This design comes from an exercise in tuning for small area on the open sky130 flow, not from production work. At most, simulation tests tie the RTL to the original design; equivalence was not proved. Some runs may be left out. An edit can pass the tests and still lose a function that they never use. No functional check of the RTL was part of runs 3 to 10. With no activity given, the tool overestimates toggling in this design, so its power and IR-drop figures are unreliable.

Figure 1. IR drop map (run 1).
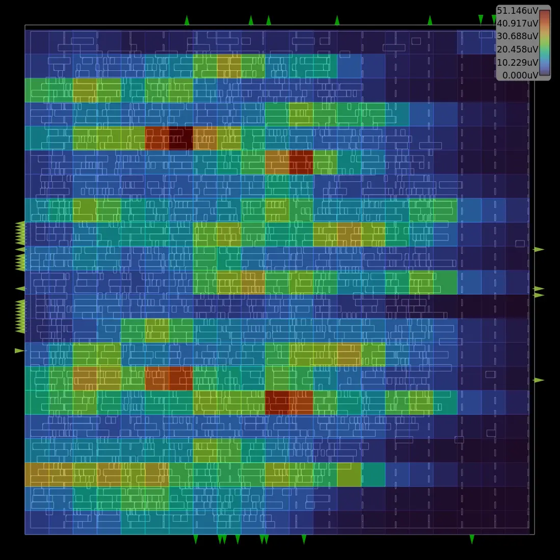
Figure 2. Signal metal coverage by tile (run 1).
Scale bar: 50 µm. The die is cut into 21 by 21 equal tiles; dark purple is low, yellow is high, scaled to the fullest tile. Values are wire area over tile area, all layers added.
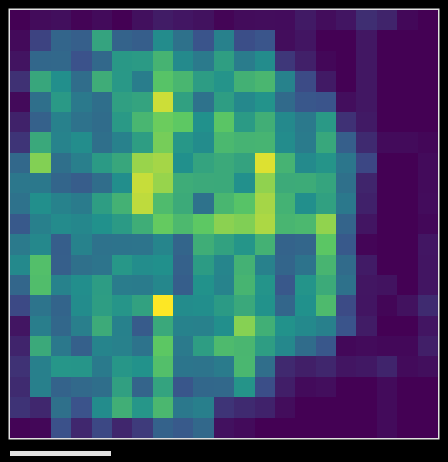
Figure 3. Where the registers sit (run 1).
Scale bar: 50 µm. Other sequential cells in the stronger grey, the rest of the logic in the fainter grey.
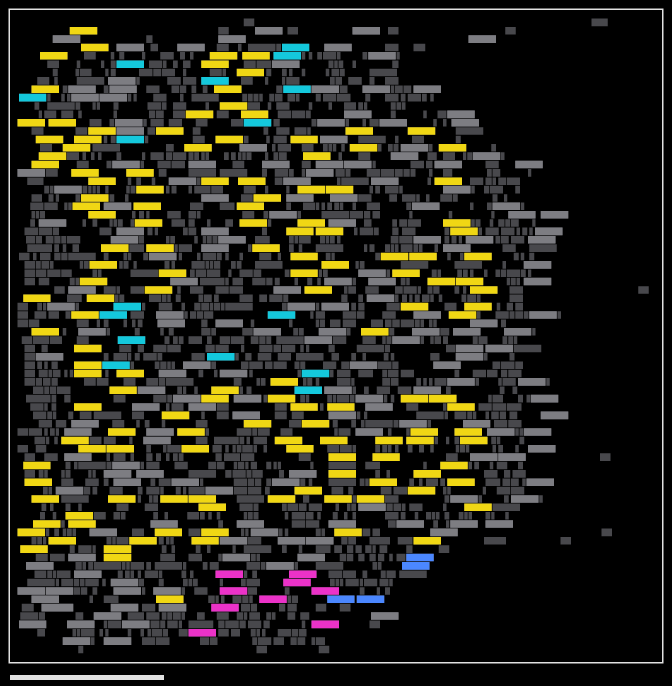
===== flow/run.sh =====
#!/bin/bash
# synth_recipe.tcl (not shown) runs the flow's synth.tcl, then flattens the netlist and writes it again
# the make line also repeats each setting of config.mk as NAME=value (left out here)
make -C /OpenROAD-flow-scripts/flow DESIGN_CONFIG=/design/flow/config.mk WORK_HOME=/design/flow/orfs CLKGATE_MAP_FILE= SYNTH_SCRIPT=/design/flow/synth_recipe.tcl finish

===== flow/config.mk =====
export PLATFORM = sky130hd
export DESIGN_NAME = uart_pwm_top
export DESIGN_NICKNAME = uart_pwm_top
export VERILOG_FILES = /design/flow/design.v
export SDC_FILE = /design/flow/constraint.sdc
export NUM_CORES = 4
export LEC_CHECK = 0
export CAP_MARGIN = 20
export CORE_MARGIN = 2
export CORE_UTILIZATION = 40
export SLEW_MARGIN = 20

===== flow/constraint.sdc =====
create_clock -name core_clock -period 20.0 [get_ports {clk}]
set_input_delay 4.0000 -clock core_clock [delete_from_list [all_inputs] [get_ports {clk}]]
set_output_delay 4.0000 -clock core_clock [all_outputs]
set_load 0.01 [all_outputs]

===== flow/design.v =====
module uart_rx #(
    parameter CLOCKS_PER_PULSE = 4 ,  
              BITS_PER_WORD = 8,  
              W_OUT = 24  
) (
    input clk,rst_n,rx,
    output reg m_valid,
    output reg [W_OUT-1:0] m_data 
);
    localparam  IDLE    = 2'b00, 
                START   = 2'b01, 
                DATA    = 2'b10, 
                STOP    = 2'b11;
  	reg [1:0] state; 
    localparam NUM_WORDS = W_OUT / BITS_PER_WORD;
    reg[$clog2(CLOCKS_PER_PULSE)-1:0] c_clocks;
    reg[$clog2(BITS_PER_WORD)-1:0] c_bits;
    reg[$clog2(NUM_WORDS)-1:0] c_words;
    always @(posedge clk or negedge rst_n) begin
        if (!rst_n) begin
            {c_words,c_bits,c_clocks,m_valid,m_data} <= 1'b0;
            state <= IDLE;
        end else begin
            m_valid <= 0;
            case(state)
                IDLE: if(rx == 0)
                    state <= START;
                START: if(c_clocks == CLOCKS_PER_PULSE/2 - 1) begin
                        c_clocks <= 0;
                        state <= DATA;
                    end else begin
                        c_clocks <= c_clocks + 1;
                    end
              DATA:   if(c_clocks == CLOCKS_PER_PULSE-1)begin
                            c_clocks <= 0;
                            m_data <= {rx, m_data[W_OUT-1:1]};  
                            if(c_bits == BITS_PER_WORD-1) begin
                                c_bits <= 0;
                                state <= STOP;  
                                if(c_words == NUM_WORDS - 1) begin
                                    m_valid <= 1;  
                                    c_words <= 0;  
                                end else c_words <= c_words + 1;  
                            end else c_bits <= c_bits + 1;  
                        end else c_clocks <= c_clocks + 1;  
                STOP: if(c_clocks == CLOCKS_PER_PULSE - 1) begin
                        c_clocks <= 0;
                        state <= IDLE;  
                    end else c_clocks <= c_clocks + 1;
            endcase
        end
    end        
endmodule
module pwm_9ch #(
    parameter RESOLUTION = 16
)(
    input  wire                 clk,
    input  wire                 rst_n,
    input  wire [RESOLUTION-1:0] duty0,
    input  wire [RESOLUTION-1:0] duty1,
    input  wire [RESOLUTION-1:0] duty2,
    input  wire [RESOLUTION-1:0] duty3,
    input  wire [RESOLUTION-1:0] duty4,
    input  wire [RESOLUTION-1:0] duty5,
    input  wire [RESOLUTION-1:0] duty6,
    input  wire [RESOLUTION-1:0] duty7,
    input  wire [RESOLUTION-1:0] duty8,
    output reg  [8:0]           pwm_out
);
    reg [RESOLUTION-1:0] counter;
    always @(posedge clk or negedge rst_n) begin
        if (!rst_n)
            counter <= {RESOLUTION{1'b0}};
        else
            counter <= counter + 1;
    end
    always @(posedge clk or negedge rst_n) begin
        if (!rst_n) begin
            pwm_out <= 9'b0;
        end else begin
            pwm_out[0] <= (counter < duty0);
            pwm_out[1] <= (counter < duty1);
            pwm_out[2] <= (counter < duty2);
            pwm_out[3] <= (counter < duty3);
            pwm_out[4] <= (counter < duty4);
            pwm_out[5] <= (counter < duty5);
            pwm_out[6] <= (counter < duty6);
            pwm_out[7] <= (counter < duty7);
            pwm_out[8] <= (counter < duty8);
        end
    end
endmodule
module sev_seg_decorder(
    input [3:0] digit,
    output reg [6:0] seg
);
    always @(*)begin
        case(digit)
           4'd0: seg  = 7'b1000000;  
            4'd1: seg  = 7'b1111001;  
            4'd2: seg  = 7'b0100100;  
            4'd3: seg  = 7'b0110000;  
            4'd4: seg  = 7'b0011001;  
            4'd5: seg  = 7'b0010010;  
            4'd6: seg  = 7'b0000010;  
            4'd7: seg  = 7'b1111000;  
            4'd8: seg  = 7'b0000000;  
            4'd9: seg  = 7'b0010000;  
            4'd10: seg = 7'b0001000;  
            4'd11: seg = 7'b0000011;  
            4'd12: seg = 7'b1000110;  
            4'd13: seg = 7'b0100001;  
            4'd14: seg = 7'b0000110;  
            4'd15: seg = 7'b0001110;  
            default: seg = 7'b0111111;  
        endcase 
        end
endmodule
module uart_pwm_data_store #(
    parameter WIDTH = 16,
    parameter CHANNELS = 9
)(
    input  wire              clk,
    input  wire              rst_n,
    input  wire              rx_valid,
    input  wire [WIDTH-1:0]  rx_data,
    output reg  [3:0]        pkt_count,
    output reg [WIDTH-1:0] duty0,
    output reg [WIDTH-1:0] duty1,
    output reg [WIDTH-1:0] duty2,
    output reg [WIDTH-1:0] duty3,
    output reg [WIDTH-1:0] duty4,
    output reg [WIDTH-1:0] duty5,
    output reg [WIDTH-1:0] duty6,
    output reg [WIDTH-1:0] duty7,
    output reg [WIDTH-1:0] duty8
);
    reg [WIDTH-1:0] duty_reg [0:CHANNELS-1];
    integer k;
    always @(posedge clk or negedge rst_n) begin
        if (!rst_n) begin
            pkt_count <= 4'd0;
            for (k = 0; k < CHANNELS; k = k + 1)
                duty_reg[k] <= {WIDTH{1'b0}};
            duty0 <= 0; duty1 <= 0; duty2 <= 0;
            duty3 <= 0; duty4 <= 0; duty5 <= 0;
            duty6 <= 0; duty7 <= 0; duty8 <= 0;
        end else if (rx_valid) begin
            duty_reg[pkt_count] <= rx_data;
            duty0 <= duty_reg[0];
            duty1 <= duty_reg[1];
            duty2 <= duty_reg[2];
            duty3 <= duty_reg[3];
            duty4 <= duty_reg[4];
            duty5 <= duty_reg[5];
            duty6 <= duty_reg[6];
            duty7 <= duty_reg[7];
            duty8 <= duty_reg[8];
            if (pkt_count == CHANNELS-1)
                pkt_count <= 4'd0;
            else
                pkt_count <= pkt_count + 1;
        end
    end
endmodule
module uart_pwm_top (
    input  wire        clk,         
    input  wire        rst_n,       
    input  wire        uart_rx,     
    output wire [8:0]  pwm_out,     
    output wire [6:0] seg0,
    output wire [6:0] seg1,
    output wire [6:0] seg2,
    output wire [6:0] seg3,
    output wire [3:0] pkt_count
);
    wire        rx_valid;
    wire [15:0] rx_data;
    uart_rx #(.CLOCKS_PER_PULSE(434),  
              .BITS_PER_WORD(8), 
              .W_OUT(16) 
    ) uart_rx_inst (
        .clk(clk),
        .rst_n(rst_n),
        .rx(uart_rx),
        .m_data(rx_data),
        .m_valid(rx_valid)
    );
    wire [15:0] duty0, duty1, duty2, duty3, duty4, duty5, duty6, duty7, duty8;
    uart_pwm_data_store #(
        .WIDTH(16),
        .CHANNELS(9)
    ) data_store_inst (
        .clk(clk),
        .rst_n(rst_n),
        .rx_valid(rx_valid),
        .rx_data(rx_data),
        .pkt_count(pkt_count),
        .duty0(duty0), .duty1(duty1), .duty2(duty2),
        .duty3(duty3), .duty4(duty4), .duty5(duty5),
        .duty6(duty6), .duty7(duty7), .duty8(duty8)
    );
    pwm_9ch #(
        .RESOLUTION(16)
    ) pwm_inst (
        .clk(clk),
        .rst_n(rst_n),
        .duty0(duty0),
        .duty1(duty1),
        .duty2(duty2),
        .duty3(duty3),
        .duty4(duty4),
        .duty5(duty5),
        .duty6(duty6),
        .duty7(duty7),
        .duty8(duty8),
        .pwm_out(pwm_out)
    );
    wire [3:0] digit0 = rx_data[3:0];     
    wire [3:0] digit1 = rx_data[7:4];
    wire [3:0] digit2 = rx_data[11:8];
    wire [3:0] digit3 = rx_data[15:12];   
    sev_seg_decorder seg_inst0 (.digit(digit0), .seg(seg0));
    sev_seg_decorder seg_inst1 (.digit(digit1), .seg(seg1));
    sev_seg_decorder seg_inst2 (.digit(digit2), .seg(seg2));
    sev_seg_decorder seg_inst3 (.digit(digit3), .seg(seg3));
endmodule

==> impl_metrics.yaml, run 1 <==
clock_tree:
  clk_path_buf_depth: 3
  clkTransAtPathRegs_ns: 0.06
  hold_buffers: 0
  htreeDepth: 2
  cts_tree: "yes"
  cts_post_setup_buffers_inserted: 0
  clock_sinks: 349
  clock_latency_ns: 0.53
  cts_buffers: 39
  cts.repair.resized: 0
  cts_root_buf: "clkbuf_16"
critical_path:
  crit_start: "uart_rx_inst.m_data[8]"
  critical_path_peak_fanout: 12
  cp-start-kind: "flop"
  worstPathArrival_ns: 3.07
  r2r-end: "pwm_inst.pwm_out[5]"
  required_ns: 16.00
  critPathCapture: "seg2[1]"
  reg2reg_slack_ns: 17.51
  rr_worst_depth: 5
  r2r-start: "pwm_inst.counter[1]"
  worst-setup-path-type: "flop to primary output"
  cp-end-kind: "primary output"
layout:
  num-fill-cells: 3992
  areaGrowthSynthToFinish_pct: 12.67
  drive_above_1_share: 0.1089
  largest_reg_flops: 144
  antennaDiodeCount: 0
  stdcell_area_mm2: 0.01952
  nets: 1860
  post-route-util: 0.4551
floorplanning:
  coreArea_mm2: 0.04289
  start_util: 0.4039
  die-height_um: 212.1
  die_area_mm2: 0.04499
  io_pins: 44
  die_w_um: 212.1
  fp-row-count: 76
yosys:
  seq_area_frac_synth: 0.5042
  synth_cells: 1664
  synthFlopType: "dfrtp_1"
  synthArstFlopShare: 1.000
  avgSynthCellArea_um2: 10.41
  ys_ff_latch: 349
  yosysUniqueCellTypes: 56
  syn_nets: 1840
  ys_warn_count: 5
  synth_area_mm2: 0.01732
  synth-edff-count: 0
route:
  ant_nets: 0
  drtIter0Drc: 894
  route.detailed.drc: 0
  vias: 11892
  wl_per_cell_um: 18.60
  firstDrtPassIters: 5
  wl_um: 42640
  viasPerCell: 5.186
timing:
  worst_pin_slew_ns: 1.011
  setup_viol: 0
  skew_ns: 0.01096
  fin_crit_sh: 0.3537
  rsz0062_at_grt: "false"
  period_needed_ns: 7.074
  slew_violations: 0
  hold_viol: 0
  fin_ws_ns: 12.93
  fmax_ghz: 0.1414
  fin_setup_tns_ns: 0
  max-slew-margin-rel: 0.3257
grt:
  grt_pass1_vias: 11939
  antenna_found_initial: 0
  grt_overflow_total: 0
  grt.total_usage: 0.1985
  grt_pass1_wl_um: 68340
  grt_max_degree: 240
job:
  max_cap_viol_count: 0
placement:
  dpl_cell_area_mm2: 0.01824
  finalWeightedCongestion: 0.7940
  port_buffers: 43
  dp_slack_ns: 13.55
  dpl.hpwl_um: 28650
worst_hold_path:
  hold_class: "flop to flop"
run_status:
  status: "complete, no violations"
## Picture notes: Figure 1

## Picture notes: Figure 2
tiles over half the peak	29%
densest ninth of the die	middle
fullest tile	0.44
mean over tiles	0.15
nearly empty tiles	14%

## Picture notes: Figure 3
colour	signal	sequential cells
magenta	`uart_rx_inst.c_clocks`	9
blue	`data_store_inst.pkt_count`	4
cyan	`data_store_inst.duty1`	16
yellow	`data_store_inst.duty_reg`	144
flip-flop and latch area: 0.008737 mm²
Seq/total area: 0.4477

run 1: stage by stage:
stage	hold WS [ns]	instances
5_1_grt	0.4934	2293
3_5_place_dp	0.4651	2228
3_3_place_gp	0.4554	2228
2_1_floorplan	0.4444	1664
4_1_cts	0.4762	2293
6_report	0.4781	2293
run 1: cell type report:
type                            count  area (µm²)  area share
Clock inverter                      5       27.53    0.001410
Multi-Input combinational cell   1080        7639      0.3914
Clock buffer                       60        1247     0.06391
Inverter                          160       600.6     0.03077
Sequential cell                   349        8737      0.4477
Timing Repair Buffer               54       534.3     0.02737
Tap cell                          585       732.0     0.03750
run 1: worst min path at each step:
stage / slack [ns] / cells past startpoint / from / end
2_1_floorplan: 0.44 / 2 / data_store_inst.duty_reg[8][0] / data_store_inst.duty_reg[8][0]
3_3_place_gp: 0.46 / 2 / data_store_inst.duty_reg[7][7] / data_store_inst.duty7[7]
3_5_place_dp: 0.47 / 2 / data_store_inst.duty_reg[1][3] / data_store_inst.duty1[3]
4_1_cts: 0.48 / 2 / data_store_inst.duty_reg[7][11] / data_store_inst.duty7[11]
5_1_grt: 0.49 / 2 / data_store_inst.duty_reg[4][15] / data_store_inst.duty4[15]
6_report: 0.48 / 2 / data_store_inst.duty_reg[5][5] / data_store_inst.duty_reg[5][5]
run 1: per-layer routing:
layer  wire (µm)  up-vias  GRT usage
met1       20580     5863     0.2848
li1            -     5714          -
met2       18960      251     0.3073
met5           0        -          0
met4        1176        0    0.06411
met3        1930       64    0.03191
run 1: logic make-up (layout without fill, tap and decap cells):
family                     after synthesis  in the layout  synth area share
AOI/OAI and AO/OA                      371            371            0.1226
xor gates and xnor gates                19             19           0.01004
adders and majority gates              173            173            0.1250
buffers and inverters                  235            279           0.05489
DFF                                    349            349            0.5042
muxes                                  113            113           0.07736
and+or+nand+nor                        404            404            0.1060
run 1: worst max-delay path: stages, from the launching register on:
cell and delay [ns]:
dfrtp_1 0.52, clkinv_1 0.39, ha_1 0.43, mux2i_1 0.06
o21ai_0 0.46, clkdlybuf4s50_1 0.66
run 1: cells in the final DEF (no fill, tap or decap), types with 8 or more instances in the layout:
master / count
nor2_1: 37
a221o_1: 9
nand2b_1: 15
mux2_2: 84
nor3_1: 32
buf_4: 9
a21oi_1: 49
nand3_1: 12
nand4_1: 35
o22ai_1: 8
ha_1: 173
nor2b_1: 10
mux2i_1: 9
clkdlybuf4s50_1: 42
o21ai_1: 25
xnor2_1: 11
clkbuf_16: 41
mux2_1: 9
inv_1: 156
o21ai_0: 201
nand2_1: 235
clkbuf_8: 15
a21o_1: 56
dfrtp_1: 348
run 1: Yosys cell counts, drive strengths merged, types with 5 or more instances:
master / instances / area share
dfrtp: 349 / 0.50
nand2: 240 / 0.053
o21ai: 226 / 0.065
ha: 173 / 0.12
inv: 157 / 0.034
mux2: 99 / 0.066
a21o: 56 / 0.024
clkbuf: 51 / 0.011
a21oi: 49 / 0.014
nor2: 38 / 0.0084
nand4: 35 / 0.013
nor3: 32 / 0.0092
buf: 24 / 0.0092
nand2b: 16 / 0.0059
nand3: 12 / 0.0035
xnor2: 12 / 0.0065
mux2i: 10 / 0.0065
nor2b: 10 / 0.0036
a221o: 9 / 0.0052
o22ai: 8 / 0.0029
a22o: 7 / 0.0035
xor2: 7 / 0.0035
and2: 5 / 0.0020
or2: 5 / 0.0018
Figure 4. Sizing map (run 1).
Scale bar: 50 µm.
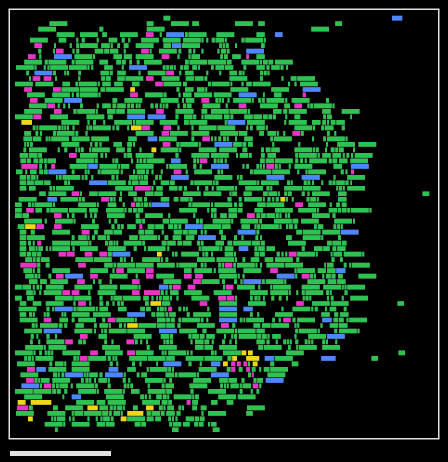

==> run 2: a larger rewrite; changed files in full <==
==> flow/design.v <==
module uart_rx #(
    parameter CLOCKS_PER_PULSE = 4 ,  
              BITS_PER_WORD = 8,  
              W_OUT = 24  
) (
    input clk,rst_n,rx,
    output reg m_valid,
    output reg [W_OUT-1:0] m_data 
);
    localparam  IDLE    = 2'b00, 
                START   = 2'b01, 
                DATA    = 2'b10, 
                STOP    = 2'b11;
  	reg [1:0] state; 
    localparam NUM_WORDS = W_OUT / BITS_PER_WORD;
    reg[$clog2(CLOCKS_PER_PULSE)-1:0] c_clocks;
    reg[$clog2(BITS_PER_WORD)-1:0] c_bits;
    reg[$clog2(NUM_WORDS)-1:0] c_words;
    always @(posedge clk or negedge rst_n) begin
        if (!rst_n) begin
            {c_words,c_bits,c_clocks,m_valid,m_data} <= 1'b0;
            state <= IDLE;
        end else begin
            m_valid <= 0;
            case(state)
                IDLE: if(rx == 0)
                    state <= START;
                START: if(c_clocks == CLOCKS_PER_PULSE/2 - 1) begin
                        c_clocks <= 0;
                        state <= DATA;
                    end else begin
                        c_clocks <= c_clocks + 1;
                    end
              DATA:   if(c_clocks == CLOCKS_PER_PULSE-1)begin
                            c_clocks <= 0;
                            m_data <= {rx, m_data[W_OUT-1:1]};  
                            if(c_bits == BITS_PER_WORD-1) begin
                                c_bits <= 0;
                                state <= STOP;  
                                if(c_words == NUM_WORDS - 1) begin
                                    m_valid <= 1;  
                                    c_words <= 0;  
                                end else c_words <= c_words + 1;  
                            end else c_bits <= c_bits + 1;  
                        end else c_clocks <= c_clocks + 1;  
                STOP: if(c_clocks == CLOCKS_PER_PULSE - 1) begin
                        c_clocks <= 0;
                        state <= IDLE;  
                    end else c_clocks <= c_clocks + 1;
            endcase
        end
    end        
endmodule
module pwm_9ch (
    input  wire        clk,
    input  wire        rst_n,
    input  wire        rx_valid,
    input  wire [15:0] rx_data,
    output reg  [3:0]  pkt_count,
    output reg  [8:0]  pwm_out
);
    reg [15:0] counter;
    reg [15:0] pend;
    reg [15:0] duty [0:8];
    reg        f1, f2, upd;
    always @(posedge clk or negedge rst_n) begin
        if (!rst_n) begin
            counter   <= 16'd0;
            pkt_count <= 4'd0;
            f1        <= 1'b1;
            f2        <= 1'b1;
            upd       <= 1'b0;
        end else begin
            counter <= counter + 16'd1;
            upd     <= rx_valid;
            if (rx_valid) begin
                if (pkt_count == 4'd8) begin
                    pkt_count <= 4'd0;
                    f1        <= 1'b0;
                end else begin
                    pkt_count <= pkt_count + 4'd1;
                end
                if (!f1 && pkt_count == 4'd0)
                    f2 <= 1'b0;
            end
        end
    end
    always @(posedge clk)
        if (upd)
            pend <= rx_data;
    wire cnt_zero = (counter == 16'd0);
    wire lt_pend  = (counter < pend);
    genvar k;
    generate
        for (k = 0; k < 9; k = k + 1) begin : ch
            wire load = rx_valid && (pkt_count == ((k + 1) % 9));
            wire fix  = upd && (pkt_count == ((k + 2) % 9));
            wire zero;
            if (k == 8) begin : z8
                assign zero = f2;
            end else begin : zk
                assign zero = f1 && (pkt_count < (k + 2));
            end
            always @(posedge clk)
                if (load)
                    duty[k] <= pend;
            always @(posedge clk or negedge rst_n) begin
                if (!rst_n)
                    pwm_out[k] <= 1'b0;
                else if (fix)
                    pwm_out[k] <= !zero && lt_pend;
                else
                    pwm_out[k] <= !zero && (cnt_zero || pwm_out[k]) && (counter != duty[k]);
            end
        end
    endgenerate
endmodule
module sev_seg_decorder(
    input [3:0] digit,
    output reg [6:0] seg
);
    always @(*)begin
        case(digit)
           4'd0: seg  = 7'b1000000;  
            4'd1: seg  = 7'b1111001;  
            4'd2: seg  = 7'b0100100;  
            4'd3: seg  = 7'b0110000;  
            4'd4: seg  = 7'b0011001;  
            4'd5: seg  = 7'b0010010;  
            4'd6: seg  = 7'b0000010;  
            4'd7: seg  = 7'b1111000;  
            4'd8: seg  = 7'b0000000;  
            4'd9: seg  = 7'b0010000;  
            4'd10: seg = 7'b0001000;  
            4'd11: seg = 7'b0000011;  
            4'd12: seg = 7'b1000110;  
            4'd13: seg = 7'b0100001;  
            4'd14: seg = 7'b0000110;  
            4'd15: seg = 7'b0001110;  
            default: seg = 7'b0111111;  
        endcase 
        end
endmodule
module uart_pwm_top (
    input  wire       clk,
    input  wire       rst_n,
    input  wire       uart_rx,
    output wire [8:0] pwm_out,
    output wire [6:0] seg0,
    output wire [6:0] seg1,
    output wire [6:0] seg2,
    output wire [6:0] seg3,
    output wire [3:0] pkt_count
);
    wire        rx_valid;
    wire [15:0] rx_data;
    uart_rx #(.CLOCKS_PER_PULSE(434), .BITS_PER_WORD(8), .W_OUT(16)) uart_rx_inst (
        .clk(clk), .rst_n(rst_n), .rx(uart_rx),
        .m_data(rx_data), .m_valid(rx_valid)
    );
    pwm_9ch pwm_inst (
        .clk(clk), .rst_n(rst_n),
        .rx_valid(rx_valid), .rx_data(rx_data),
        .pkt_count(pkt_count), .pwm_out(pwm_out)
    );
    sev_seg_decorder seg_inst0 (.digit(rx_data[3:0]),   .seg(seg0));
    sev_seg_decorder seg_inst1 (.digit(rx_data[7:4]),   .seg(seg1));
    sev_seg_decorder seg_inst2 (.digit(rx_data[11:8]),  .seg(seg2));
    sev_seg_decorder seg_inst3 (.digit(rx_data[15:12]), .seg(seg3));
endmodule
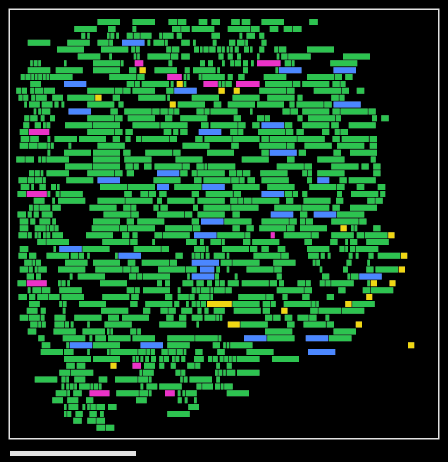
Figure 5: run 2, sizing map.
Scale bar: 50 µm.
colour	size	cells	share
blue	x6 and larger	31	3.3%
yellow	x3 and x4	20	2.2%
magenta	x2	12	1.3%
green	x1 and smaller	865	93%
setup ws final: 13.54 ns
post-route cell area: 0.01258 mm²
Buffers, non-clock: 60
Synth-to-Final Area Change: 15.05%

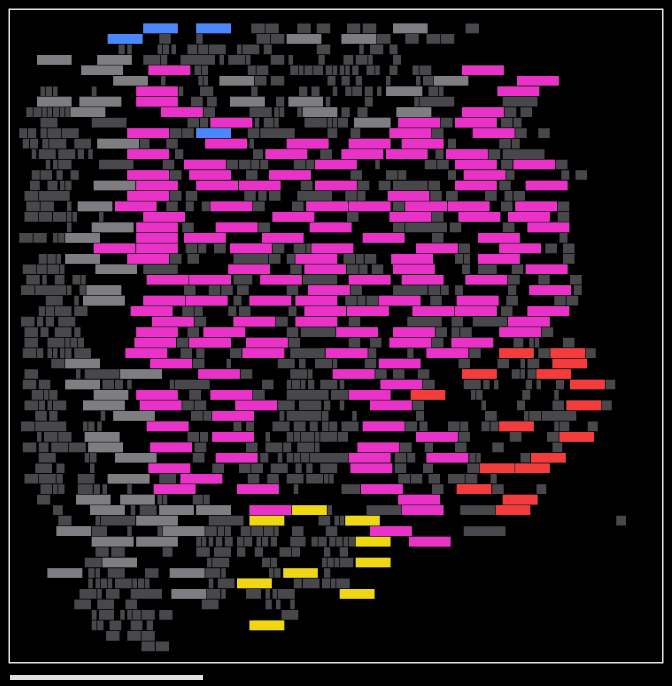
Figure 6: run 2, where the registers sit.
Scale bar: 50 µm. Other sequential cells in the stronger grey, the rest of the logic in the fainter grey.
colour	signal	sequential cells
magenta	`pwm_inst.duty`	144
blue	`pwm_inst.pkt_count`	4
red	`pwm_inst.counter`	16
yellow	`uart_rx_inst.c_clocks`	9
not coloured	51

==> impl_metrics.yaml, run 2 <==
timing:
  fmax_ghz: 0.1549
  fin_setup_tns_ns: 0
  period_needed_ns: 6.457
  whs_ns: 0.4643
  max-slew-margin-rel: 0.2635
  hold_viol: 0
  setup_viol: 0
  skew_ns: 0.01731
  slew_violations: 0
  rsz0062_at_grt: "false"
  fin_crit_sh: 0.3229
  worst_pin_slew_ns: 1.105
critical_path:
  worst-setup-path-type: "flop to primary output"
  r2r-end: "pwm_inst.pwm_out[8]"
  critical_path_peak_fanout: 7
  cp-end-kind: "primary output"
  rr_worst_depth: 6
  r2r-start: "pwm_inst.counter[14]"
  reg2reg_slack_ns: 17.16
  required_ns: 16.00
  worstPathArrival_ns: 2.46
  cp-start-kind: "flop"
layout:
  largest_reg_flops: 144
  drive_above_1_share: 0.06789
  final_common_cell: "edfxtp_1"
  antennaDiodeCount: 0
  nets: 967
  final_cell_mix: "edfxtp_1, xnor2_1, xor2_1, dfrtp_1, ha_1"
clock_tree:
  cts_root_buf: "clkbuf_16"
  clk_path_buf_depth: 3
  hold_buffers: 0
  clock_sinks: 224
  clkTransAtPathRegs_ns: 0.06
  cts.repair.resized: 0
  cts_tree: "yes"
  cts_post_setup_buffers_inserted: 0
  clock_latency_ns: 0.52
  htreeDepth: 1
  cts_buffers: 24
grt:
  grt_max_degree: 65
  grt.total_usage: 0.1840
  grt_overflow_total: 0
  grt_pass1_vias: 6565
  grt_pass1_wl_um: 39700
  antenna_found_initial: 0
worst_hold_path:
  hold_class: "flop to flop"
  hold_path_startpoint: "uart_rx_inst.c_words"
  hold_path_end: "uart_rx_inst.c_words"
  holdPathStages: 1
yosys:
  synth.most_common_cell: "edfxtp_1"
  yosys-top-cells-count: "edfxtp_1, xnor2_1, xor2_1"
  synthArstFlopShare: 0.2857
  syn_nets: 921
  ys_ff_latch: 224
  ys_warn_count: 4
  synth_cells: 864
  seq_area_frac_synth: 0.5861
  synthFlopType: "edfxtp_1"
  avgSynthCellArea_um2: 12.66
  synthTopCellsByArea: "edfxtp_1, dfrtp_1, xnor2_1"
  yosysTopAreaCellShare: 0.4394
  synth_area_leader_cell: "edfxtp_1"
  yosysUniqueCellTypes: 58
  synth_area_mm2: 0.01093
  synth-edff-count: 160
placement:
  port_buffers: 43
  finalWeightedCongestion: 0.7704
  dpl.hpwl_um: 16150
floorplanning:
  coreArea_mm2: 0.02688
  io_pins: 44
  fp-row-count: 60
  die_w_um: 169.3
  die_area_mm2: 0.02867
  die-height_um: 169.3
  start_util: 0.4068
run_status:
  status: "complete, no violations"
route:
  drtIter0Drc: 529
  wl_per_cell_um: 20.39
  route.detailed.drc: 0
  firstDrtPassIters: 5
  wl_um: 25880
  viasPerCell: 5.288
  ant_nets: 0
  vias: 6711
job:
  max_cap_viol_count: 0
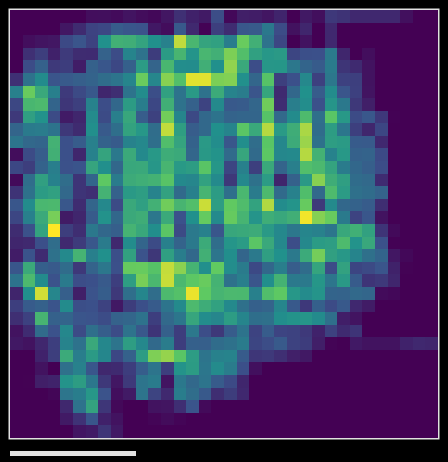
Figure 7: run 2, signal metal coverage by tile.
Scale bar: 50 µm. The die is cut into 34 by 34 equal tiles; dark purple is low, yellow is high, scaled to the fullest tile. Values are wire area over tile area, all layers added.
fullest tile	0.50
nearly empty tiles	24%
densest ninth of the die	middle
emptiest ninth of the die	bottom right

[run 2: per-stage QoR]
stage	instance area, µm²	util	instances	setup slack [ns]
after CTS	12580	0.4681	1269	13.51
final	12580	0.4681	1269	13.54
after floorplan	10930	-	864	14.68
after global routing	12580	0.4681	1269	13.39
after detailed placement	11770	0.4378	1225	14.07
after global placement	11770	0.4378	1225	14.12
[run 2: kinds of logic after synthesis]
family / after synthesis / synth area share
multiplexers: 26 / 0.02895
XOR/XNOR: 161 / 0.1290
AO/OA/AOI/OAI: 103 / 0.06271
flip-flops: 224 / 0.5861
AND/OR/NAND/NOR: 212 / 0.1021
buffers and inverters: 84 / 0.02941
adder cells (fa/ha/maj): 54 / 0.06179
[run 2: worst max-delay path, stage by stage (launching register included)]
cell	delay, ns
dfrtp_1	0.44
inv_1	0.17
ha_1	0.26
nor2b_1	0.08
or3b_1	0.36
o21ai_1	0.08
clkdlybuf4s50_1	0.54
[run 2: final cells by class]
type,count,area (µm²)
clock buffer,32,650.6
clock inverter,12,163.9
fill,2389,14300
inverter,44,165.2
multi-input combinational,556,4209
sequential,224,6409
tap,341,426.7
timing repair buffer,60,555.5
[run 2: worst max path at each step]
| stage | startpoint | end | slack [ns] | cells after the start |
|---|---|---|---|---|
| floorplan | uart_rx_inst.m_data[12] | seg3[3] | 14.68 | 4 |
| global placement | uart_rx_inst.m_data[1] | seg0[0] | 14.12 | 6 |
| detailed placement | uart_rx_inst.m_data[1] | seg0[0] | 14.07 | 6 |
| CTS | uart_rx_inst.m_data[1] | seg0[0] | 13.51 | 6 |
| global route | uart_rx_inst.m_data[1] | seg0[0] | 13.39 | 6 |
| finish | uart_rx_inst.m_data[1] | seg0[0] | 13.54 | 6 |
[run 2: per-layer routing]
layer | routed length, µm | up-vias | global-route usage
li1 | - | 3185 | -
met2 | 12250 | 166 | 0.2962
met1 | 11720 | 3334 | 0.2611
met4 | 582 | 0 | 0.05165
met5 | 0 | - | 0
met3 | 1323 | 26 | 0.02682
Figure 8. Cell area per tile (run 2).
Scale bar: 50 µm. The die is cut into 17 by 17 equal tiles; dark purple is low, yellow is high, 0 to 100% covered.
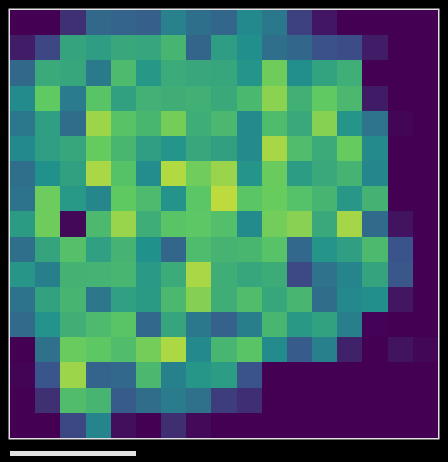

--- run 3 (changed files replaced; the others as in run 2) ---
==> flow/design.v <==
module uart_rx (
    input  wire        clk,
    input  wire        rst_n,
    input  wire        rx,
    output wire        m_valid,
    output reg  [15:0] m_data
);
    localparam IDLE = 2'b00, START = 2'b01, DATA = 2'b10, STOP = 2'b11;
    reg [1:0] state;
    reg [8:0] c_clocks;
    reg [2:0] c_bits;
    reg       c_words;
    wire c_zero = (c_clocks == 9'd0);
    always @(posedge clk or negedge rst_n) begin
        if (!rst_n) begin
            state    <= IDLE;
            c_clocks <= 9'd0;
            c_bits   <= 3'd0;
            c_words  <= 1'b0;
            m_data   <= 16'd0;
        end else begin
            case (state)
                IDLE: if (!rx) begin
                        state    <= START;
                        c_clocks <= 9'd216;
                    end
                START: if (c_zero) begin
                        state    <= DATA;
                        c_clocks <= 9'd433;
                    end else c_clocks <= c_clocks - 9'd1;
                DATA: if (c_zero) begin
                        c_clocks <= 9'd433;
                        m_data   <= {rx, m_data[15:1]};
                        c_bits   <= c_bits + 3'd1;
                        if (c_bits == 3'd7) begin
                            state   <= STOP;
                            c_words <= !c_words;
                        end
                    end else c_clocks <= c_clocks - 9'd1;
                STOP: if (c_zero) state <= IDLE;
                      else c_clocks <= c_clocks - 9'd1;
            endcase
        end
    end
    assign m_valid = (state == STOP) && (c_clocks == 9'd433) && !c_words;
endmodule
module pwm_9ch (
    input  wire        clk,
    input  wire        rst_n,
    input  wire        rx_valid,
    input  wire [15:0] rx_data,
    output reg  [3:0]  pkt_count,
    output reg  [8:0]  pwm_out
);
    reg [15:0] counter;
    reg [15:0] pend;
    reg [15:0] slot [0:8];
    reg [3:0]  ph;
    reg        f1, f2, ip;
    wire [8:0] phs, qs;
    genvar j;
    generate
        for (j = 0; j < 9; j = j + 1) begin : dec
            assign phs[j] = (ph == j);
            assign qs[j]  = (pkt_count == ((j + 2) % 9));
        end
    endgenerate
    wire inj = ip && |(phs & {qs[0], qs[1], qs[2], qs[3], qs[4], qs[5], qs[6], qs[7], qs[8]});
    always @(posedge clk or negedge rst_n) begin
        if (!rst_n) begin
            counter   <= 16'd0;
            pkt_count <= 4'd0;
            f1        <= 1'b1;
            f2        <= 1'b1;
            ip        <= 1'b0;
        end else begin
            counter <= counter + 16'd1;
            if (rx_valid) begin
                ip <= 1'b1;
                if (pkt_count == 4'd8) begin
                    pkt_count <= 4'd0;
                    f1        <= 1'b0;
                end else begin
                    pkt_count <= pkt_count + 4'd1;
                end
                if (!f1 && pkt_count == 4'd0)
                    f2 <= 1'b0;
            end else if (inj) begin
                ip <= 1'b0;
            end
        end
    end
    always @(posedge clk)
        ph <= (ph == 4'd8) ? 4'd0 : ph + 4'd1;
    always @(posedge clk) begin
        slot[0] <= inj ? pend : slot[8];
        if (inj)
            pend <= rx_data;
    end
    genvar s;
    generate
        for (s = 1; s < 9; s = s + 1) begin : ring
            always @(posedge clk)
                slot[s] <= slot[s - 1];
        end
    endgenerate
    wire [8:0] eq;
    generate
        for (s = 0; s < 9; s = s + 1) begin : cmp
            assign eq[s] = (counter == slot[s]);
        end
    endgenerate
    wire cnt_zero = (counter == 16'd0);
    wire lt_pend  = (counter < pend);
    genvar k;
    generate
        for (k = 0; k < 9; k = k + 1) begin : ch
            wire win = ip && qs[k];
            wire zero;
            if (k == 8) begin : z8
                assign zero = f2;
            end else begin : zk
                assign zero = f1 && (pkt_count < (k + 2));
            end
            wire [8:0] eqr = {eq, eq} >> k;
            wire hit = |(phs & eqr);
            always @(posedge clk or negedge rst_n) begin
                if (!rst_n)
                    pwm_out[k] <= 1'b0;
                else if (win)
                    pwm_out[k] <= !zero && lt_pend;
                else
                    pwm_out[k] <= !zero && (cnt_zero || pwm_out[k]) && !hit;
            end
        end
    endgenerate
endmodule
module sev_seg_decorder(
    input [3:0] digit,
    output reg [6:0] seg
);
    always @(*)begin
        case(digit)
           4'd0: seg  = 7'b1000000;  
            4'd1: seg  = 7'b1111001;  
            4'd2: seg  = 7'b0100100;  
            4'd3: seg  = 7'b0110000;  
            4'd4: seg  = 7'b0011001;  
            4'd5: seg  = 7'b0010010;  
            4'd6: seg  = 7'b0000010;  
            4'd7: seg  = 7'b1111000;  
            4'd8: seg  = 7'b0000000;  
            4'd9: seg  = 7'b0010000;  
            4'd10: seg = 7'b0001000;  
            4'd11: seg = 7'b0000011;  
            4'd12: seg = 7'b1000110;  
            4'd13: seg = 7'b0100001;  
            4'd14: seg = 7'b0000110;  
            4'd15: seg = 7'b0001110;  
            default: seg = 7'b0111111;  
        endcase 
        end
endmodule
module uart_pwm_top (
    input  wire       clk,
    input  wire       rst_n,
    input  wire       uart_rx,
    output wire [8:0] pwm_out,
    output wire [6:0] seg0,
    output wire [6:0] seg1,
    output wire [6:0] seg2,
    output wire [6:0] seg3,
    output wire [3:0] pkt_count
);
    wire        rx_valid;
    wire [15:0] rx_data;
    uart_rx uart_rx_inst (
        .clk(clk), .rst_n(rst_n), .rx(uart_rx),
        .m_data(rx_data), .m_valid(rx_valid)
    );
    pwm_9ch pwm_inst (
        .clk(clk), .rst_n(rst_n),
        .rx_valid(rx_valid), .rx_data(rx_data),
        .pkt_count(pkt_count), .pwm_out(pwm_out)
    );
    sev_seg_decorder seg_inst0 (.digit(rx_data[3:0]),   .seg(seg0));
    sev_seg_decorder seg_inst1 (.digit(rx_data[7:4]),   .seg(seg1));
    sev_seg_decorder seg_inst2 (.digit(rx_data[11:8]),  .seg(seg2));
    sev_seg_decorder seg_inst3 (.digit(rx_data[15:12]), .seg(seg3));
endmodule
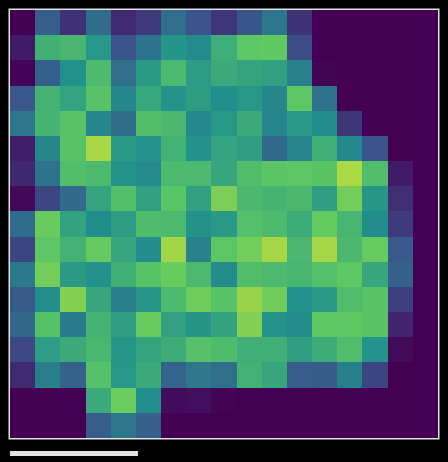
Figure 9: run 3, cell area per tile.
Scale bar: 50 µm. The die is cut into 17 by 17 equal tiles; dark purple is low, yellow is high, 0 to 100% covered.
mean over tiles	42%
tiles over 75% full	8.0%
fullest tile	87%
densest ninth of the die	middle
nearly empty tiles	22%

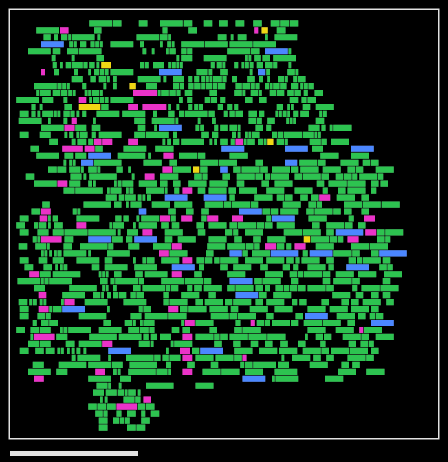
Figure 10: run 3, sizing map.
Scale bar: 50 µm.
colour	size	cells	share
blue	x6 and larger	34	3.3%
magenta	x2	58	5.6%
yellow	x3 and x4	7	0.68%
green	x1 and smaller	933	90%

==> impl_metrics.yaml, run 3 <==
run_status:
  status: "complete, no violations"
worst_hold_path:
  hold_class: "flop to flop"
  holdPathStages: 0
grt:
  antenna_found_initial: 1
  grt_overflow_total: 0
  grt_max_degree: 64
  grt_pass1_vias: 7287
  grt_pass1_wl_um: 39360
floorplanning:
  io_pins: 44
  die_area_mm2: 0.02791
  fp-row-count: 59
  coreArea_mm2: 0.02606
  die_w_um: 167.1
  die-height_um: 167.1
  start_util: 0.4081
yosys:
  seq_area_frac_synth: 0.4723
  yosysTopAreaCellShare: 0.2786
  ys_ff_latch: 227
  synth.most_common_cell: "xnor2_1"
  avgSynthCellArea_um2: 10.66
  synthTopCellsByArea: "dfxtp_1, dfrtp_1, xnor2_1"
  synthArstFlopShare: 0.2775
  synthFlopType: "dfxtp_1"
  ys_warn_count: 4
  syn_nets: 1060
  yosys-top-cells-count: "xnor2_1, dfxtp_1, dfrtp_1"
  synth_area_mm2: 0.01063
  synth_cells: 998
  yosysUniqueCellTypes: 65
  synth_area_leader_cell: "dfxtp_1"
  synth-edff-count: 16
route:
  ant_nets: 0
  route.detailed.drc: 0
  viasPerCell: 5.213
  drtIter0Drc: 574
  firstDrtPassIters: 5
layout:
  final_cell_mix: "xnor2_1, dfxtp_1, dfrtp_1, ha_1, nor2_1"
  largest_reg_flops: 144
  nets: 1075
  final_common_cell: "xnor2_1"
  register_area_mm2: 0.005022
  drive_above_1_share: 0.09593
  num-fill-cells: 2395
  areaGrowthSynthToFinish_pct: 13.31
  post-route-util: 0.4624
  multi_input_area_mm2: 0.005132
critical_path:
  crit_family: "buffers and inverters"
  cp-end-kind: "primary output"
  cp-start-kind: "flop"
  reg2reg_slack_ns: 15.89
  worst-setup-path-type: "flop to primary output"
  critical_path_peak_fanout: 7
  cp_num_cells: 6
  critPathCapture: "seg3[0]"
  crit_buf_inv: 2
  cp_cell_sequence: "inv_1 > ha_1 > nor2b_1 > or3b_2 > o21ai_0 > clkdlybuf4s50_1"
  cpMaxStageDelayCell: "clkdlybuf4s50_1"
  worstPathArrival_ns: 2.69
  required_ns: 16.00
  rr_worst_depth: 7
  max_stage_delay_ns: 0.61
  crit_start: "uart_rx_inst.m_data[13]"
  r2r-end: "pwm_inst.pend[2]"
  r2r-start: "pwm_inst.ph[2]"
clock_tree:
  cts_post_setup_buffers_inserted: 0
  clock_latency_ns: 0.52
  clk_path_buf_depth: 3
  cts_buffers: 25
  cts.repair.resized: 0
  clkTransAtPathRegs_ns: 0.06
  cts_root_buf: "clkbuf_16"
  hold_buffers: 0
  htreeDepth: 1
  clock_sinks: 227
  cts_tree: "yes"
placement:
  dpl.hpwl_um: 16810
  finalWeightedCongestion: 0.8263
  dp_slack_ns: 13.84
  port_buffers: 43
timing:
  worst_pin_slew_ns: 1.110
  period_needed_ns: 6.688
  fin_crit_sh: 0.3344
  slew_violations: 0
  whs_ns: 0.3594
  fmax_ghz: 0.1495
  hold_viol: 0
  skew_ns: 0.01029
  fin_setup_tns_ns: 0
  rsz0062_at_grt: "false"
  fin_ws_ns: 13.31
  setup_viol: 0
  max-slew-margin-rel: 0.2538
job:
  max_cap_viol_count: 0
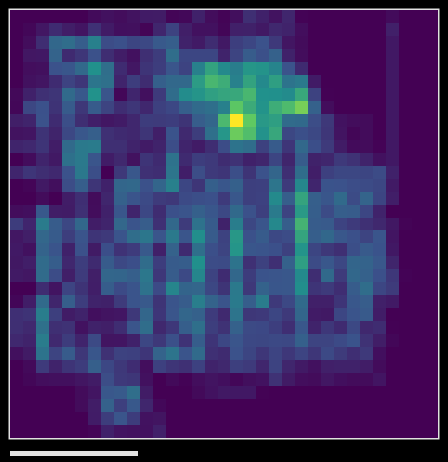
Figure 11: run 3, signal metal coverage by tile.
Scale bar: 50 µm. The die is cut into 33 by 33 equal tiles; dark purple is low, yellow is high, scaled to the fullest tile. Values are wire area over tile area, all layers added.
tiles over half the peak	3.6%
densest ninth of the die	top middle
mean over tiles	0.13
nearly empty tiles	26%
Wirelength per Cell: 17.40 µm
routed vias: 7132
final wirelength: 23800 µm
GRT Total Usage: 0.1741

-- run 3: routing by layer --
metal	part of all wire	global-route usage	vias up
li1	-	-	3526
met1	0.49	0.2495	3412
met2	0.45	0.2761	149
met3	0.037	0.02353	45
met4	0.029	0.04835	0
met5	0	0	-
-- run 3: cell families after synthesis --
group / count (synthesis) / synth area share
fa+ha+maj: 59 / 0.06942
mux: 53 / 0.05812
xor+xnor: 161 / 0.1326
simple gates: 230 / 0.1182
compound gates: 161 / 0.1042
flops: 227 / 0.4723
buf+inv: 107 / 0.04506
-- run 3: how the worst min path moves through the flow --
stage | from | to | slack [ns]
6_report | pwm_inst.slot[1][13] | pwm_inst.slot[2][13] | 0.36
5_1_grt | pwm_inst.slot[6][8] | pwm_inst.slot[7][8] | 0.36
4_1_cts | pwm_inst.slot[1][13] | pwm_inst.slot[2][13] | 0.36
3_5_place_dp | pwm_inst.slot[5][8] | pwm_inst.slot[6][8] | 0.35
3_3_place_gp | pwm_inst.slot[5][13] | pwm_inst.slot[6][13] | 0.35
2_1_floorplan | pwm_inst.slot[0][0] | pwm_inst.slot[1][0] | 0.35
-- run 3: metrics by stage --
step	instances	area, µm²
after global routing	1367	12050
after detailed placement	1321	11210
after global placement	1321	11210
after floorplan	998	10630
after CTS	1367	12050
final	1368	12050
-- run 3: final cells by class --
cell class / instances / area share
tap: 335 / 0.03479
inverter: 47 / 0.01464
clock inverter: 10 / 0.01132
antenna: 1 / 0.0002077
sequential: 227 / 0.4168
timing repair buffer: 48 / 0.03842
clock buffer: 36 / 0.05784
multi-input combinational: 664 / 0.4260
Figure 12. IR drop map (run 3).
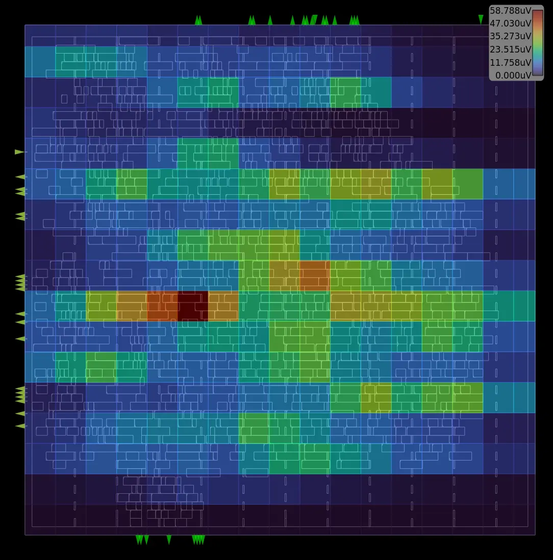

## Run 4: what changed since run 3
--- a/flow/design.v
+++ b/flow/design.v
@@ -136,30 +136,16 @@
     endgenerate
 endmodule
 module sev_seg_decorder(
-    input [3:0] digit,
-    output reg [6:0] seg
+    input  [3:0] digit,
+    output [6:0] seg
 );
-    always @(*)begin
-        case(digit)
-           4'd0: seg  = 7'b1000000;  
-            4'd1: seg  = 7'b1111001;  
-            4'd2: seg  = 7'b0100100;  
-            4'd3: seg  = 7'b0110000;  
-            4'd4: seg  = 7'b0011001;  
-            4'd5: seg  = 7'b0010010;  
-            4'd6: seg  = 7'b0000010;  
-            4'd7: seg  = 7'b1111000;  
-            4'd8: seg  = 7'b0000000;  
-            4'd9: seg  = 7'b0010000;  
-            4'd10: seg = 7'b0001000;  
-            4'd11: seg = 7'b0000011;  
-            4'd12: seg = 7'b1000110;  
-            4'd13: seg = 7'b0100001;  
-            4'd14: seg = 7'b0000110;  
-            4'd15: seg = 7'b0001110;  
-            default: seg = 7'b0111111;  
-        endcase 
-        end
+  assign seg[0] = (~digit[3]&~digit[2]&~digit[1]&digit[0]) | (~digit[3]&digit[2]&~digit[1]&~digit[0]) | (digit[3]&digit[2]&~digit[1]&digit[0]) | (digit[3]&~digit[2]&digit[1]&digit[0]);
+  assign seg[1] = (~digit[3]&digit[2]&~digit[1]&digit[0]) | (digit[3]&digit[2]&~digit[0]) | (digit[2]&digit[1]&~digit[0]) | (digit[3]&digit[1]&digit[0]);
+  assign seg[2] = (digit[3]&digit[2]&digit[1]) | (~digit[3]&~digit[2]&digit[1]&~digit[0]) | (digit[3]&digit[2]&~digit[0]);
+  assign seg[3] = (~digit[3]&~digit[2]&~digit[1]&digit[0]) | (~digit[3]&digit[2]&~digit[1]&~digit[0]) | (digit[3]&~digit[2]&digit[1]&~digit[0]) | (digit[2]&digit[1]&digit[0]);
+  assign seg[4] = (~digit[3]&digit[0]) | (~digit[2]&~digit[1]&digit[0]) | (~digit[3]&digit[2]&~digit[1]);
+  assign seg[5] = (~digit[3]&~digit[2]&digit[0]) | (~digit[3]&~digit[2]&digit[1]) | (digit[3]&digit[2]&~digit[1]&digit[0]) | (~digit[3]&digit[1]&digit[0]);
+  assign seg[6] = (~digit[3]&~digit[2]&~digit[1]) | (digit[3]&digit[2]&~digit[1]&~digit[0]) | (~digit[3]&digit[2]&digit[1]&digit[0]);
 endmodule
 module uart_pwm_top (
     input  wire       clk,
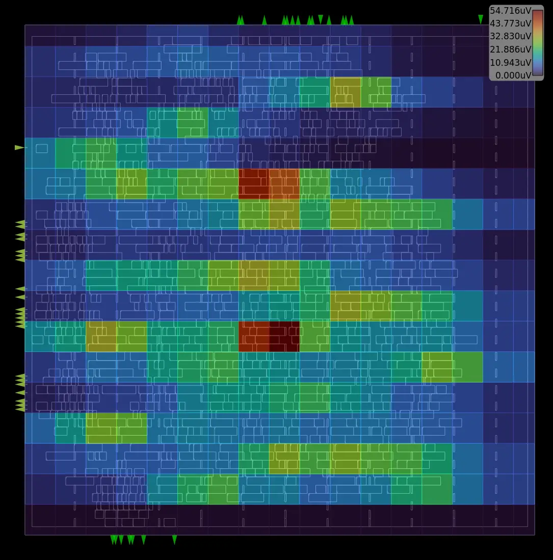
Figure 13: run 4, IR drop map.

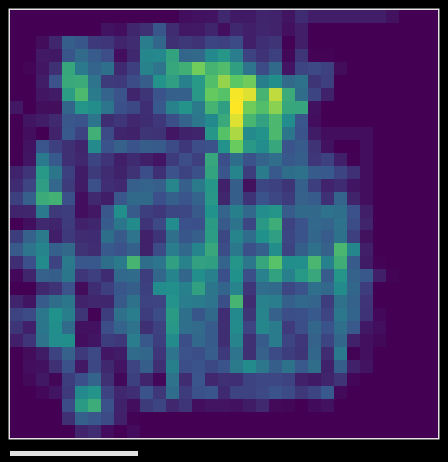
Figure 14: run 4, signal metal coverage by tile.
Scale bar: 50 µm. The die is cut into 33 by 33 equal tiles; dark purple is low, yellow is high, scaled to the fullest tile. Values are wire area over tile area, all layers added.
mean over tiles	0.13
densest ninth of the die	top middle
tiles over half the peak	8.4%

==> impl_metrics.yaml, run 4 <==
yosys:
  synthFlopType: "dfxtp_1"
  muxShareOfSynthArea: 0.03770
  ys_warn_count: 3
  synth-edff-count: 16
  yosysUniqueCellTypes: 73
  yosys-top-cells-count: "dfxtp_1, xnor2_1, nand2_1"
  synthArstFlopShare: 0.2775
  seq_area_frac_synth: 0.4729
  ys_ff_latch: 227
  synth.most_common_cell: "dfxtp_1"
  yosysTopAreaCellShare: 0.2790
  synth_compound_area_frac: 0.1251
route:
  wl_per_cell_um: 17.09
  wl_um: 23710
  drtIter0Drc: 542
  vias: 7269
floorplanning:
  start_util: 0.4075
  io_pins: 44
  die-height_um: 166.9
  coreArea_mm2: 0.02606
  fp-row-count: 59
grt:
  antenna_found_initial: 0
  grt_pass1_wl_um: 38540
  grt_pass1_vias: 7204
  grt.total_usage: 0.1705
  grt_overflow_total: 0
timing:
  worst_pin_slew_ns: 0.9464
  period_needed_ns: 6.419
  whs_ns: 0.3383
  max-slew-margin-rel: 0.3675
  rsz0062_at_grt: "false"
  setup_viol: 0
  fin_crit_sh: 0.3210
  fin_ws_ns: 13.58
  fin_setup_tns_ns: 0
layout:
  num-fill-cells: 2463
  fin_cells: 1387
  areaGrowthSynthToFinish_pct: 12.48
  final_common_cell: "dfxtp_1"
  largest_reg_flops: 144
  final_cell_mix: "dfxtp_1, xnor2_1, nand2_1, dfrtp_1, o21ai_0"
placement:
  dp_slack_ns: 14.15
  finalWeightedCongestion: 0.8700
  dpl.hpwl_um: 16590
clock_tree:
  cts_root_buf: "clkbuf_16"
  clock_latency_ns: 0.54
  cts_buffers: 25
  clk_path_buf_depth: 3
  clock_sinks: 227
  clkTransAtPathRegs_ns: 0.06
  cts.repair.resized: 0
critical_path:
  cp-start-kind: "flop"
  critical_path_peak_fanout: 16
  cp-end-kind: "primary output"
  required_ns: 16.00
  rr_worst_depth: 7
  worstPathArrival_ns: 2.42
worst_hold_path:
  holdPathStages: 0
  hold_class: "flop to flop"
run_status:
  status: "complete, no violations"
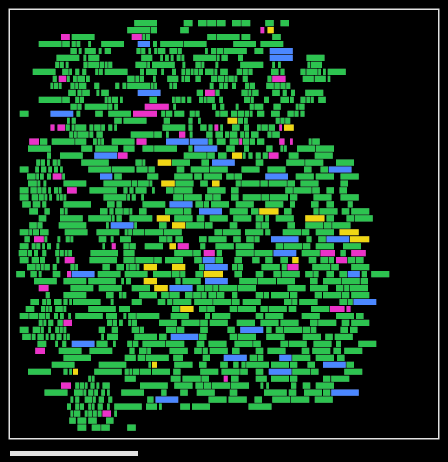
Figure 15: run 4, sizing map.
Scale bar: 50 µm.
colour	size	cells	share
blue	x6 and larger	35	3.3%
yellow	x3 and x4	23	2.2%
green	x1 and smaller	953	91%
magenta	x2	40	3.8%

## run 4: critical path: stages, from the launching register on
cell	delay, ns
dfrtp_1	0.62
inv_1	0.14
or3_1	0.36
o21ai_0	0.09
a22o_1	0.16
clkdlybuf4s50_1	0.53
## run 4: path summary, 6_finish.rpt
| path | start | endpoint | slack (ns) |
|---|---|---|---|
| setup / recovery | uart_rx_inst.m_data[15] | seg3[0] | 13.58 |
| hold / removal | pwm_inst.slot[0][11] | pwm_inst.slot[1][11] | 0.34 |
| setup reg to reg | pwm_inst.ph[2] | pwm_inst.slot[0][15] | 16.81 |
| hold reg to reg | pwm_inst.slot[0][11] | pwm_inst.slot[1][11] | 0.34 |
| max in group asynchronous | rst_n | pwm_inst.counter[15] | 15.76 |
| min in group asynchronous | rst_n | pwm_inst.pwm_out[1] | 3.66 |
## run 4: cell families (layout without fill, tap and decap cells)
family	count (synthesis)	in the layout
AO/OA/AOI/OAI	207	207
XOR/XNOR	166	166
adder cells (fa/ha/maj)	34	34
buffers and inverters	114	138
flip-flops	227	227
multiplexers	33	33
other	0	1
AND/OR/NAND/NOR	246	246
## run 4: metal layers
| layer | up-vias | track usage | wire length, µm |
|---|---|---|---|
| met2 | 193 | 0.2721 | 10810 |
| met5 | - | 0 | 0 |
| met1 | 3443 | 0.2394 | 11310 |
| met3 | 45 | 0.02258 | 962 |
| met4 | 0 | 0.05622 | 623 |
| li1 | 3588 | - | - |
## run 4: per-stage QoR
stage                 util
floorplan                -
global placement    0.4241
detailed placement  0.4241
CTS                 0.4581
global route        0.4583
finish              0.4584
## run 4: cell type report
cell class | count | area, µm² | share of cell area
tap | 335 | 419.2 | 0.03509
inverter | 47 | 176.4 | 0.01477
antenna | 1 | 2.502 | 0.0002095
multi-input combinational | 686 | 4992 | 0.4179
timing repair buffer | 46 | 445.4 | 0.03729
clock buffer | 32 | 723.2 | 0.06054
sequential | 227 | 5022 | 0.4204
clock inverter | 13 | 163.9 | 0.01372
Figure 16. Cell outlines without signal wires (run 4).
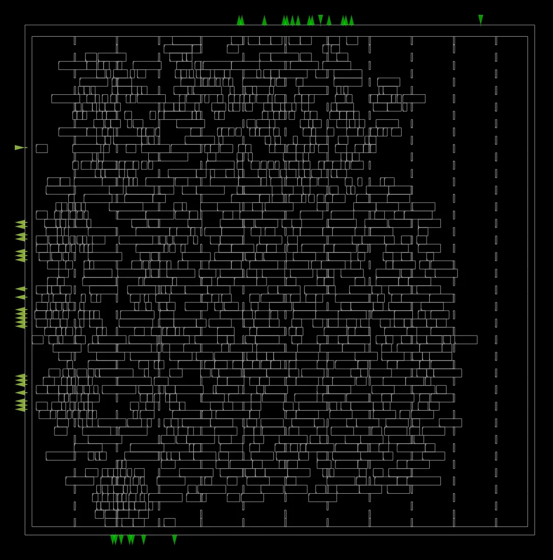

## Run 5: what changed since run 4
--- a/flow/config.mk
+++ b/flow/config.mk
@@ -8,4 +8,5 @@
 export CAP_MARGIN = 20
 export CORE_MARGIN = 2
 export CORE_UTILIZATION = 40
+export CTS_BUF_LIST = sky130_fd_sc_hd__clkbuf_2
 export SLEW_MARGIN = 20
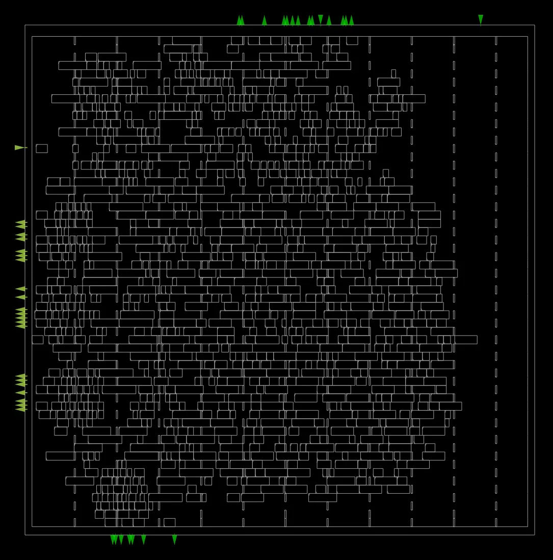
Figure 17: run 5, cell outlines without signal wires.
number of flip-flops and latches: 227
Layout Utilization: 0.4446
Well Taps: 335
core area: 0.02606 mm²
fillers: 2545

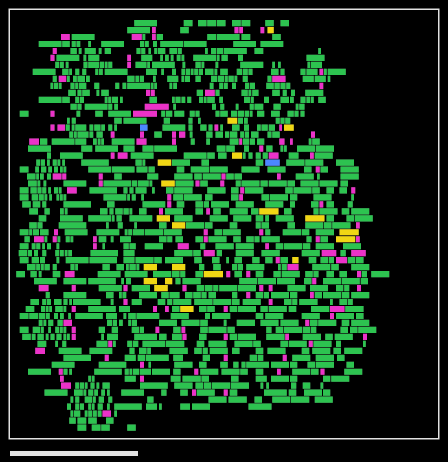
Figure 18: run 5, sizing map.
Scale bar: 50 µm.
colour	size	cells	share
magenta	x2	127	11%
yellow	x3 and x4	20	1.8%
green	x1 and smaller	961	87%
blue	x6 and larger	2	0.18%
post-route cell area: 0.01159 mm²
Buffers, non-clock: 46
Synth-to-Final Area Change: 9.095%
setup ws final: 13.26 ns

==> impl_metrics.yaml, run 5 <==
yosys:
  synthArstFlopShare: 0.2775
  seq_area_frac_synth: 0.4729
  yosys-top-cells-count: "dfxtp_1, xnor2_1, nand2_1"
  yosysUniqueCellTypes: 73
  syn_nets: 1064
  synth.most_common_cell: "dfxtp_1"
  ys_ff_latch: 227
  synth-edff-count: 16
  synthFlopType: "dfxtp_1"
  yosysTopAreaCellShare: 0.2790
  ys_warn_count: 3
clock_tree:
  cts_root_buf: "clkbuf_2"
  clock_latency_ns: 0.90
  clock_sinks: 227
  clk_path_buf_depth: 3
  cts.repair.resized: 0
  cts_buffers: 56
  clkTransAtPathRegs_ns: 0.12
floorplanning:
  fp-row-count: 59
  die_area_mm2: 0.02787
  io_pins: 44
  die-height_um: 166.9
route:
  wl_per_cell_um: 16.48
  vias: 7485
  firstDrtPassIters: 5
  drtIter0Drc: 517
  wl_um: 23840
critical_path:
  worstPathArrival_ns: 2.74
  cp_cell_sequence: "inv_1 > or3_1 > o21ai_0 > a22o_1 > clkdlybuf4s50_1"
  required_ns: 16.00
  max_stage_delay_ns: 0.64
  cp-start-kind: "flop"
  crit_buf_inv: 2
  cp-end-kind: "primary output"
  crit_family: "buffers and inverters"
  critical_path_peak_fanout: 16
  cpMaxStageDelayCell: "dfrtp_1"
placement:
  dp_cells: 1340
  dpl.hpwl_um: 16590
  finalWeightedCongestion: 0.8700
  port_buffers: 43
timing:
  rsz0062_at_grt: "false"
  worst_pin_slew_ns: 0.9713
  fin_setup_tns_ns: 0
  period_needed_ns: 6.745
  whs_ns: 0.2815
  max-slew-margin-rel: 0.3509
  setup_viol: 0
  fin_crit_sh: 0.3372
layout:
  final_common_cell: "dfxtp_1"
  fin_cells: 1446
  final_cell_mix: "dfxtp_1, xnor2_1, clkbuf_2, nand2_1, dfrtp_1"
  largest_reg_flops: 144
grt:
  grt_overflow_total: 0
  antenna_found_initial: 1
  grt.total_usage: 0.1732
  grt_pass1_vias: 7467
  grt_pass1_wl_um: 38940
run_status:
  status: "complete, no violations"
worst_hold_path:
  hold_class: "flop to flop"
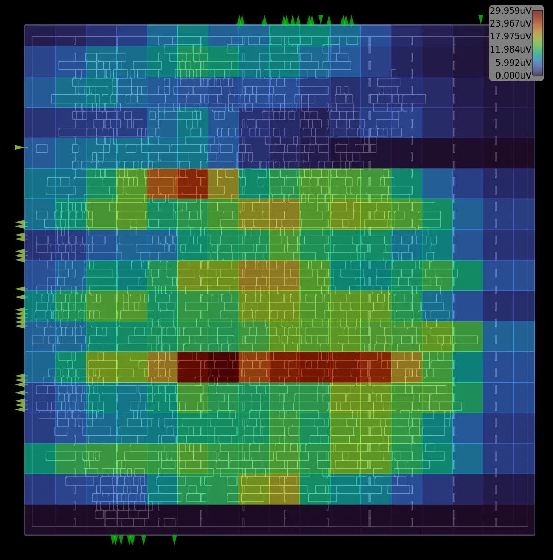
Figure 19: run 5, IR drop map.

-- run 5: cell counts after synthesis --
No cell type changed its count.
-- run 5: area by class of cell --
type                            count  area [µm²]
Timing Repair Buffer               46       445.4
Antenna cell                        1       2.502
Clock inverter                     15       82.58
Inverter                           47       176.4
Sequential cell                   227        5022
Fill cell                        2545       14470
Clock buffer                       89       445.4
Multi-Input combinational cell    686        4992
Tap cell                          335       419.2
-- run 5: routing by layer --
layer,wire (µm),share of wire,vias up,global-route usage
met2,10900,0.46,216,0.2725
met3,1010,0.042,48,0.03279
met5,0,0,-,0
met1,11320,0.47,3532,0.2351
met4,602,0.025,0,0.06972
li1,-,-,3689,-
-- run 5: cells by family after synthesis --
family	Yosys count	synth area share
AOI/OAI and AO/OA	207	0.1251
xor gates and xnor gates	166	0.1390
adders and majority gates	34	0.04006
buffers and inverters	114	0.05714
DFF	227	0.4729
muxes	33	0.03770
and+or+nand+nor	246	0.1281
-- run 5: final timing paths --
path                       slack, ns                   start                       to  cells past startpoint
setup / recovery               13.26  uart_rx_inst.m_data[3]                  seg0[0]                      5
hold / removal                  0.28    pwm_inst.slot[2][11]     pwm_inst.slot[3][11]                      0
setup reg to reg               16.80          pwm_inst.ph[2]     pwm_inst.slot[0][15]                      7
hold reg to reg                 0.28    pwm_inst.slot[2][11]     pwm_inst.slot[3][11]                      0
max in group asynchronous      16.05                   rst_n  uart_rx_inst.m_data[13]                      2
min in group asynchronous       3.31                   rst_n      pwm_inst.pwm_out[1]                      2
-- run 5: stage by stage --
step	cell area, µm²	setup slack (ns)
global route	11590	13.01
finish	11590	13.26
detailed placement	11050	14.15
global placement	11050	14.19
CTS	11580	13.17
floorplan	10620	14.72
Figure 20. Cell area per tile (run 5).
Scale bar: 50 µm. The die is cut into 17 by 17 equal tiles; dark purple is low, yellow is high, 0 to 100% covered.
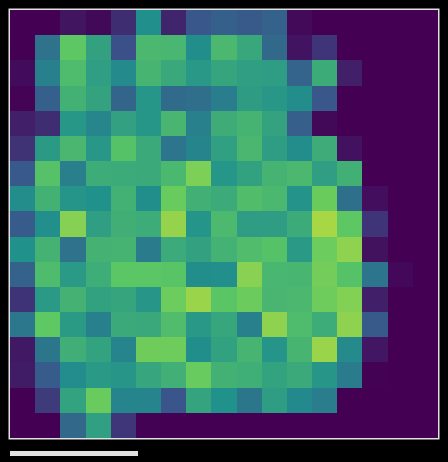

## Run 6: what changed since run 5
==> flow/flow/run.sh (new file) <==
#!/bin/bash
# Layout flow: the standard flow (standard.sh), with two changes.
#  1. Synthesis runs ORFS's own scripts, except that ABC maps for area
#     (flow/abc_area.script in place of abc_speed.script) and Yosys's
#     adder extraction is off (ADDER_MAP_FILE empty), so ABC sees all the
#     logic. Registers are mapped before ABC, exactly as in the standard
#     synthesis.
#  2. Ports are buffered with sky130_fd_sc_hd__buf_1.
# Each step's full output goes to its own log file in this folder.
set -euo pipefail
W=$(pwd)

mkdir -p "$W/scripts_area"
for f in "$FLOW_HOME"/scripts/*; do
  ln -sf "$f" "$W/scripts_area/"
done
rm -f "$W/scripts_area/abc_speed.script"
cp "$W/flow/abc_area.script" "$W/scripts_area/abc_speed.script"

bash standard.sh "SCRIPTS_DIR=$W/scripts_area" "ADDER_MAP_FILE=" synth > "$W/synth.log" 2>&1

bash standard.sh "BUFFER_PORTS_ARGS=-buffer_cell sky130_fd_sc_hd__buf_1" finish > "$W/layout.log" 2>&1
==> flow/flow/abc_area.script (new file) <==
&get -n
&st
&dch
&nf -a -R 1000
&put
topo
dnsize
==> flow/standard.sh (new file) <==
#!/bin/bash
# synth_recipe.tcl (not shown) runs the flow's synth.tcl, then flattens the netlist and writes it again
# the make line also repeats each setting of config.mk as NAME=value (left out here)
make -C /OpenROAD-flow-scripts/flow DESIGN_CONFIG=/design/flow/config.mk WORK_HOME=/design/flow/orfs CLKGATE_MAP_FILE= SYNTH_SCRIPT=/design/flow/synth_recipe.tcl "${@:-finish}"
--- a/flow/config.mk
+++ b/flow/config.mk
@@ -8,5 +8,4 @@
 export CAP_MARGIN = 20
 export CORE_MARGIN = 2
 export CORE_UTILIZATION = 40
-export CTS_BUF_LIST = sky130_fd_sc_hd__clkbuf_2
 export SLEW_MARGIN = 20
removed: flow/run.sh
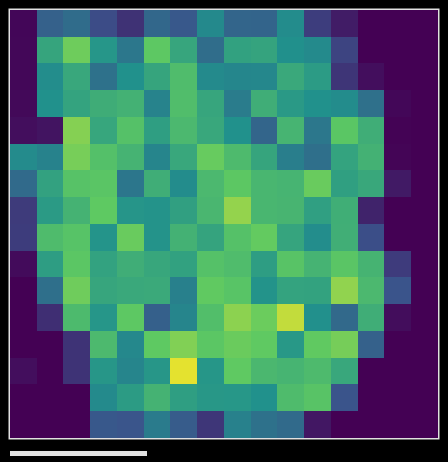
Figure 21: run 6, cell area per tile.
Scale bar: 50 µm. The die is cut into 16 by 16 equal tiles; dark purple is low, yellow is high, 0 to 100% covered.
mean over tiles	43%
fullest tile	96%
nearly empty tiles	19%
tiles over 75% full	8.2%

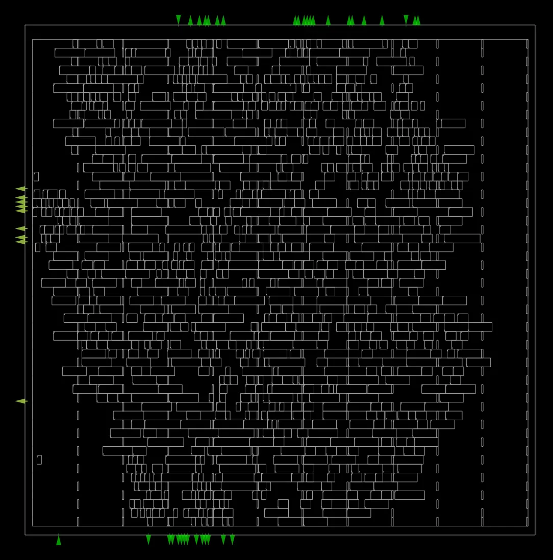
Figure 22: run 6, cell outlines without signal wires.
Layout Utilization: 0.4778
Seq/total area: 0.4615
core area: 0.02278 mm²

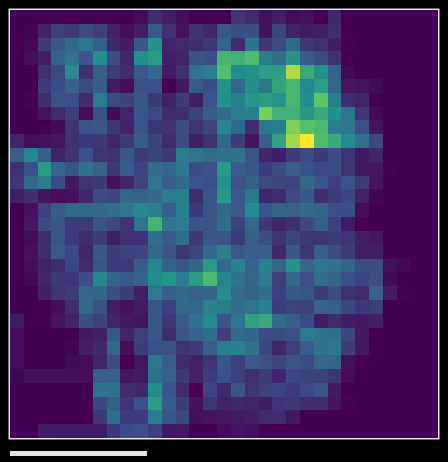
Figure 23: run 6, signal metal coverage by tile.
Scale bar: 50 µm. The die is cut into 31 by 31 equal tiles; dark purple is low, yellow is high, scaled to the fullest tile. Values are wire area over tile area, all layers added.
emptiest ninth of the die	bottom right
mean over tiles	0.13
tiles over half the peak	5.3%
fullest tile	0.72
nearly empty tiles	25%
routed vias: 6817
GRT Total Usage: 0.1695
Wirelength per Cell: 15.64 µm

==> impl_metrics.yaml, run 6 <==
critical_path:
  max_stage_delay_ns: 0.53
  critical_path_peak_fanout: 12
  cpMaxStageDelayCell: "dfrtp_1"
  cp_cell_sequence: "or3b_1 > nor2b_1 > a21o_1 > o311ai_0 > buf_1"
  crit_family: "simple AND/OR/NAND/NOR gates"
  worstPathArrival_ns: 2.09
  cp-end-kind: "primary output"
  cp-start-kind: "flop"
  crit_buf_inv: 1
  required_ns: 16.00
  worst-setup-path-type: "flop to primary output"
layout:
  antennaDiodeCount: 0
  fin_cells: 1317
  final_common_cell: "dfxtp_1"
  largest_reg_flops: 144
  nets: 989
  final_cell_mix: "dfxtp_1, xnor2_1, nand2_1, dfrtp_1, nor2_1"
  areaGrowthSynthToFinish_pct: 16.61
  drive_above_1_share: 0.05777
timing:
  rsz0062_at_grt: "false"
  period_needed_ns: 6.090
  worst_pin_slew_ns: 1.195
  slew_violations: 0
  setup_viol: 0
  fin_crit_sh: 0.3045
  fmax_ghz: 0.1642
  skew_ns: 0.006409
  max-slew-margin-rel: 0.1974
  whs_ns: 0.3604
  fin_setup_tns_ns: 0
  hold_viol: 0
yosys:
  synth.most_common_cell: "dfxtp_1"
  yosysTopAreaCellShare: 0.3175
  yosysUniqueCellTypes: 48
  synth_area_leader_cell: "dfxtp_1"
  seq_area_frac_synth: 0.5381
  ys_ff_latch: 227
  synthFlopType: "dfxtp_1"
  synth_cells: 904
  avgSynthCellArea_um2: 10.32
  synthTopCellsByArea: "dfxtp_1, dfrtp_1, xnor2_1"
  yosys-top-cells-count: "dfxtp_1, xnor2_1, nand2_1"
  syn_nets: 907
  synth_area_mm2: 0.009333
  ys_warn_count: 3
  synth-edff-count: 16
  synthArstFlopShare: 0.2775
grt:
  grt_pass1_wl_um: 33270
  grt_overflow_total: 0
  grt_max_degree: 64
  grt_pass1_vias: 6432
  antenna_found_initial: 0
placement:
  dpl.hpwl_um: 14150
  finalWeightedCongestion: 0.8368
  dp_cells: 1273
  port_buffers: 43
floorplanning:
  io_pins: 44
  die-height_um: 156.7
  start_util: 0.4097
  die_w_um: 156.7
  fp-row-count: 55
  die_area_mm2: 0.02457
clock_tree:
  cts_post_setup_buffers_inserted: 0
  cts_tree: "yes"
  clk_path_buf_depth: 3
  cts_buffers: 24
  clock_latency_ns: 0.51
  cts_root_buf: "clkbuf_16"
  hold_buffers: 0
  clock_sinks: 227
  htreeDepth: 1
  cts.repair.resized: 0
  clkTransAtPathRegs_ns: 0.06
route:
  drtIter0Drc: 430
  wl_um: 20600
  routed.top_layer: "met4"
  firstDrtPassIters: 5
  wl_met3_um: 879
  wl_met2_um: 9561
  viasPerCell: 5.176
  drt-met1-wl_um: 9793
  ant_nets: 0
  route.detailed.drc: 0
run_status:
  status: "complete, no violations"
job:
  max_cap_viol_count: 0
worst_hold_path:
  hold_class: "flop to flop"
run 6: cell count changes after synthesis, sizes merged, moves of 18 or more:
| cell | previous run | this run |
|---|---|---|
| nor2 | 39 | 61 |
| a21oi | 48 | 30 |
| nand2 | 67 | 109 |
| o21ai | 64 | 39 |
| buf | 42 | 0 |
| xor2 | 22 | 54 |
| clkinv | 0 | 18 |
| clkbuf | 25 | 0 |
| xnor2 | 144 | 122 |
| inv | 47 | 0 |
| ha | 34 | 0 |
run 6: worst paths after layout:
check | slack (ns) | endpoint | from | depth (start not counted)
max | 13.91 | seg3[3] | uart_rx_inst.m_data[14] | 5
min | 0.36 | pwm_inst.slot[2][5] | pwm_inst.slot[1][5] | 0
max reg2reg | 16.72 | pwm_inst.pwm_out[1] | pwm_inst.counter[13] | 9
min reg2reg | 0.36 | pwm_inst.slot[2][5] | pwm_inst.slot[1][5] | 0
max in group asynchronous | 15.78 | pwm_inst.counter[0] | rst_n | 2
min in group asynchronous | 3.66 | pwm_inst.pwm_out[4] | rst_n | 2
run 6: through the flow:
stage	area (µm²)	setup slack (ns)
final	10880	13.91
after global routing	10880	13.75
after CTS	10880	13.88
after detailed placement	9987	14.44
after global placement	9987	14.50
after floorplan	9333	14.68
run 6: area by class of cell:
cell class | instances | area [µm²]
Clock buffer | 37 | 805.8
Clock inverter | 7 | 90.09
Fill cell | 2153 | 11900
Inverter | 18 | 67.56
Multi-Input combinational cell | 659 | 4245
Sequential cell | 227 | 5022
Tap cell | 313 | 391.6
Timing Repair Buffer | 56 | 260.3
run 6: kinds of logic (layout without fill, tap and decap cells):
family,Yosys count,count (layout),share of synthesized area
AOI/OAI and AO/OA,147,147,0.1044
xor gates and xnor gates,176,176,0.1652
adders and majority gates,1,1,0.001073
buffers and inverters,18,118,0.007239
DFF,227,227,0.5381
muxes,18,18,0.02172
and+or+nand+nor,317,317,0.1622
run 6: layer usage:
layer	vias up	GRT usage
li1	3397	-
met2	134	0.2711
met1	3258	0.2389
met3	28	0.02603
met5	-	0
met4	0	0.04675
run 6: worst reg2reg max path: cells and delay by family (launching register included):
| kind | cells | cell delay, ns |
|---|---|---|
| compound gates | 5 | 0.66 |
| xor+xnor | 1 | 0.15 |
| flops | 1 | 0.88 |
| simple gates | 3 | 1.46 |
Figure 24. IR drop map (run 6).
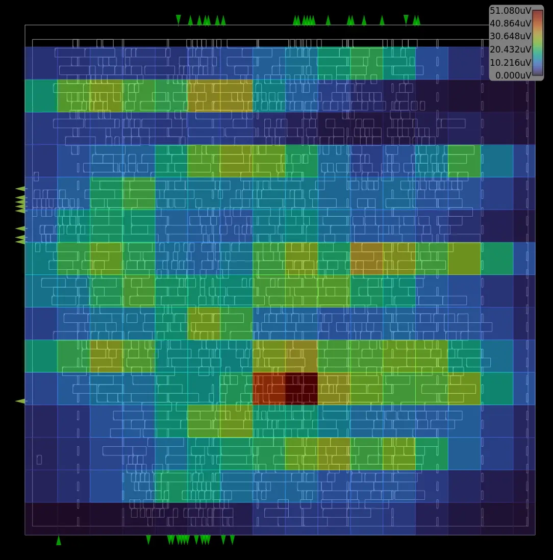

## Run 7: what changed since run 6
--- a/flow/flow/run.sh
+++ b/flow/flow/run.sh
@@ -19,4 +19,5 @@
 
 bash standard.sh "SCRIPTS_DIR=$W/scripts_area" "ADDER_MAP_FILE=" synth > "$W/synth.log" 2>&1
 
-bash standard.sh "BUFFER_PORTS_ARGS=-buffer_cell sky130_fd_sc_hd__buf_1" finish > "$W/layout.log" 2>&1
+bash standard.sh "BUFFER_PORTS_ARGS=-buffer_cell sky130_fd_sc_hd__buf_1" \
+  "CTS_ARGS=-sink_clustering_enable -repair_clock_nets -buf_list sky130_fd_sc_hd__clkbuf_4 -dont_use_dummy_load" finish > "$W/layout.log" 2>&1
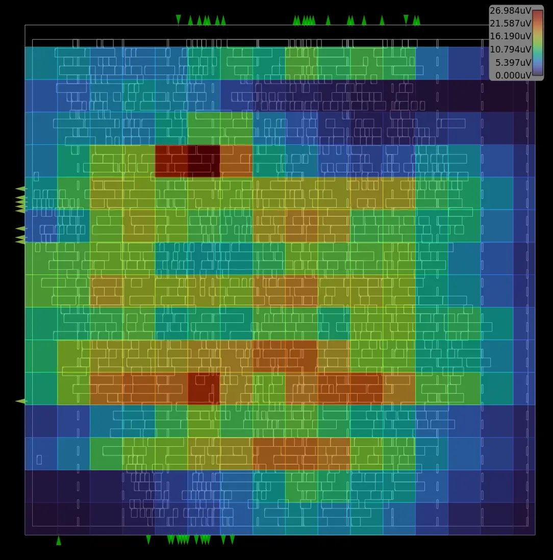
Figure 25: run 7, IR drop map.

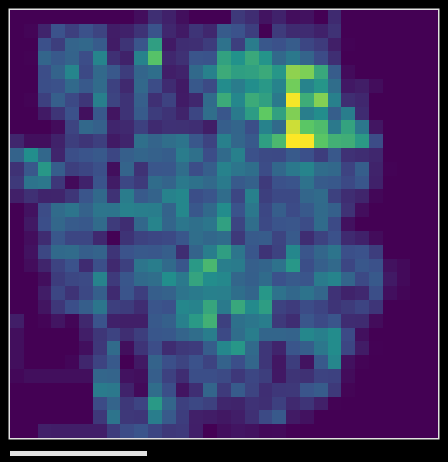
Figure 26: run 7, signal metal coverage by tile.
Scale bar: 50 µm. The die is cut into 31 by 31 equal tiles; dark purple is low, yellow is high, scaled to the fullest tile. Values are wire area over tile area, all layers added.
mean over tiles	0.13
nearly empty tiles	25%
tiles over half the peak	5.6%
fullest tile	0.66

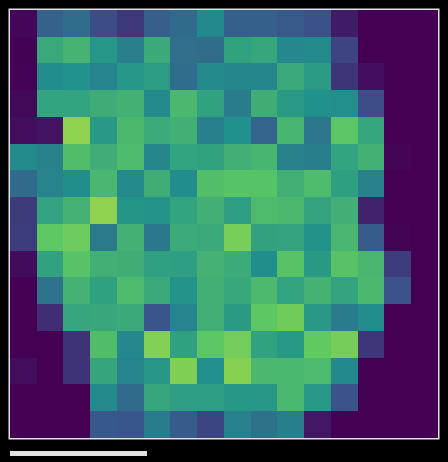
Figure 27: run 7, cell area per tile.
Scale bar: 50 µm. The die is cut into 16 by 16 equal tiles; dark purple is low, yellow is high, 0 to 100% covered.
tiles over 75% full	4.3%
mean over tiles	41%
nearly empty tiles	20%
fullest tile	83%
emptiest ninth of the die	top right
Starting Density: 0.4097
Layout Utilization: 0.4577

==> impl_metrics.yaml, run 7 <==
critical_path:
  cp-start-kind: "flop"
  cp-end-kind: "primary output"
  required_ns: 16.00
  critical_path_peak_fanout: 12
  max_stage_delay_ns: 0.52
  cpMaxStageDelayCell: "dfrtp_1"
  worstPathArrival_ns: 2.24
  crit_start: "uart_rx_inst.m_data[14]"
  worst-setup-path-type: "flop to primary output"
  r2r-start: "pwm_inst.counter[13]"
  cp_cell_sequence: "or3b_1 > nor2b_1 > a21o_1 > o311ai_0 > buf_1"
route:
  route.detailed.drc: 0
  viasPerCell: 5.195
  ant_nets: 0
  drtIter0Drc: 406
  wl_per_cell_um: 15.41
  vias: 6920
  firstDrtPassIters: 5
  wl_um: 20520
run_status:
  status: "complete, no violations"
layout:
  multi_input_area_mm2: 0.004245
  num-fill-cells: 2227
  final_common_cell: "dfxtp_1"
  drive_above_1_share: 0.07367
  register_area_mm2: 0.005022
  largest_reg_flops: 144
  final_cell_mix: "dfxtp_1, xnor2_1, nand2_1, dfrtp_1, nor2_1"
  fin_cells: 1332
  areaGrowthSynthToFinish_pct: 11.70
  stdcell_area_mm2: 0.01043
  nets: 1023
worst_hold_path:
  hold_path_startpoint: "pwm_inst.slot[0][0]"
  hold_class: "flop to flop"
yosys:
  synth_cells: 904
  syn_nets: 907
  seq_area_frac_synth: 0.5381
  synthTopCellsByArea: "dfxtp_1, dfrtp_1, xnor2_1"
  avgSynthCellArea_um2: 10.32
  ys_warn_count: 3
  yosysTopAreaCellShare: 0.3175
  ys_ff_latch: 227
  synth-edff-count: 16
  synth_area_leader_cell: "dfxtp_1"
  yosys-top-cells-count: "dfxtp_1, xnor2_1, nand2_1"
  synthArstFlopShare: 0.2775
  synthFlopType: "dfxtp_1"
  synth.most_common_cell: "dfxtp_1"
  synth_area_mm2: 0.009333
  yosysUniqueCellTypes: 48
clock_tree:
  cts_root_buf: "clkbuf_4"
  cts_tree: "yes"
  clock_latency_ns: 0.69
  clock_sinks: 227
  cts.repair.resized: 0
  cts_buffers: 58
  htreeDepth: 2
  cts_post_setup_buffers_inserted: 0
  clkTransAtPathRegs_ns: 0.06
  hold_buffers: 0
  clk_path_buf_depth: 3
placement:
  port_buffers: 43
  dp_cells: 1273
  finalWeightedCongestion: 0.8368
  dpl_cell_area_mm2: 0.009987
  dpl.hpwl_um: 14150
floorplanning:
  io_pins: 44
  fp-row-count: 55
  die-height_um: 156.7
  die_area_mm2: 0.02457
  die_w_um: 156.7
  coreArea_mm2: 0.02278
timing:
  max-slew-margin-rel: 0.2304
  fmax_ghz: 0.1603
  period_needed_ns: 6.239
  skew_ns: 0.09220
  rsz0062_at_grt: "false"
  whs_ns: 0.2855
  hold_viol: 0
  worst_pin_slew_ns: 1.146
  slew_violations: 0
  fin_setup_tns_ns: 0
  setup_viol: 0
  fin_crit_sh: 0.3120
grt:
  antenna_found_initial: 1
  grt_pass1_vias: 6640
  grt_overflow_total: 0
  grt_pass1_wl_um: 33300
  grt_max_degree: 64
  grt.total_usage: 0.1710
job:
  max_cap_viol_count: 0
==> run 7: cell counts after synthesis <==
No cell type changed its count.
==> run 7: final cells by class <==
type,instances,area share
sequential,227,0.4818
inverter,18,0.006481
clock buffer,58,0.04177
tap,313,0.03757
multi-input combinational,659,0.4072
antenna,1,0.0002400
timing repair buffer,56,0.02496
==> run 7: worst paths after layout <==
path / end / slack, ns / depth (start not counted)
min in group asynchronous: pwm_inst.counter[1] / 3.53 / 2
worst max register to register: pwm_inst.pwm_out[5] / 16.71 / 9
max in group asynchronous: pwm_inst.counter[0] / 15.86 / 2
worst min-delay path: pwm_inst.slot[1][0] / 0.29 / 0
worst min register to register: pwm_inst.slot[1][0] / 0.29 / 0
worst max-delay path: seg3[3] / 13.76 / 5
==> run 7: per-stage QoR <==
step / setup WS, ns / util
2_1_floorplan: 14.68 / -
3_3_place_gp: 14.50 / 0.4385
3_5_place_dp: 14.44 / 0.4385
4_1_cts: 13.69 / 0.4576
5_1_grt: 13.58 / 0.4577
6_report: 13.76 / 0.4577
==> run 7: cell families (layout without fill, tap and decap cells) <==
group                      after synthesis  after routing  share of synthesized area
and+or+nand+nor                        317            317                     0.1622
buffers and inverters                   18            132                   0.007239
DFF                                    227            227                     0.5381
adders and majority gates                1              1                   0.001073
xor gates and xnor gates               176            176                     0.1652
other                                    0              1                          0
muxes                                   18             18                    0.02172
AOI/OAI and AO/OA                      147            147                     0.1044
==> run 7: layer usage <==
layer,vias up,routed length (µm),track usage,part of all wire
li1,3461,-,-,-
met1,3266,9611,0.2323,0.47
met2,157,9506,0.2707,0.46
met3,36,970,0.03572,0.047
met4,0,433,0.05985,0.021
met5,-,0,0,0
==> run 7: critical path: cells and delay by family (launching register included) <==
family	cells	cell delay [ns]
AND/OR/NAND/NOR	2	0.59
AO/OA/AOI/OAI	2	0.27
buffers and inverters	1	0.19
flip-flops	1	0.52
Figure 28. Cell outlines without signal wires (run 7).
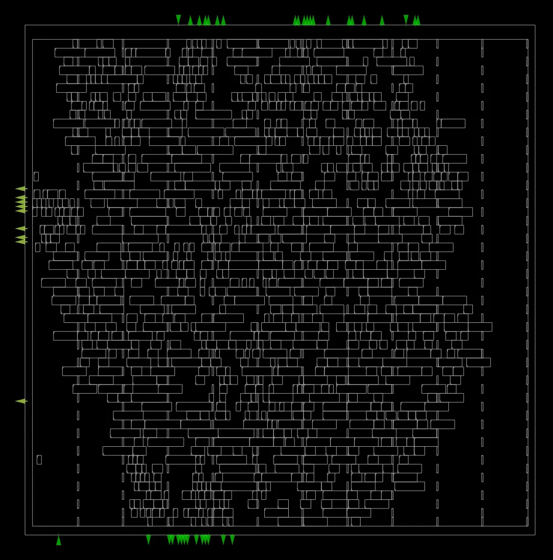

## Run 8: what changed since run 7
--- a/flow/flow/run.sh
+++ b/flow/flow/run.sh
@@ -20,4 +20,4 @@
 bash standard.sh "SCRIPTS_DIR=$W/scripts_area" "ADDER_MAP_FILE=" synth > "$W/synth.log" 2>&1
 
 bash standard.sh "BUFFER_PORTS_ARGS=-buffer_cell sky130_fd_sc_hd__buf_1" \
-  "CTS_ARGS=-sink_clustering_enable -repair_clock_nets -buf_list sky130_fd_sc_hd__clkbuf_4 -dont_use_dummy_load" finish > "$W/layout.log" 2>&1
+  "CTS_ARGS=-sink_clustering_enable -repair_clock_nets -buf_list sky130_fd_sc_hd__clkbuf_2 -dont_use_dummy_load" finish > "$W/layout.log" 2>&1
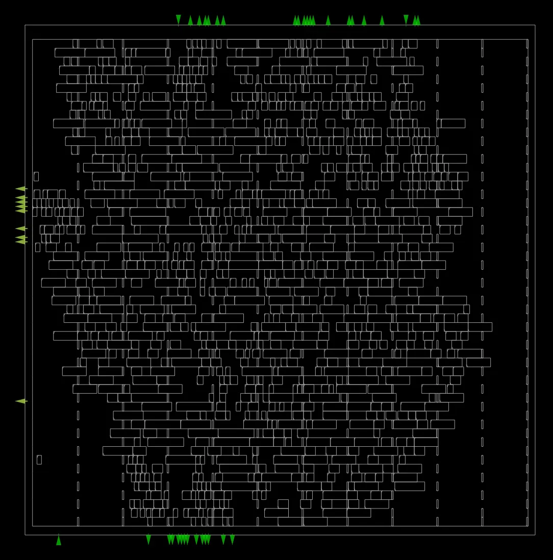
Figure 29: run 8, cell outlines without signal wires.
Well Taps: 313
Layout Cells excl Fill: 1332
num rows: 55
fillers: 2241

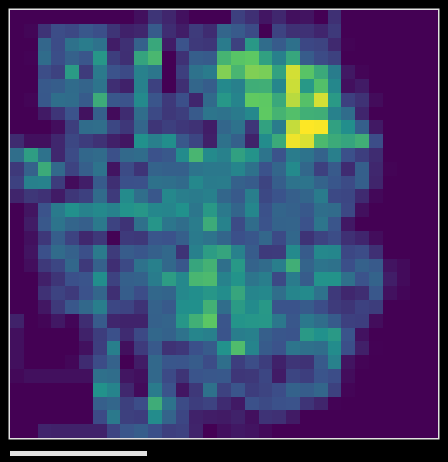
Figure 30: run 8, signal metal coverage by tile.
Scale bar: 50 µm. The die is cut into 31 by 31 equal tiles; dark purple is low, yellow is high, scaled to the fullest tile. Values are wire area over tile area, all layers added.
mean over tiles	0.13
densest ninth of the die	middle
nearly empty tiles	26%
emptiest ninth of the die	bottom right

==> impl_metrics.yaml, run 8 <==
run_status:
  status: "complete, no violations"
timing:
  rsz0062_at_grt: "false"
  slew_violations: 0
  fin_crit_sh: 0.3208
  hold_viol: 0
  skew_ns: 0.1439
  fmax_ghz: 0.1558
  max-slew-margin-rel: 0.1972
  whs_ns: 0.2447
  setup_viol: 0
route:
  wl_um: 20510
  wl_per_cell_um: 15.39
  drtIter0Drc: 394
  viasPerCell: 5.171
  firstDrtPassIters: 5
  route.detailed.drc: 0
  ant_nets: 0
layout:
  post-route-util: 0.4513
  stdcell_area_mm2: 0.01028
  areaGrowthSynthToFinish_pct: 10.15
yosys:
  avgSynthCellArea_um2: 10.32
  ys_warn_count: 3
  seq_area_frac_synth: 0.5381
  synthArstFlopShare: 0.2775
  synthFlopType: "dfxtp_1"
  yosysUniqueCellTypes: 48
  synth_area_mm2: 0.009333
  synth.most_common_cell: "dfxtp_1"
  synthTopCellsByArea: "dfxtp_1, dfrtp_1, xnor2_1"
  syn_nets: 907
  synth-edff-count: 16
  ys_ff_latch: 227
  yosys-top-cells-count: "dfxtp_1, xnor2_1, nand2_1"
critical_path:
  cp-end-kind: "primary output"
  cp-start-kind: "flop"
  reg2reg_slack_ns: 16.64
  critical_path_peak_fanout: 12
  required_ns: 16.00
  worstPathArrival_ns: 2.42
floorplanning:
  die-height_um: 156.7
  coreArea_mm2: 0.02278
  io_pins: 44
  die_w_um: 156.7
grt:
  busiest_layer: "met2"
  met1_usage: 0.2319
  grt_util_met3: 0.03572
  grt_pass1_wl_um: 33250
  grt_use_met2: 0.2707
  grt_overflow_total: 0
  grt_pass1_vias: 6628
  grt.total_usage: 0.1709
placement:
  port_buffers: 43
  dpl.hpwl_um: 14150
clock_tree:
  cts_root_buf: "clkbuf_2"
  hold_buffers: 0
  cts_post_setup_buffers_inserted: 0
  clk_path_buf_depth: 3
  cts_buffers: 58
  clkTransAtPathRegs_ns: 0.08
  clock_latency_ns: 0.85
  cts.repair.resized: 0
  htreeDepth: 2
worst_hold_path:
  hold_class: "flop to flop"
job:
  max_cap_viol_count: 0
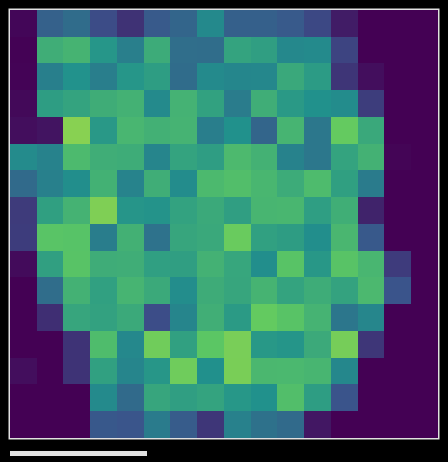
Figure 31: run 8, cell area per tile.
Scale bar: 50 µm. The die is cut into 16 by 16 equal tiles; dark purple is low, yellow is high, 0 to 100% covered.
tiles over 75% full	3.9%
nearly empty tiles	20%
mean over tiles	40%
emptiest ninth of the die	top right

run 8: cell counts after synthesis:
Identical to the previous run, type by type.
run 8: per-layer routing:
layer  up-vias  part of all wire
met5         -                 0
met4         0             0.021
met3        36             0.044
met2       146              0.46
met1      3246              0.47
li1       3460                 -
run 8: cells by family after synthesis:
| family | count (synthesis) | share of synthesized area |
|---|---|---|
| xor+xnor | 176 | 0.1652 |
| buf+inv | 18 | 0.007239 |
| flops | 227 | 0.5381 |
| simple gates | 317 | 0.1622 |
| compound gates | 147 | 0.1044 |
| fa+ha+maj | 1 | 0.001073 |
| mux | 18 | 0.02172 |
run 8: critical path, cell delays in order (launching register included):
cell and delay [ns]:
dfrtp_1 0.53, or3b_1 0.42, nor2b_1 0.17, a21o_1 0.19, o311ai_0 0.08, buf_1 0.19
run 8: path summary, 6_finish.rpt:
kind / startpoint / endpoint / depth (start not counted)
worst max-delay path: uart_rx_inst.m_data[14] / seg3[3] / 5
worst min-delay path: pwm_inst.slot[0][0] / pwm_inst.slot[1][0] / 0
worst max register to register: pwm_inst.counter[13] / pwm_inst.pwm_out[5] / 9
min in group asynchronous: rst_n / pwm_inst.counter[1] / 2
max in group asynchronous: rst_n / pwm_inst.counter[0] / 2
worst min register to register: pwm_inst.slot[0][0] / pwm_inst.slot[1][0] / 0
run 8: final cells by class:
type                            count  area, µm²  area share
Clock buffer                       58      290.3     0.02824
Antenna cell                        1      2.502   0.0002434
Timing Repair Buffer               56      260.3     0.02532
Inverter                           18      67.56    0.006573
Multi-Input combinational cell    659       4245      0.4130
Sequential cell                   227       5022      0.4886
Tap cell                          313      391.6     0.03810
run 8: metrics by stage:
| step | cells | setup WS (ns) |
|---|---|---|
| after CTS | 1331 | 13.50 |
| final | 1332 | 13.58 |
| after floorplan | 904 | 14.68 |
| after detailed placement | 1273 | 14.44 |
| after global routing | 1332 | 13.39 |
| after global placement | 1273 | 14.50 |
Figure 32. Where the registers sit (run 8).
Scale bar: 50 µm. Other sequential cells in the stronger grey, the rest of the logic in the fainter grey.
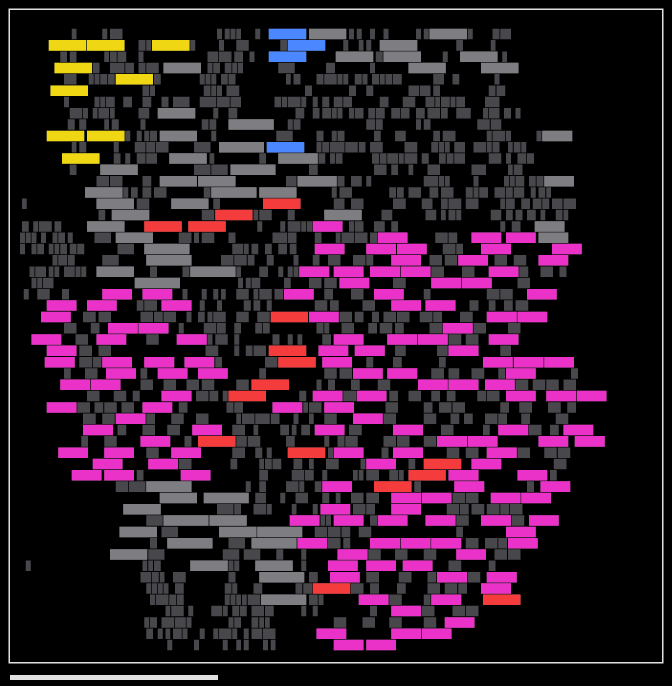

## Run 9: what changed since run 8
--- a/flow/design.v
+++ b/flow/design.v
@@ -5,44 +5,36 @@
     output wire        m_valid,
     output reg  [15:0] m_data
 );
-    localparam IDLE = 2'b00, START = 2'b01, DATA = 2'b10, STOP = 2'b11;
-    reg [1:0] state;
+    reg [3:0] phase;
     reg [8:0] c_clocks;
-    reg [2:0] c_bits;
     reg       c_words;
+    wire idle   = (phase == 4'b0001);
     wire c_zero = (c_clocks == 9'd0);
     always @(posedge clk or negedge rst_n) begin
         if (!rst_n) begin
-            state    <= IDLE;
-            c_clocks <= 9'd0;
-            c_bits   <= 3'd0;
-            c_words  <= 1'b0;
-            m_data   <= 16'd0;
-        end else begin
-            case (state)
-                IDLE: if (!rx) begin
-                        state    <= START;
-                        c_clocks <= 9'd216;
-                    end
-                START: if (c_zero) begin
-                        state    <= DATA;
-                        c_clocks <= 9'd433;
-                    end else c_clocks <= c_clocks - 9'd1;
-                DATA: if (c_zero) begin
-                        c_clocks <= 9'd433;
-                        m_data   <= {rx, m_data[15:1]};
-                        c_bits   <= c_bits + 3'd1;
-                        if (c_bits == 3'd7) begin
-                            state   <= STOP;
-                            c_words <= !c_words;
-                        end
-                    end else c_clocks <= c_clocks - 9'd1;
-                STOP: if (c_zero) state <= IDLE;
-                      else c_clocks <= c_clocks - 9'd1;
-            endcase
+            phase   <= 4'b0001;
+            c_words <= 1'b0;
+            m_data  <= 16'd0;
+        end else if (idle) begin
+            if (!rx)
+                phase <= 4'b0111;
+        end else if (c_zero) begin
+            phase <= phase + 4'd1;
+            if (phase[3])
+                m_data <= {rx, m_data[15:1]};
+            if (phase == 4'b1111)
+                c_words <= !c_words;
         end
     end
-    assign m_valid = (state == STOP) && (c_clocks == 9'd433) && !c_words;
+    always @(posedge clk) begin
+        if (idle)
+            c_clocks <= 9'd216;
+        else if (c_zero)
+            c_clocks <= 9'd433;
+        else
+            c_clocks <= c_clocks - 9'd1;
+    end
+    assign m_valid = (phase == 4'b0000) && (c_clocks == 9'd433) && !c_words;
 endmodule
 module pwm_9ch (
     input  wire        clk,
--- a/flow/flow/run.sh
+++ b/flow/flow/run.sh
@@ -20,4 +20,4 @@
 bash standard.sh "SCRIPTS_DIR=$W/scripts_area" "ADDER_MAP_FILE=" synth > "$W/synth.log" 2>&1
 
 bash standard.sh "BUFFER_PORTS_ARGS=-buffer_cell sky130_fd_sc_hd__buf_1" \
-  "CTS_ARGS=-sink_clustering_enable -repair_clock_nets -buf_list sky130_fd_sc_hd__clkbuf_2 -dont_use_dummy_load" finish > "$W/layout.log" 2>&1
+  "CTS_ARGS=-sink_clustering_enable -repair_clock_nets -buf_list sky130_fd_sc_hd__clkbuf_8 -dont_use_dummy_load -sink_clustering_size 20 -sink_clustering_max_diameter 80" finish > "$W/layout.log" 2>&1
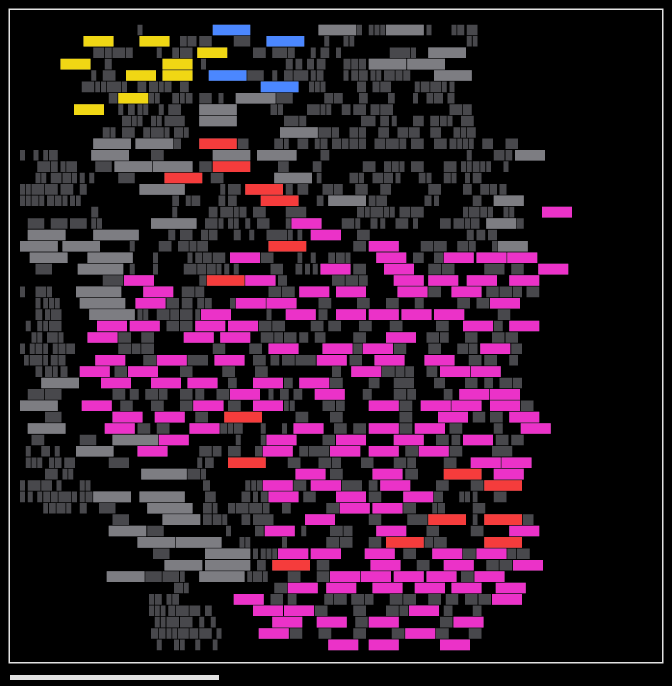
Figure 33: run 9, where the registers sit.
Scale bar: 50 µm. Other sequential cells in the stronger grey, the rest of the logic in the fainter grey.
colour	signal	sequential cells
blue	`pwm_inst.pkt_count`	4
red	`pwm_inst.counter`	16
magenta	`pwm_inst.slot`	144
yellow	`uart_rx_inst.c_clocks`	9

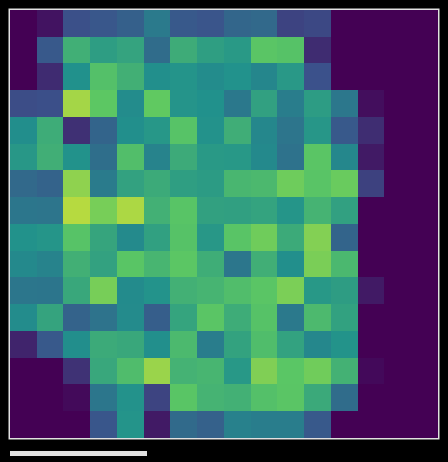
Figure 34: run 9, cell area per tile.
Scale bar: 50 µm. The die is cut into 16 by 16 equal tiles; dark purple is low, yellow is high, 0 to 100% covered.
fullest tile	89%
tiles over 75% full	6.2%
mean over tiles	40%
nearly empty tiles	22%
emptiest ninth of the die	top right
Layout Utilization: 0.4444
core area: 0.02264 mm²
Starting Density: 0.4067

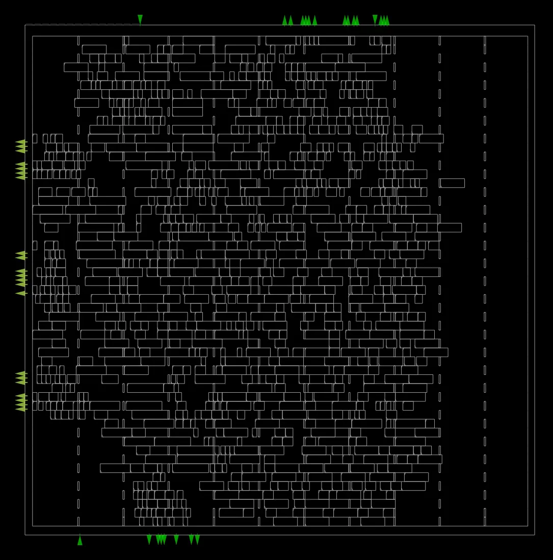
Figure 35: run 9, cell outlines without signal wires.
Well Taps: 285
Seq/total area: 0.4924
Layout Cells excl Fill: 1251
fillers: 2104

==> impl_metrics.yaml, run 9 <==
yosys:
  synthXorXnorAreaFrac: 0.1655
  synth_area_mm2: 0.009208
  synth_compound_area_frac: 0.1003
  yosysUniqueCellTypes: 47
  seq_area_frac_synth: 0.5380
  synth-edff-count: 16
  avgSynthCellArea_um2: 10.33
  synthFlopType: "dfxtp_1"
  synth_top_family_by_area: "XOR/XNOR gates"
  synthTopCellsByArea: "dfxtp_1, dfrtp_1, xnor2_1"
  ys_ff_latch: 226
  syn_nets: 894
  muxShareOfSynthArea: 0.02541
  synthAdderAreaFrac: 0
  yosys.area_share.simple: 0.1643
  synthArstFlopShare: 0.2345
  ys_warn_count: 3
route:
  firstDrtPassIters: 5
  wl_per_cell_um: 15.70
  wl_um: 19640
  route.detailed.drc: 0
  drtIter0Drc: 416
run_status:
  status: "complete, no violations"
floorplanning:
  die-height_um: 155.7
  io_pins: 44
grt:
  grt.total_usage: 0.1654
  met1_usage: 0.2415
  grt_util_met3: 0.01611
  grt_overflow_total: 0
  busiest_layer: "met2"
  grt_use_met2: 0.2640
  grt_pass1_vias: 6272
  grt_pass1_wl_um: 32710
timing:
  slew_violations: 0
  max-slew-margin-rel: 0.4290
  setup_viol: 0
  skew_ns: 0.06510
  rsz0062_at_grt: "false"
  fmax_ghz: 0.1642
  fin_crit_sh: 0.3046
clock_tree:
  cts.repair.resized: 0
  cts_root_buf: "clkbuf_8"
  cts_buffers: 15
  clkTransAtPathRegs_ns: 0.11
  htreeDepth: 1
  clock_latency_ns: 0.51
layout:
  antennaDiodeCount: 0
  stdcell_area_mm2: 0.01006
worst_hold_path:
  hold_class: "flop to flop"
  hold_path_startpoint: "pwm_inst.slot[1][13]"
placement:
  port_buffers: 43
  dpl.hpwl_um: 13730
critical_path:
  r2r-start: "pwm_inst.ph[0]"
  worstPathArrival_ns: 2.09
  critical_path_peak_fanout: 12
  crit_start: "uart_rx_inst.m_data[6]"
  required_ns: 16.00
  cp-end-kind: "primary output"
## run 9: changes by cell type after synthesis, moves of 4 or more
cell / before / now
a221o_1: 4 / 0
a22oi_1: 10 / 14
a31oi_1: 7 / 12
dfrtp_1: 61 / 50
dfxtp_1: 148 / 157
nor3_1: 20 / 12
xnor2_1: 122 / 136
xor2_1: 54 / 38
## run 9: area by class of cell
cell class | count | area (µm²)
Tap cell | 285 | 356.6
Timing Repair Buffer | 60 | 290.3
Multi-Input combinational cell | 649 | 4194
Fill cell | 2104 | 12580
Sequential cell | 226 | 4954
Clock buffer | 15 | 206.4
Inverter | 16 | 60.06
## run 9: cell families (layout without fill, tap and decap cells)
group | Yosys count | after routing
buffers and inverters | 16 | 91
flip-flops | 226 | 226
AO/OA/AOI/OAI | 141 | 141
multiplexers | 21 | 21
XOR/XNOR | 174 | 174
AND/OR/NAND/NOR | 313 | 313
## run 9: critical path: stages (launching register included)
cell,delay [ns]
dfrtp_1,0.55
or3b_1,0.42
nor2b_1,0.16
a21o_1,0.18
o311ai_0,0.08
buf_1,0.19
## run 9: layer usage
layer,part of all wire,vias up
met5,0,-
met4,0.017,0
met3,0.035,26
met2,0.45,124
met1,0.50,3038
li1,-,3306
## run 9: stage by stage
stage / cells / setup slack (ns) / hold WS (ns) / util
after detailed placement: 1236 / 14.44 / 0.3542 / 0.4353
after global routing: 1251 / 13.75 / 0.3565 / 0.4444
after CTS: 1251 / 13.86 / 0.3612 / 0.4444
final: 1251 / 13.91 / 0.3579 / 0.4444
after floorplan: 891 / 14.68 / 0.3487 / -
after global placement: 1236 / 14.48 / 0.3522 / 0.4353
## run 9: worst paths after layout
check,depth (start not counted),slack (ns),end
max reg2reg,9,16.90,pwm_inst.pend[9]
max in group asynchronous,2,15.84,pwm_inst.pwm_out[7]
max,5,13.91,seg1[3]
min reg2reg,0,0.36,pwm_inst.slot[2][13]
min,0,0.36,pwm_inst.slot[2][13]
min in group asynchronous,2,3.62,pwm_inst.pkt_count[2]
Figure 36. Sizing map (run 9).
Scale bar: 50 µm.
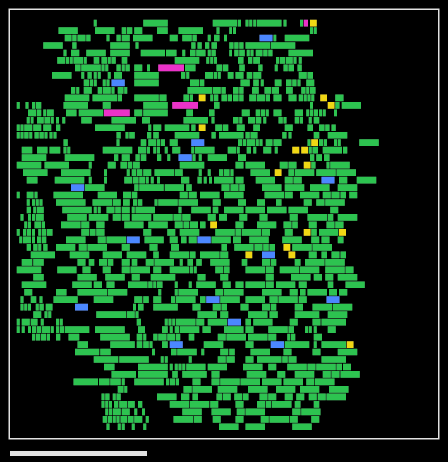

## Run 10: what changed since run 9
--- a/flow/flow/run.sh
+++ b/flow/flow/run.sh
@@ -20,4 +20,4 @@
 bash standard.sh "SCRIPTS_DIR=$W/scripts_area" "ADDER_MAP_FILE=" synth > "$W/synth.log" 2>&1
 
 bash standard.sh "BUFFER_PORTS_ARGS=-buffer_cell sky130_fd_sc_hd__buf_1" \
-  "CTS_ARGS=-sink_clustering_enable -repair_clock_nets -buf_list sky130_fd_sc_hd__clkbuf_8 -dont_use_dummy_load -sink_clustering_size 20 -sink_clustering_max_diameter 80" finish > "$W/layout.log" 2>&1
+  "CTS_ARGS=-sink_clustering_enable -repair_clock_nets -buf_list sky130_fd_sc_hd__clkbuf_4 -dont_use_dummy_load -sink_clustering_size 10 -sink_clustering_max_diameter 60" finish > "$W/layout.log" 2>&1
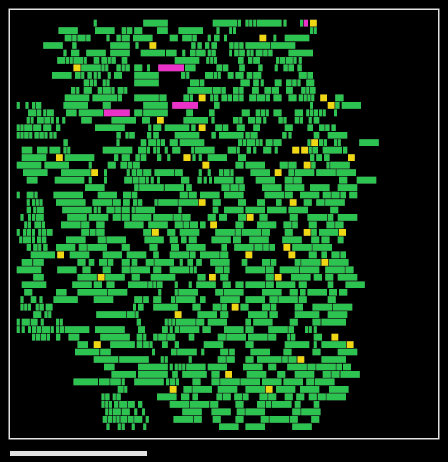
Figure 37: run 10, sizing map.
Scale bar: 50 µm.
colour	size	cells	share
yellow	x3 and x4	43	4.4%
green	x1 and smaller	930	95%
magenta	x2	4	0.41%

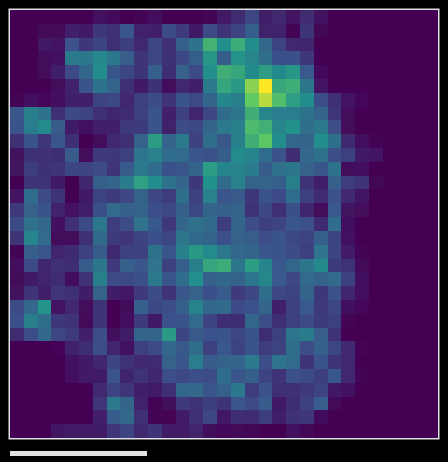
Figure 38: run 10, signal metal coverage by tile.
Scale bar: 50 µm. The die is cut into 31 by 31 equal tiles; dark purple is low, yellow is high, scaled to the fullest tile. Values are wire area over tile area, all layers added.
mean over tiles	0.13
fullest tile	0.74
tiles over half the peak	3.5%
nearly empty tiles	28%

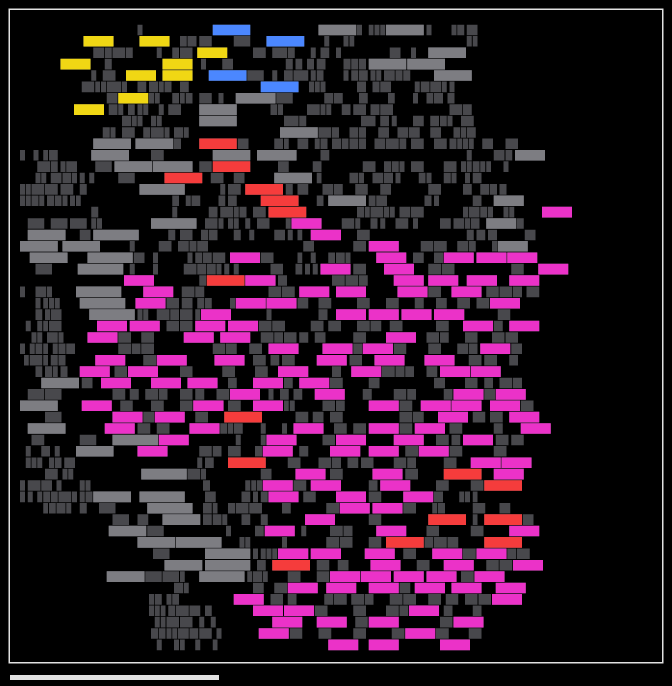
Figure 39: run 10, where the registers sit.
Scale bar: 50 µm. Other sequential cells in the stronger grey, the rest of the logic in the fainter grey.
colour	signal	sequential cells
yellow	`uart_rx_inst.c_clocks`	9
red	`pwm_inst.counter`	16
blue	`pwm_inst.pkt_count`	4
magenta	`pwm_inst.slot`	144
not coloured	53

==> impl_metrics.yaml, run 10 <==
critical_path:
  required_ns: 16.00
  rr_worst_depth: 9
  r2r-end: "pwm_inst.pend[10]"
  reg2reg_slack_ns: 16.90
  cp-end-kind: "primary output"
  critical_path_peak_fanout: 12
  r2r-start: "pwm_inst.ph[0]"
  worstPathArrival_ns: 2.23
placement:
  port_buffers: 43
  dpl.hpwl_um: 13730
  dp_cells: 1236
job:
  max_cap_viol_count: 0
yosys:
  synthTopCellsByArea: "dfxtp_1, dfrtp_1, xnor2_1"
  synthArstFlopShare: 0.2345
  avgSynthCellArea_um2: 10.33
  ys_ff_latch: 226
  synth_area_mm2: 0.009208
  synthFlopType: "dfxtp_1"
  seq_area_frac_synth: 0.5380
  yosysUniqueCellTypes: 47
  synth.most_common_cell: "dfxtp_1"
  ys_warn_count: 3
  synth_area_leader_cell: "dfxtp_1"
  synth-edff-count: 16
  syn_nets: 894
worst_hold_path:
  hold_class: "flop to flop"
  hold_path_startpoint: "pwm_inst.slot[1][13]"
  hold_path_end: "pwm_inst.slot[2][13]"
  holdPathStages: 0
clock_tree:
  clkTransAtPathRegs_ns: 0.10
  clock_latency_ns: 0.65
  htreeDepth: 1
  cts_root_buf: "clkbuf_4"
  cts_buffers: 26
  clock_sinks: 226
  cts.repair.resized: 0
route:
  wl_um: 19810
  route.detailed.drc: 0
  wl_per_cell_um: 15.68
  firstDrtPassIters: 5
  drtIter0Drc: 465
timing:
  max-slew-margin-rel: 0.4309
  fmax_ghz: 0.1605
  rsz0062_at_grt: "false"
  slew_violations: 0
  skew_ns: 0.05237
  setup_viol: 0
  fin_crit_sh: 0.3115
floorplanning:
  start_util: 0.4067
  fp-row-count: 55
  die-height_um: 155.7
  io_pins: 44
  coreArea_mm2: 0.02264
layout:
  post-route-util: 0.4440
  register_area_mm2: 0.004954
  final_common_cell: "dfxtp_1"
  fin_cells: 1263
  largest_reg_flops: 144
  multi_input_area_mm2: 0.004194
  nets: 982
  num-fill-cells: 2108
grt:
  grt_overflow_total: 0
  grt_pass1_wl_um: 32910
  met1_usage: 0.2395
  grt_pass1_vias: 6378
  grt_use_met2: 0.2636
  busiest_layer: "met2"
  grt_util_met3: 0.02306
  grt.total_usage: 0.1666
run_status:
  status: "complete, no violations"
==> run 10: logic make-up (layout without fill, tap and decap cells) <==
group                     count (synthesis)  count (layout)  share of synthesized area
and+or+nand+nor                         313             313                     0.1643
DFF                                     226             226                     0.5380
xor gates and xnor gates                174             174                     0.1655
AOI/OAI and AO/OA                       141             141                     0.1003
muxes                                    21              21                    0.02541
buffers and inverters                    16             102                   0.006523
other                                     0               1                          0
==> run 10: worst max-delay path by stage <==
stage | start | end | cells after the start
final | uart_rx_inst.m_data[6] | seg1[3] | 5
after global routing | uart_rx_inst.m_data[6] | seg1[3] | 5
after CTS | uart_rx_inst.m_data[6] | seg1[3] | 5
after detailed placement | uart_rx_inst.m_data[6] | seg1[3] | 5
after global placement | uart_rx_inst.m_data[14] | seg3[3] | 5
after floorplan | uart_rx_inst.m_data[5] | seg1[3] | 4
==> run 10: stage by stage <==
| step | instance area, µm² | setup slack [ns] | hold slack (ns) |
|---|---|---|---|
| 3_3_place_gp | 9854 | 14.48 | 0.3522 |
| 3_5_place_dp | 9854 | 14.44 | 0.3542 |
| 2_1_floorplan | 9208 | 14.68 | 0.3487 |
| 6_report | 10050 | 13.77 | 0.3440 |
| 5_1_grt | 10050 | 13.60 | 0.3503 |
| 4_1_cts | 10050 | 13.70 | 0.3352 |
==> run 10: critical path, cell delays in order, from the launching register on <==
cell and delay, ns:
dfrtp_1 0.55, or3b_1 0.42, nor2b_1 0.16, a21o_1 0.18
o311ai_0 0.08, buf_1 0.19
==> run 10: final cells by class <==
type | instances | share of cell area
Sequential cell | 226 | 0.4928
Timing Repair Buffer | 60 | 0.02888
Clock buffer | 26 | 0.01942
Tap cell | 285 | 0.03547
Antenna cell | 1 | 0.0002489
Multi-Input combinational cell | 649 | 0.4172
Inverter | 16 | 0.005975
==> run 10: metal layers <==
metal | vias up | share of wire
met5 | - | 0
met4 | 0 | 0.017
met1 | 3123 | 0.49
li1 | 3342 | -
met3 | 31 | 0.043
met2 | 152 | 0.45

==> gallery <==
Cell outlines without signal wires.
picture 1
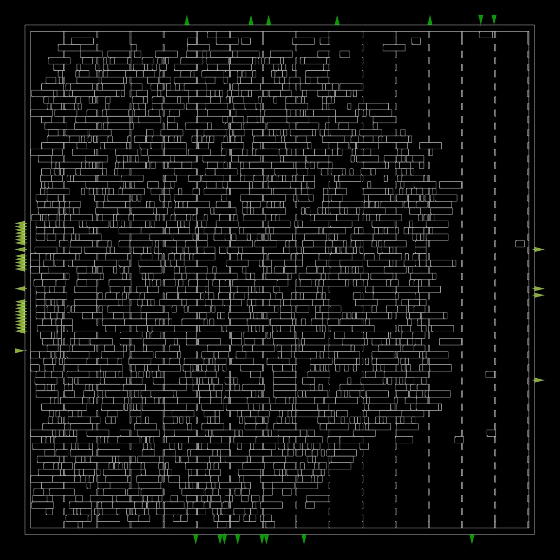
picture 2
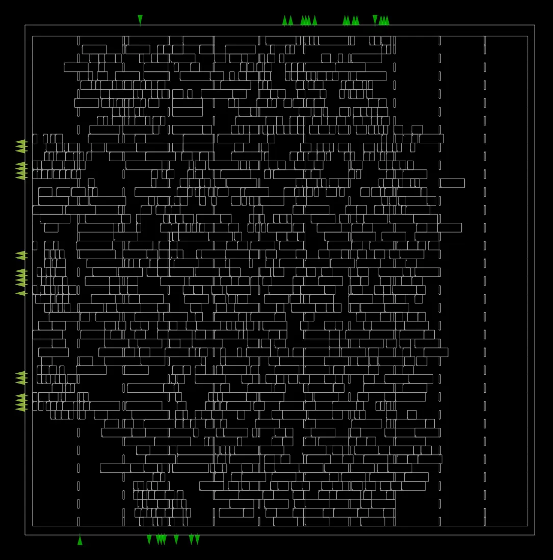
picture 3
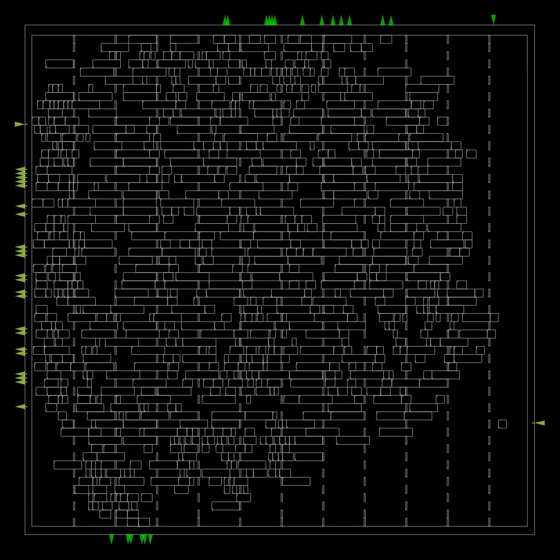
Of these, most sequential cells: picture 1
run 10: picture 2
run 1: picture 1
run 2: picture 3


==> notes/layouts.md <==
Pictures saved along the way, in no particular order.

Cell area per tile.
Plate I
Scale bar: 50 µm. The die is cut into 21 by 21 equal tiles; dark purple is low, yellow is high, 0 to 100% covered.
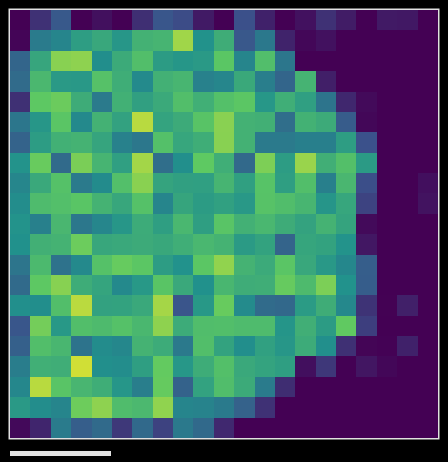
Plate II
Scale bar: 50 µm. The die is cut into 17 by 17 equal tiles; dark purple is low, yellow is high, 0 to 100% covered.
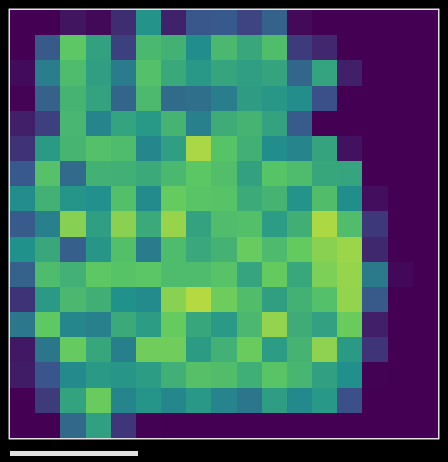
Plate III
Scale bar: 50 µm. The die is cut into 16 by 16 equal tiles; dark purple is low, yellow is high, 0 to 100% covered.
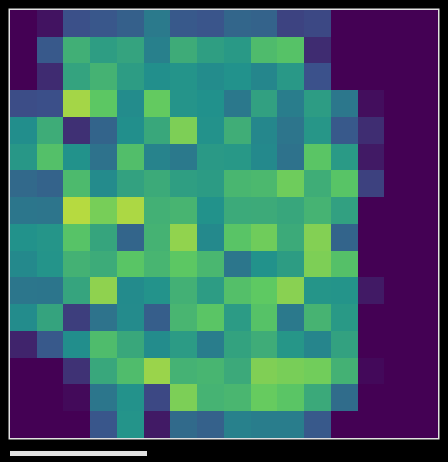
Of these, largest die: Plate I
- Plate II = run 4
- Plate III = run 10
- Plate I = run 1

[re-timing with driven ports]
How much do the figures lean on ideal ports? The routed layouts below were timed once more, with nothing changed but the port constraints. Step 1: set_driving_cell puts a clkbuf_16 on clk and a buf_2 on each other input, an assumption about the parent block. Step 2 moves the port delays by t, midway between the first and last clock arrival at a register: inputs arrive t later, outputs are due t later. That takes back most of the time a late clock gives input paths. Three values: no drivers, after step 1, after step 2; two values: the first two.
run	t, ns	setup slack, ns	hold slack, ns	latest minus earliest clock arrival (ns)
run 1	0.581	12.926 / 12.870 / 13.452	0.478 / 0.478 / 0.478	0.011 / 0.011
run 2	0.564	13.543 / 13.490 / 14.054	0.464 / 0.464 / 0.464	0.017 / 0.017
run 3	0.563	13.312 / 13.266 / 13.829	0.359 / 0.359 / 0.359	0.010 / 0.010
run 4	0.569	13.581 / 13.534 / 14.103	0.338 / 0.338 / 0.338	0.030 / 0.030
run 5	0.886	13.255 / 13.216 / 14.102	0.282 / 0.282 / 0.282	0.108 / 0.108
run 6	0.556	13.910 / 13.864 / 14.420	0.360 / 0.360 / 0.360	0.008 / 0.008
run 7	0.681	13.761 / 13.723 / 14.404	0.285 / 0.285 / 0.285	0.092 / 0.092
run 8	0.815	13.583 / 13.545 / 14.360	0.245 / 0.245 / 0.245	0.144 / 0.144
run 9	0.512	13.908 / 13.873 / 14.385	0.358 / 0.358 / 0.358	0.065 / 0.065
run 10	0.665	13.771 / 13.733 / 14.398	0.344 / 0.344 / 0.344	0.053 / 0.052
After both steps every run listed still meets setup and hold.
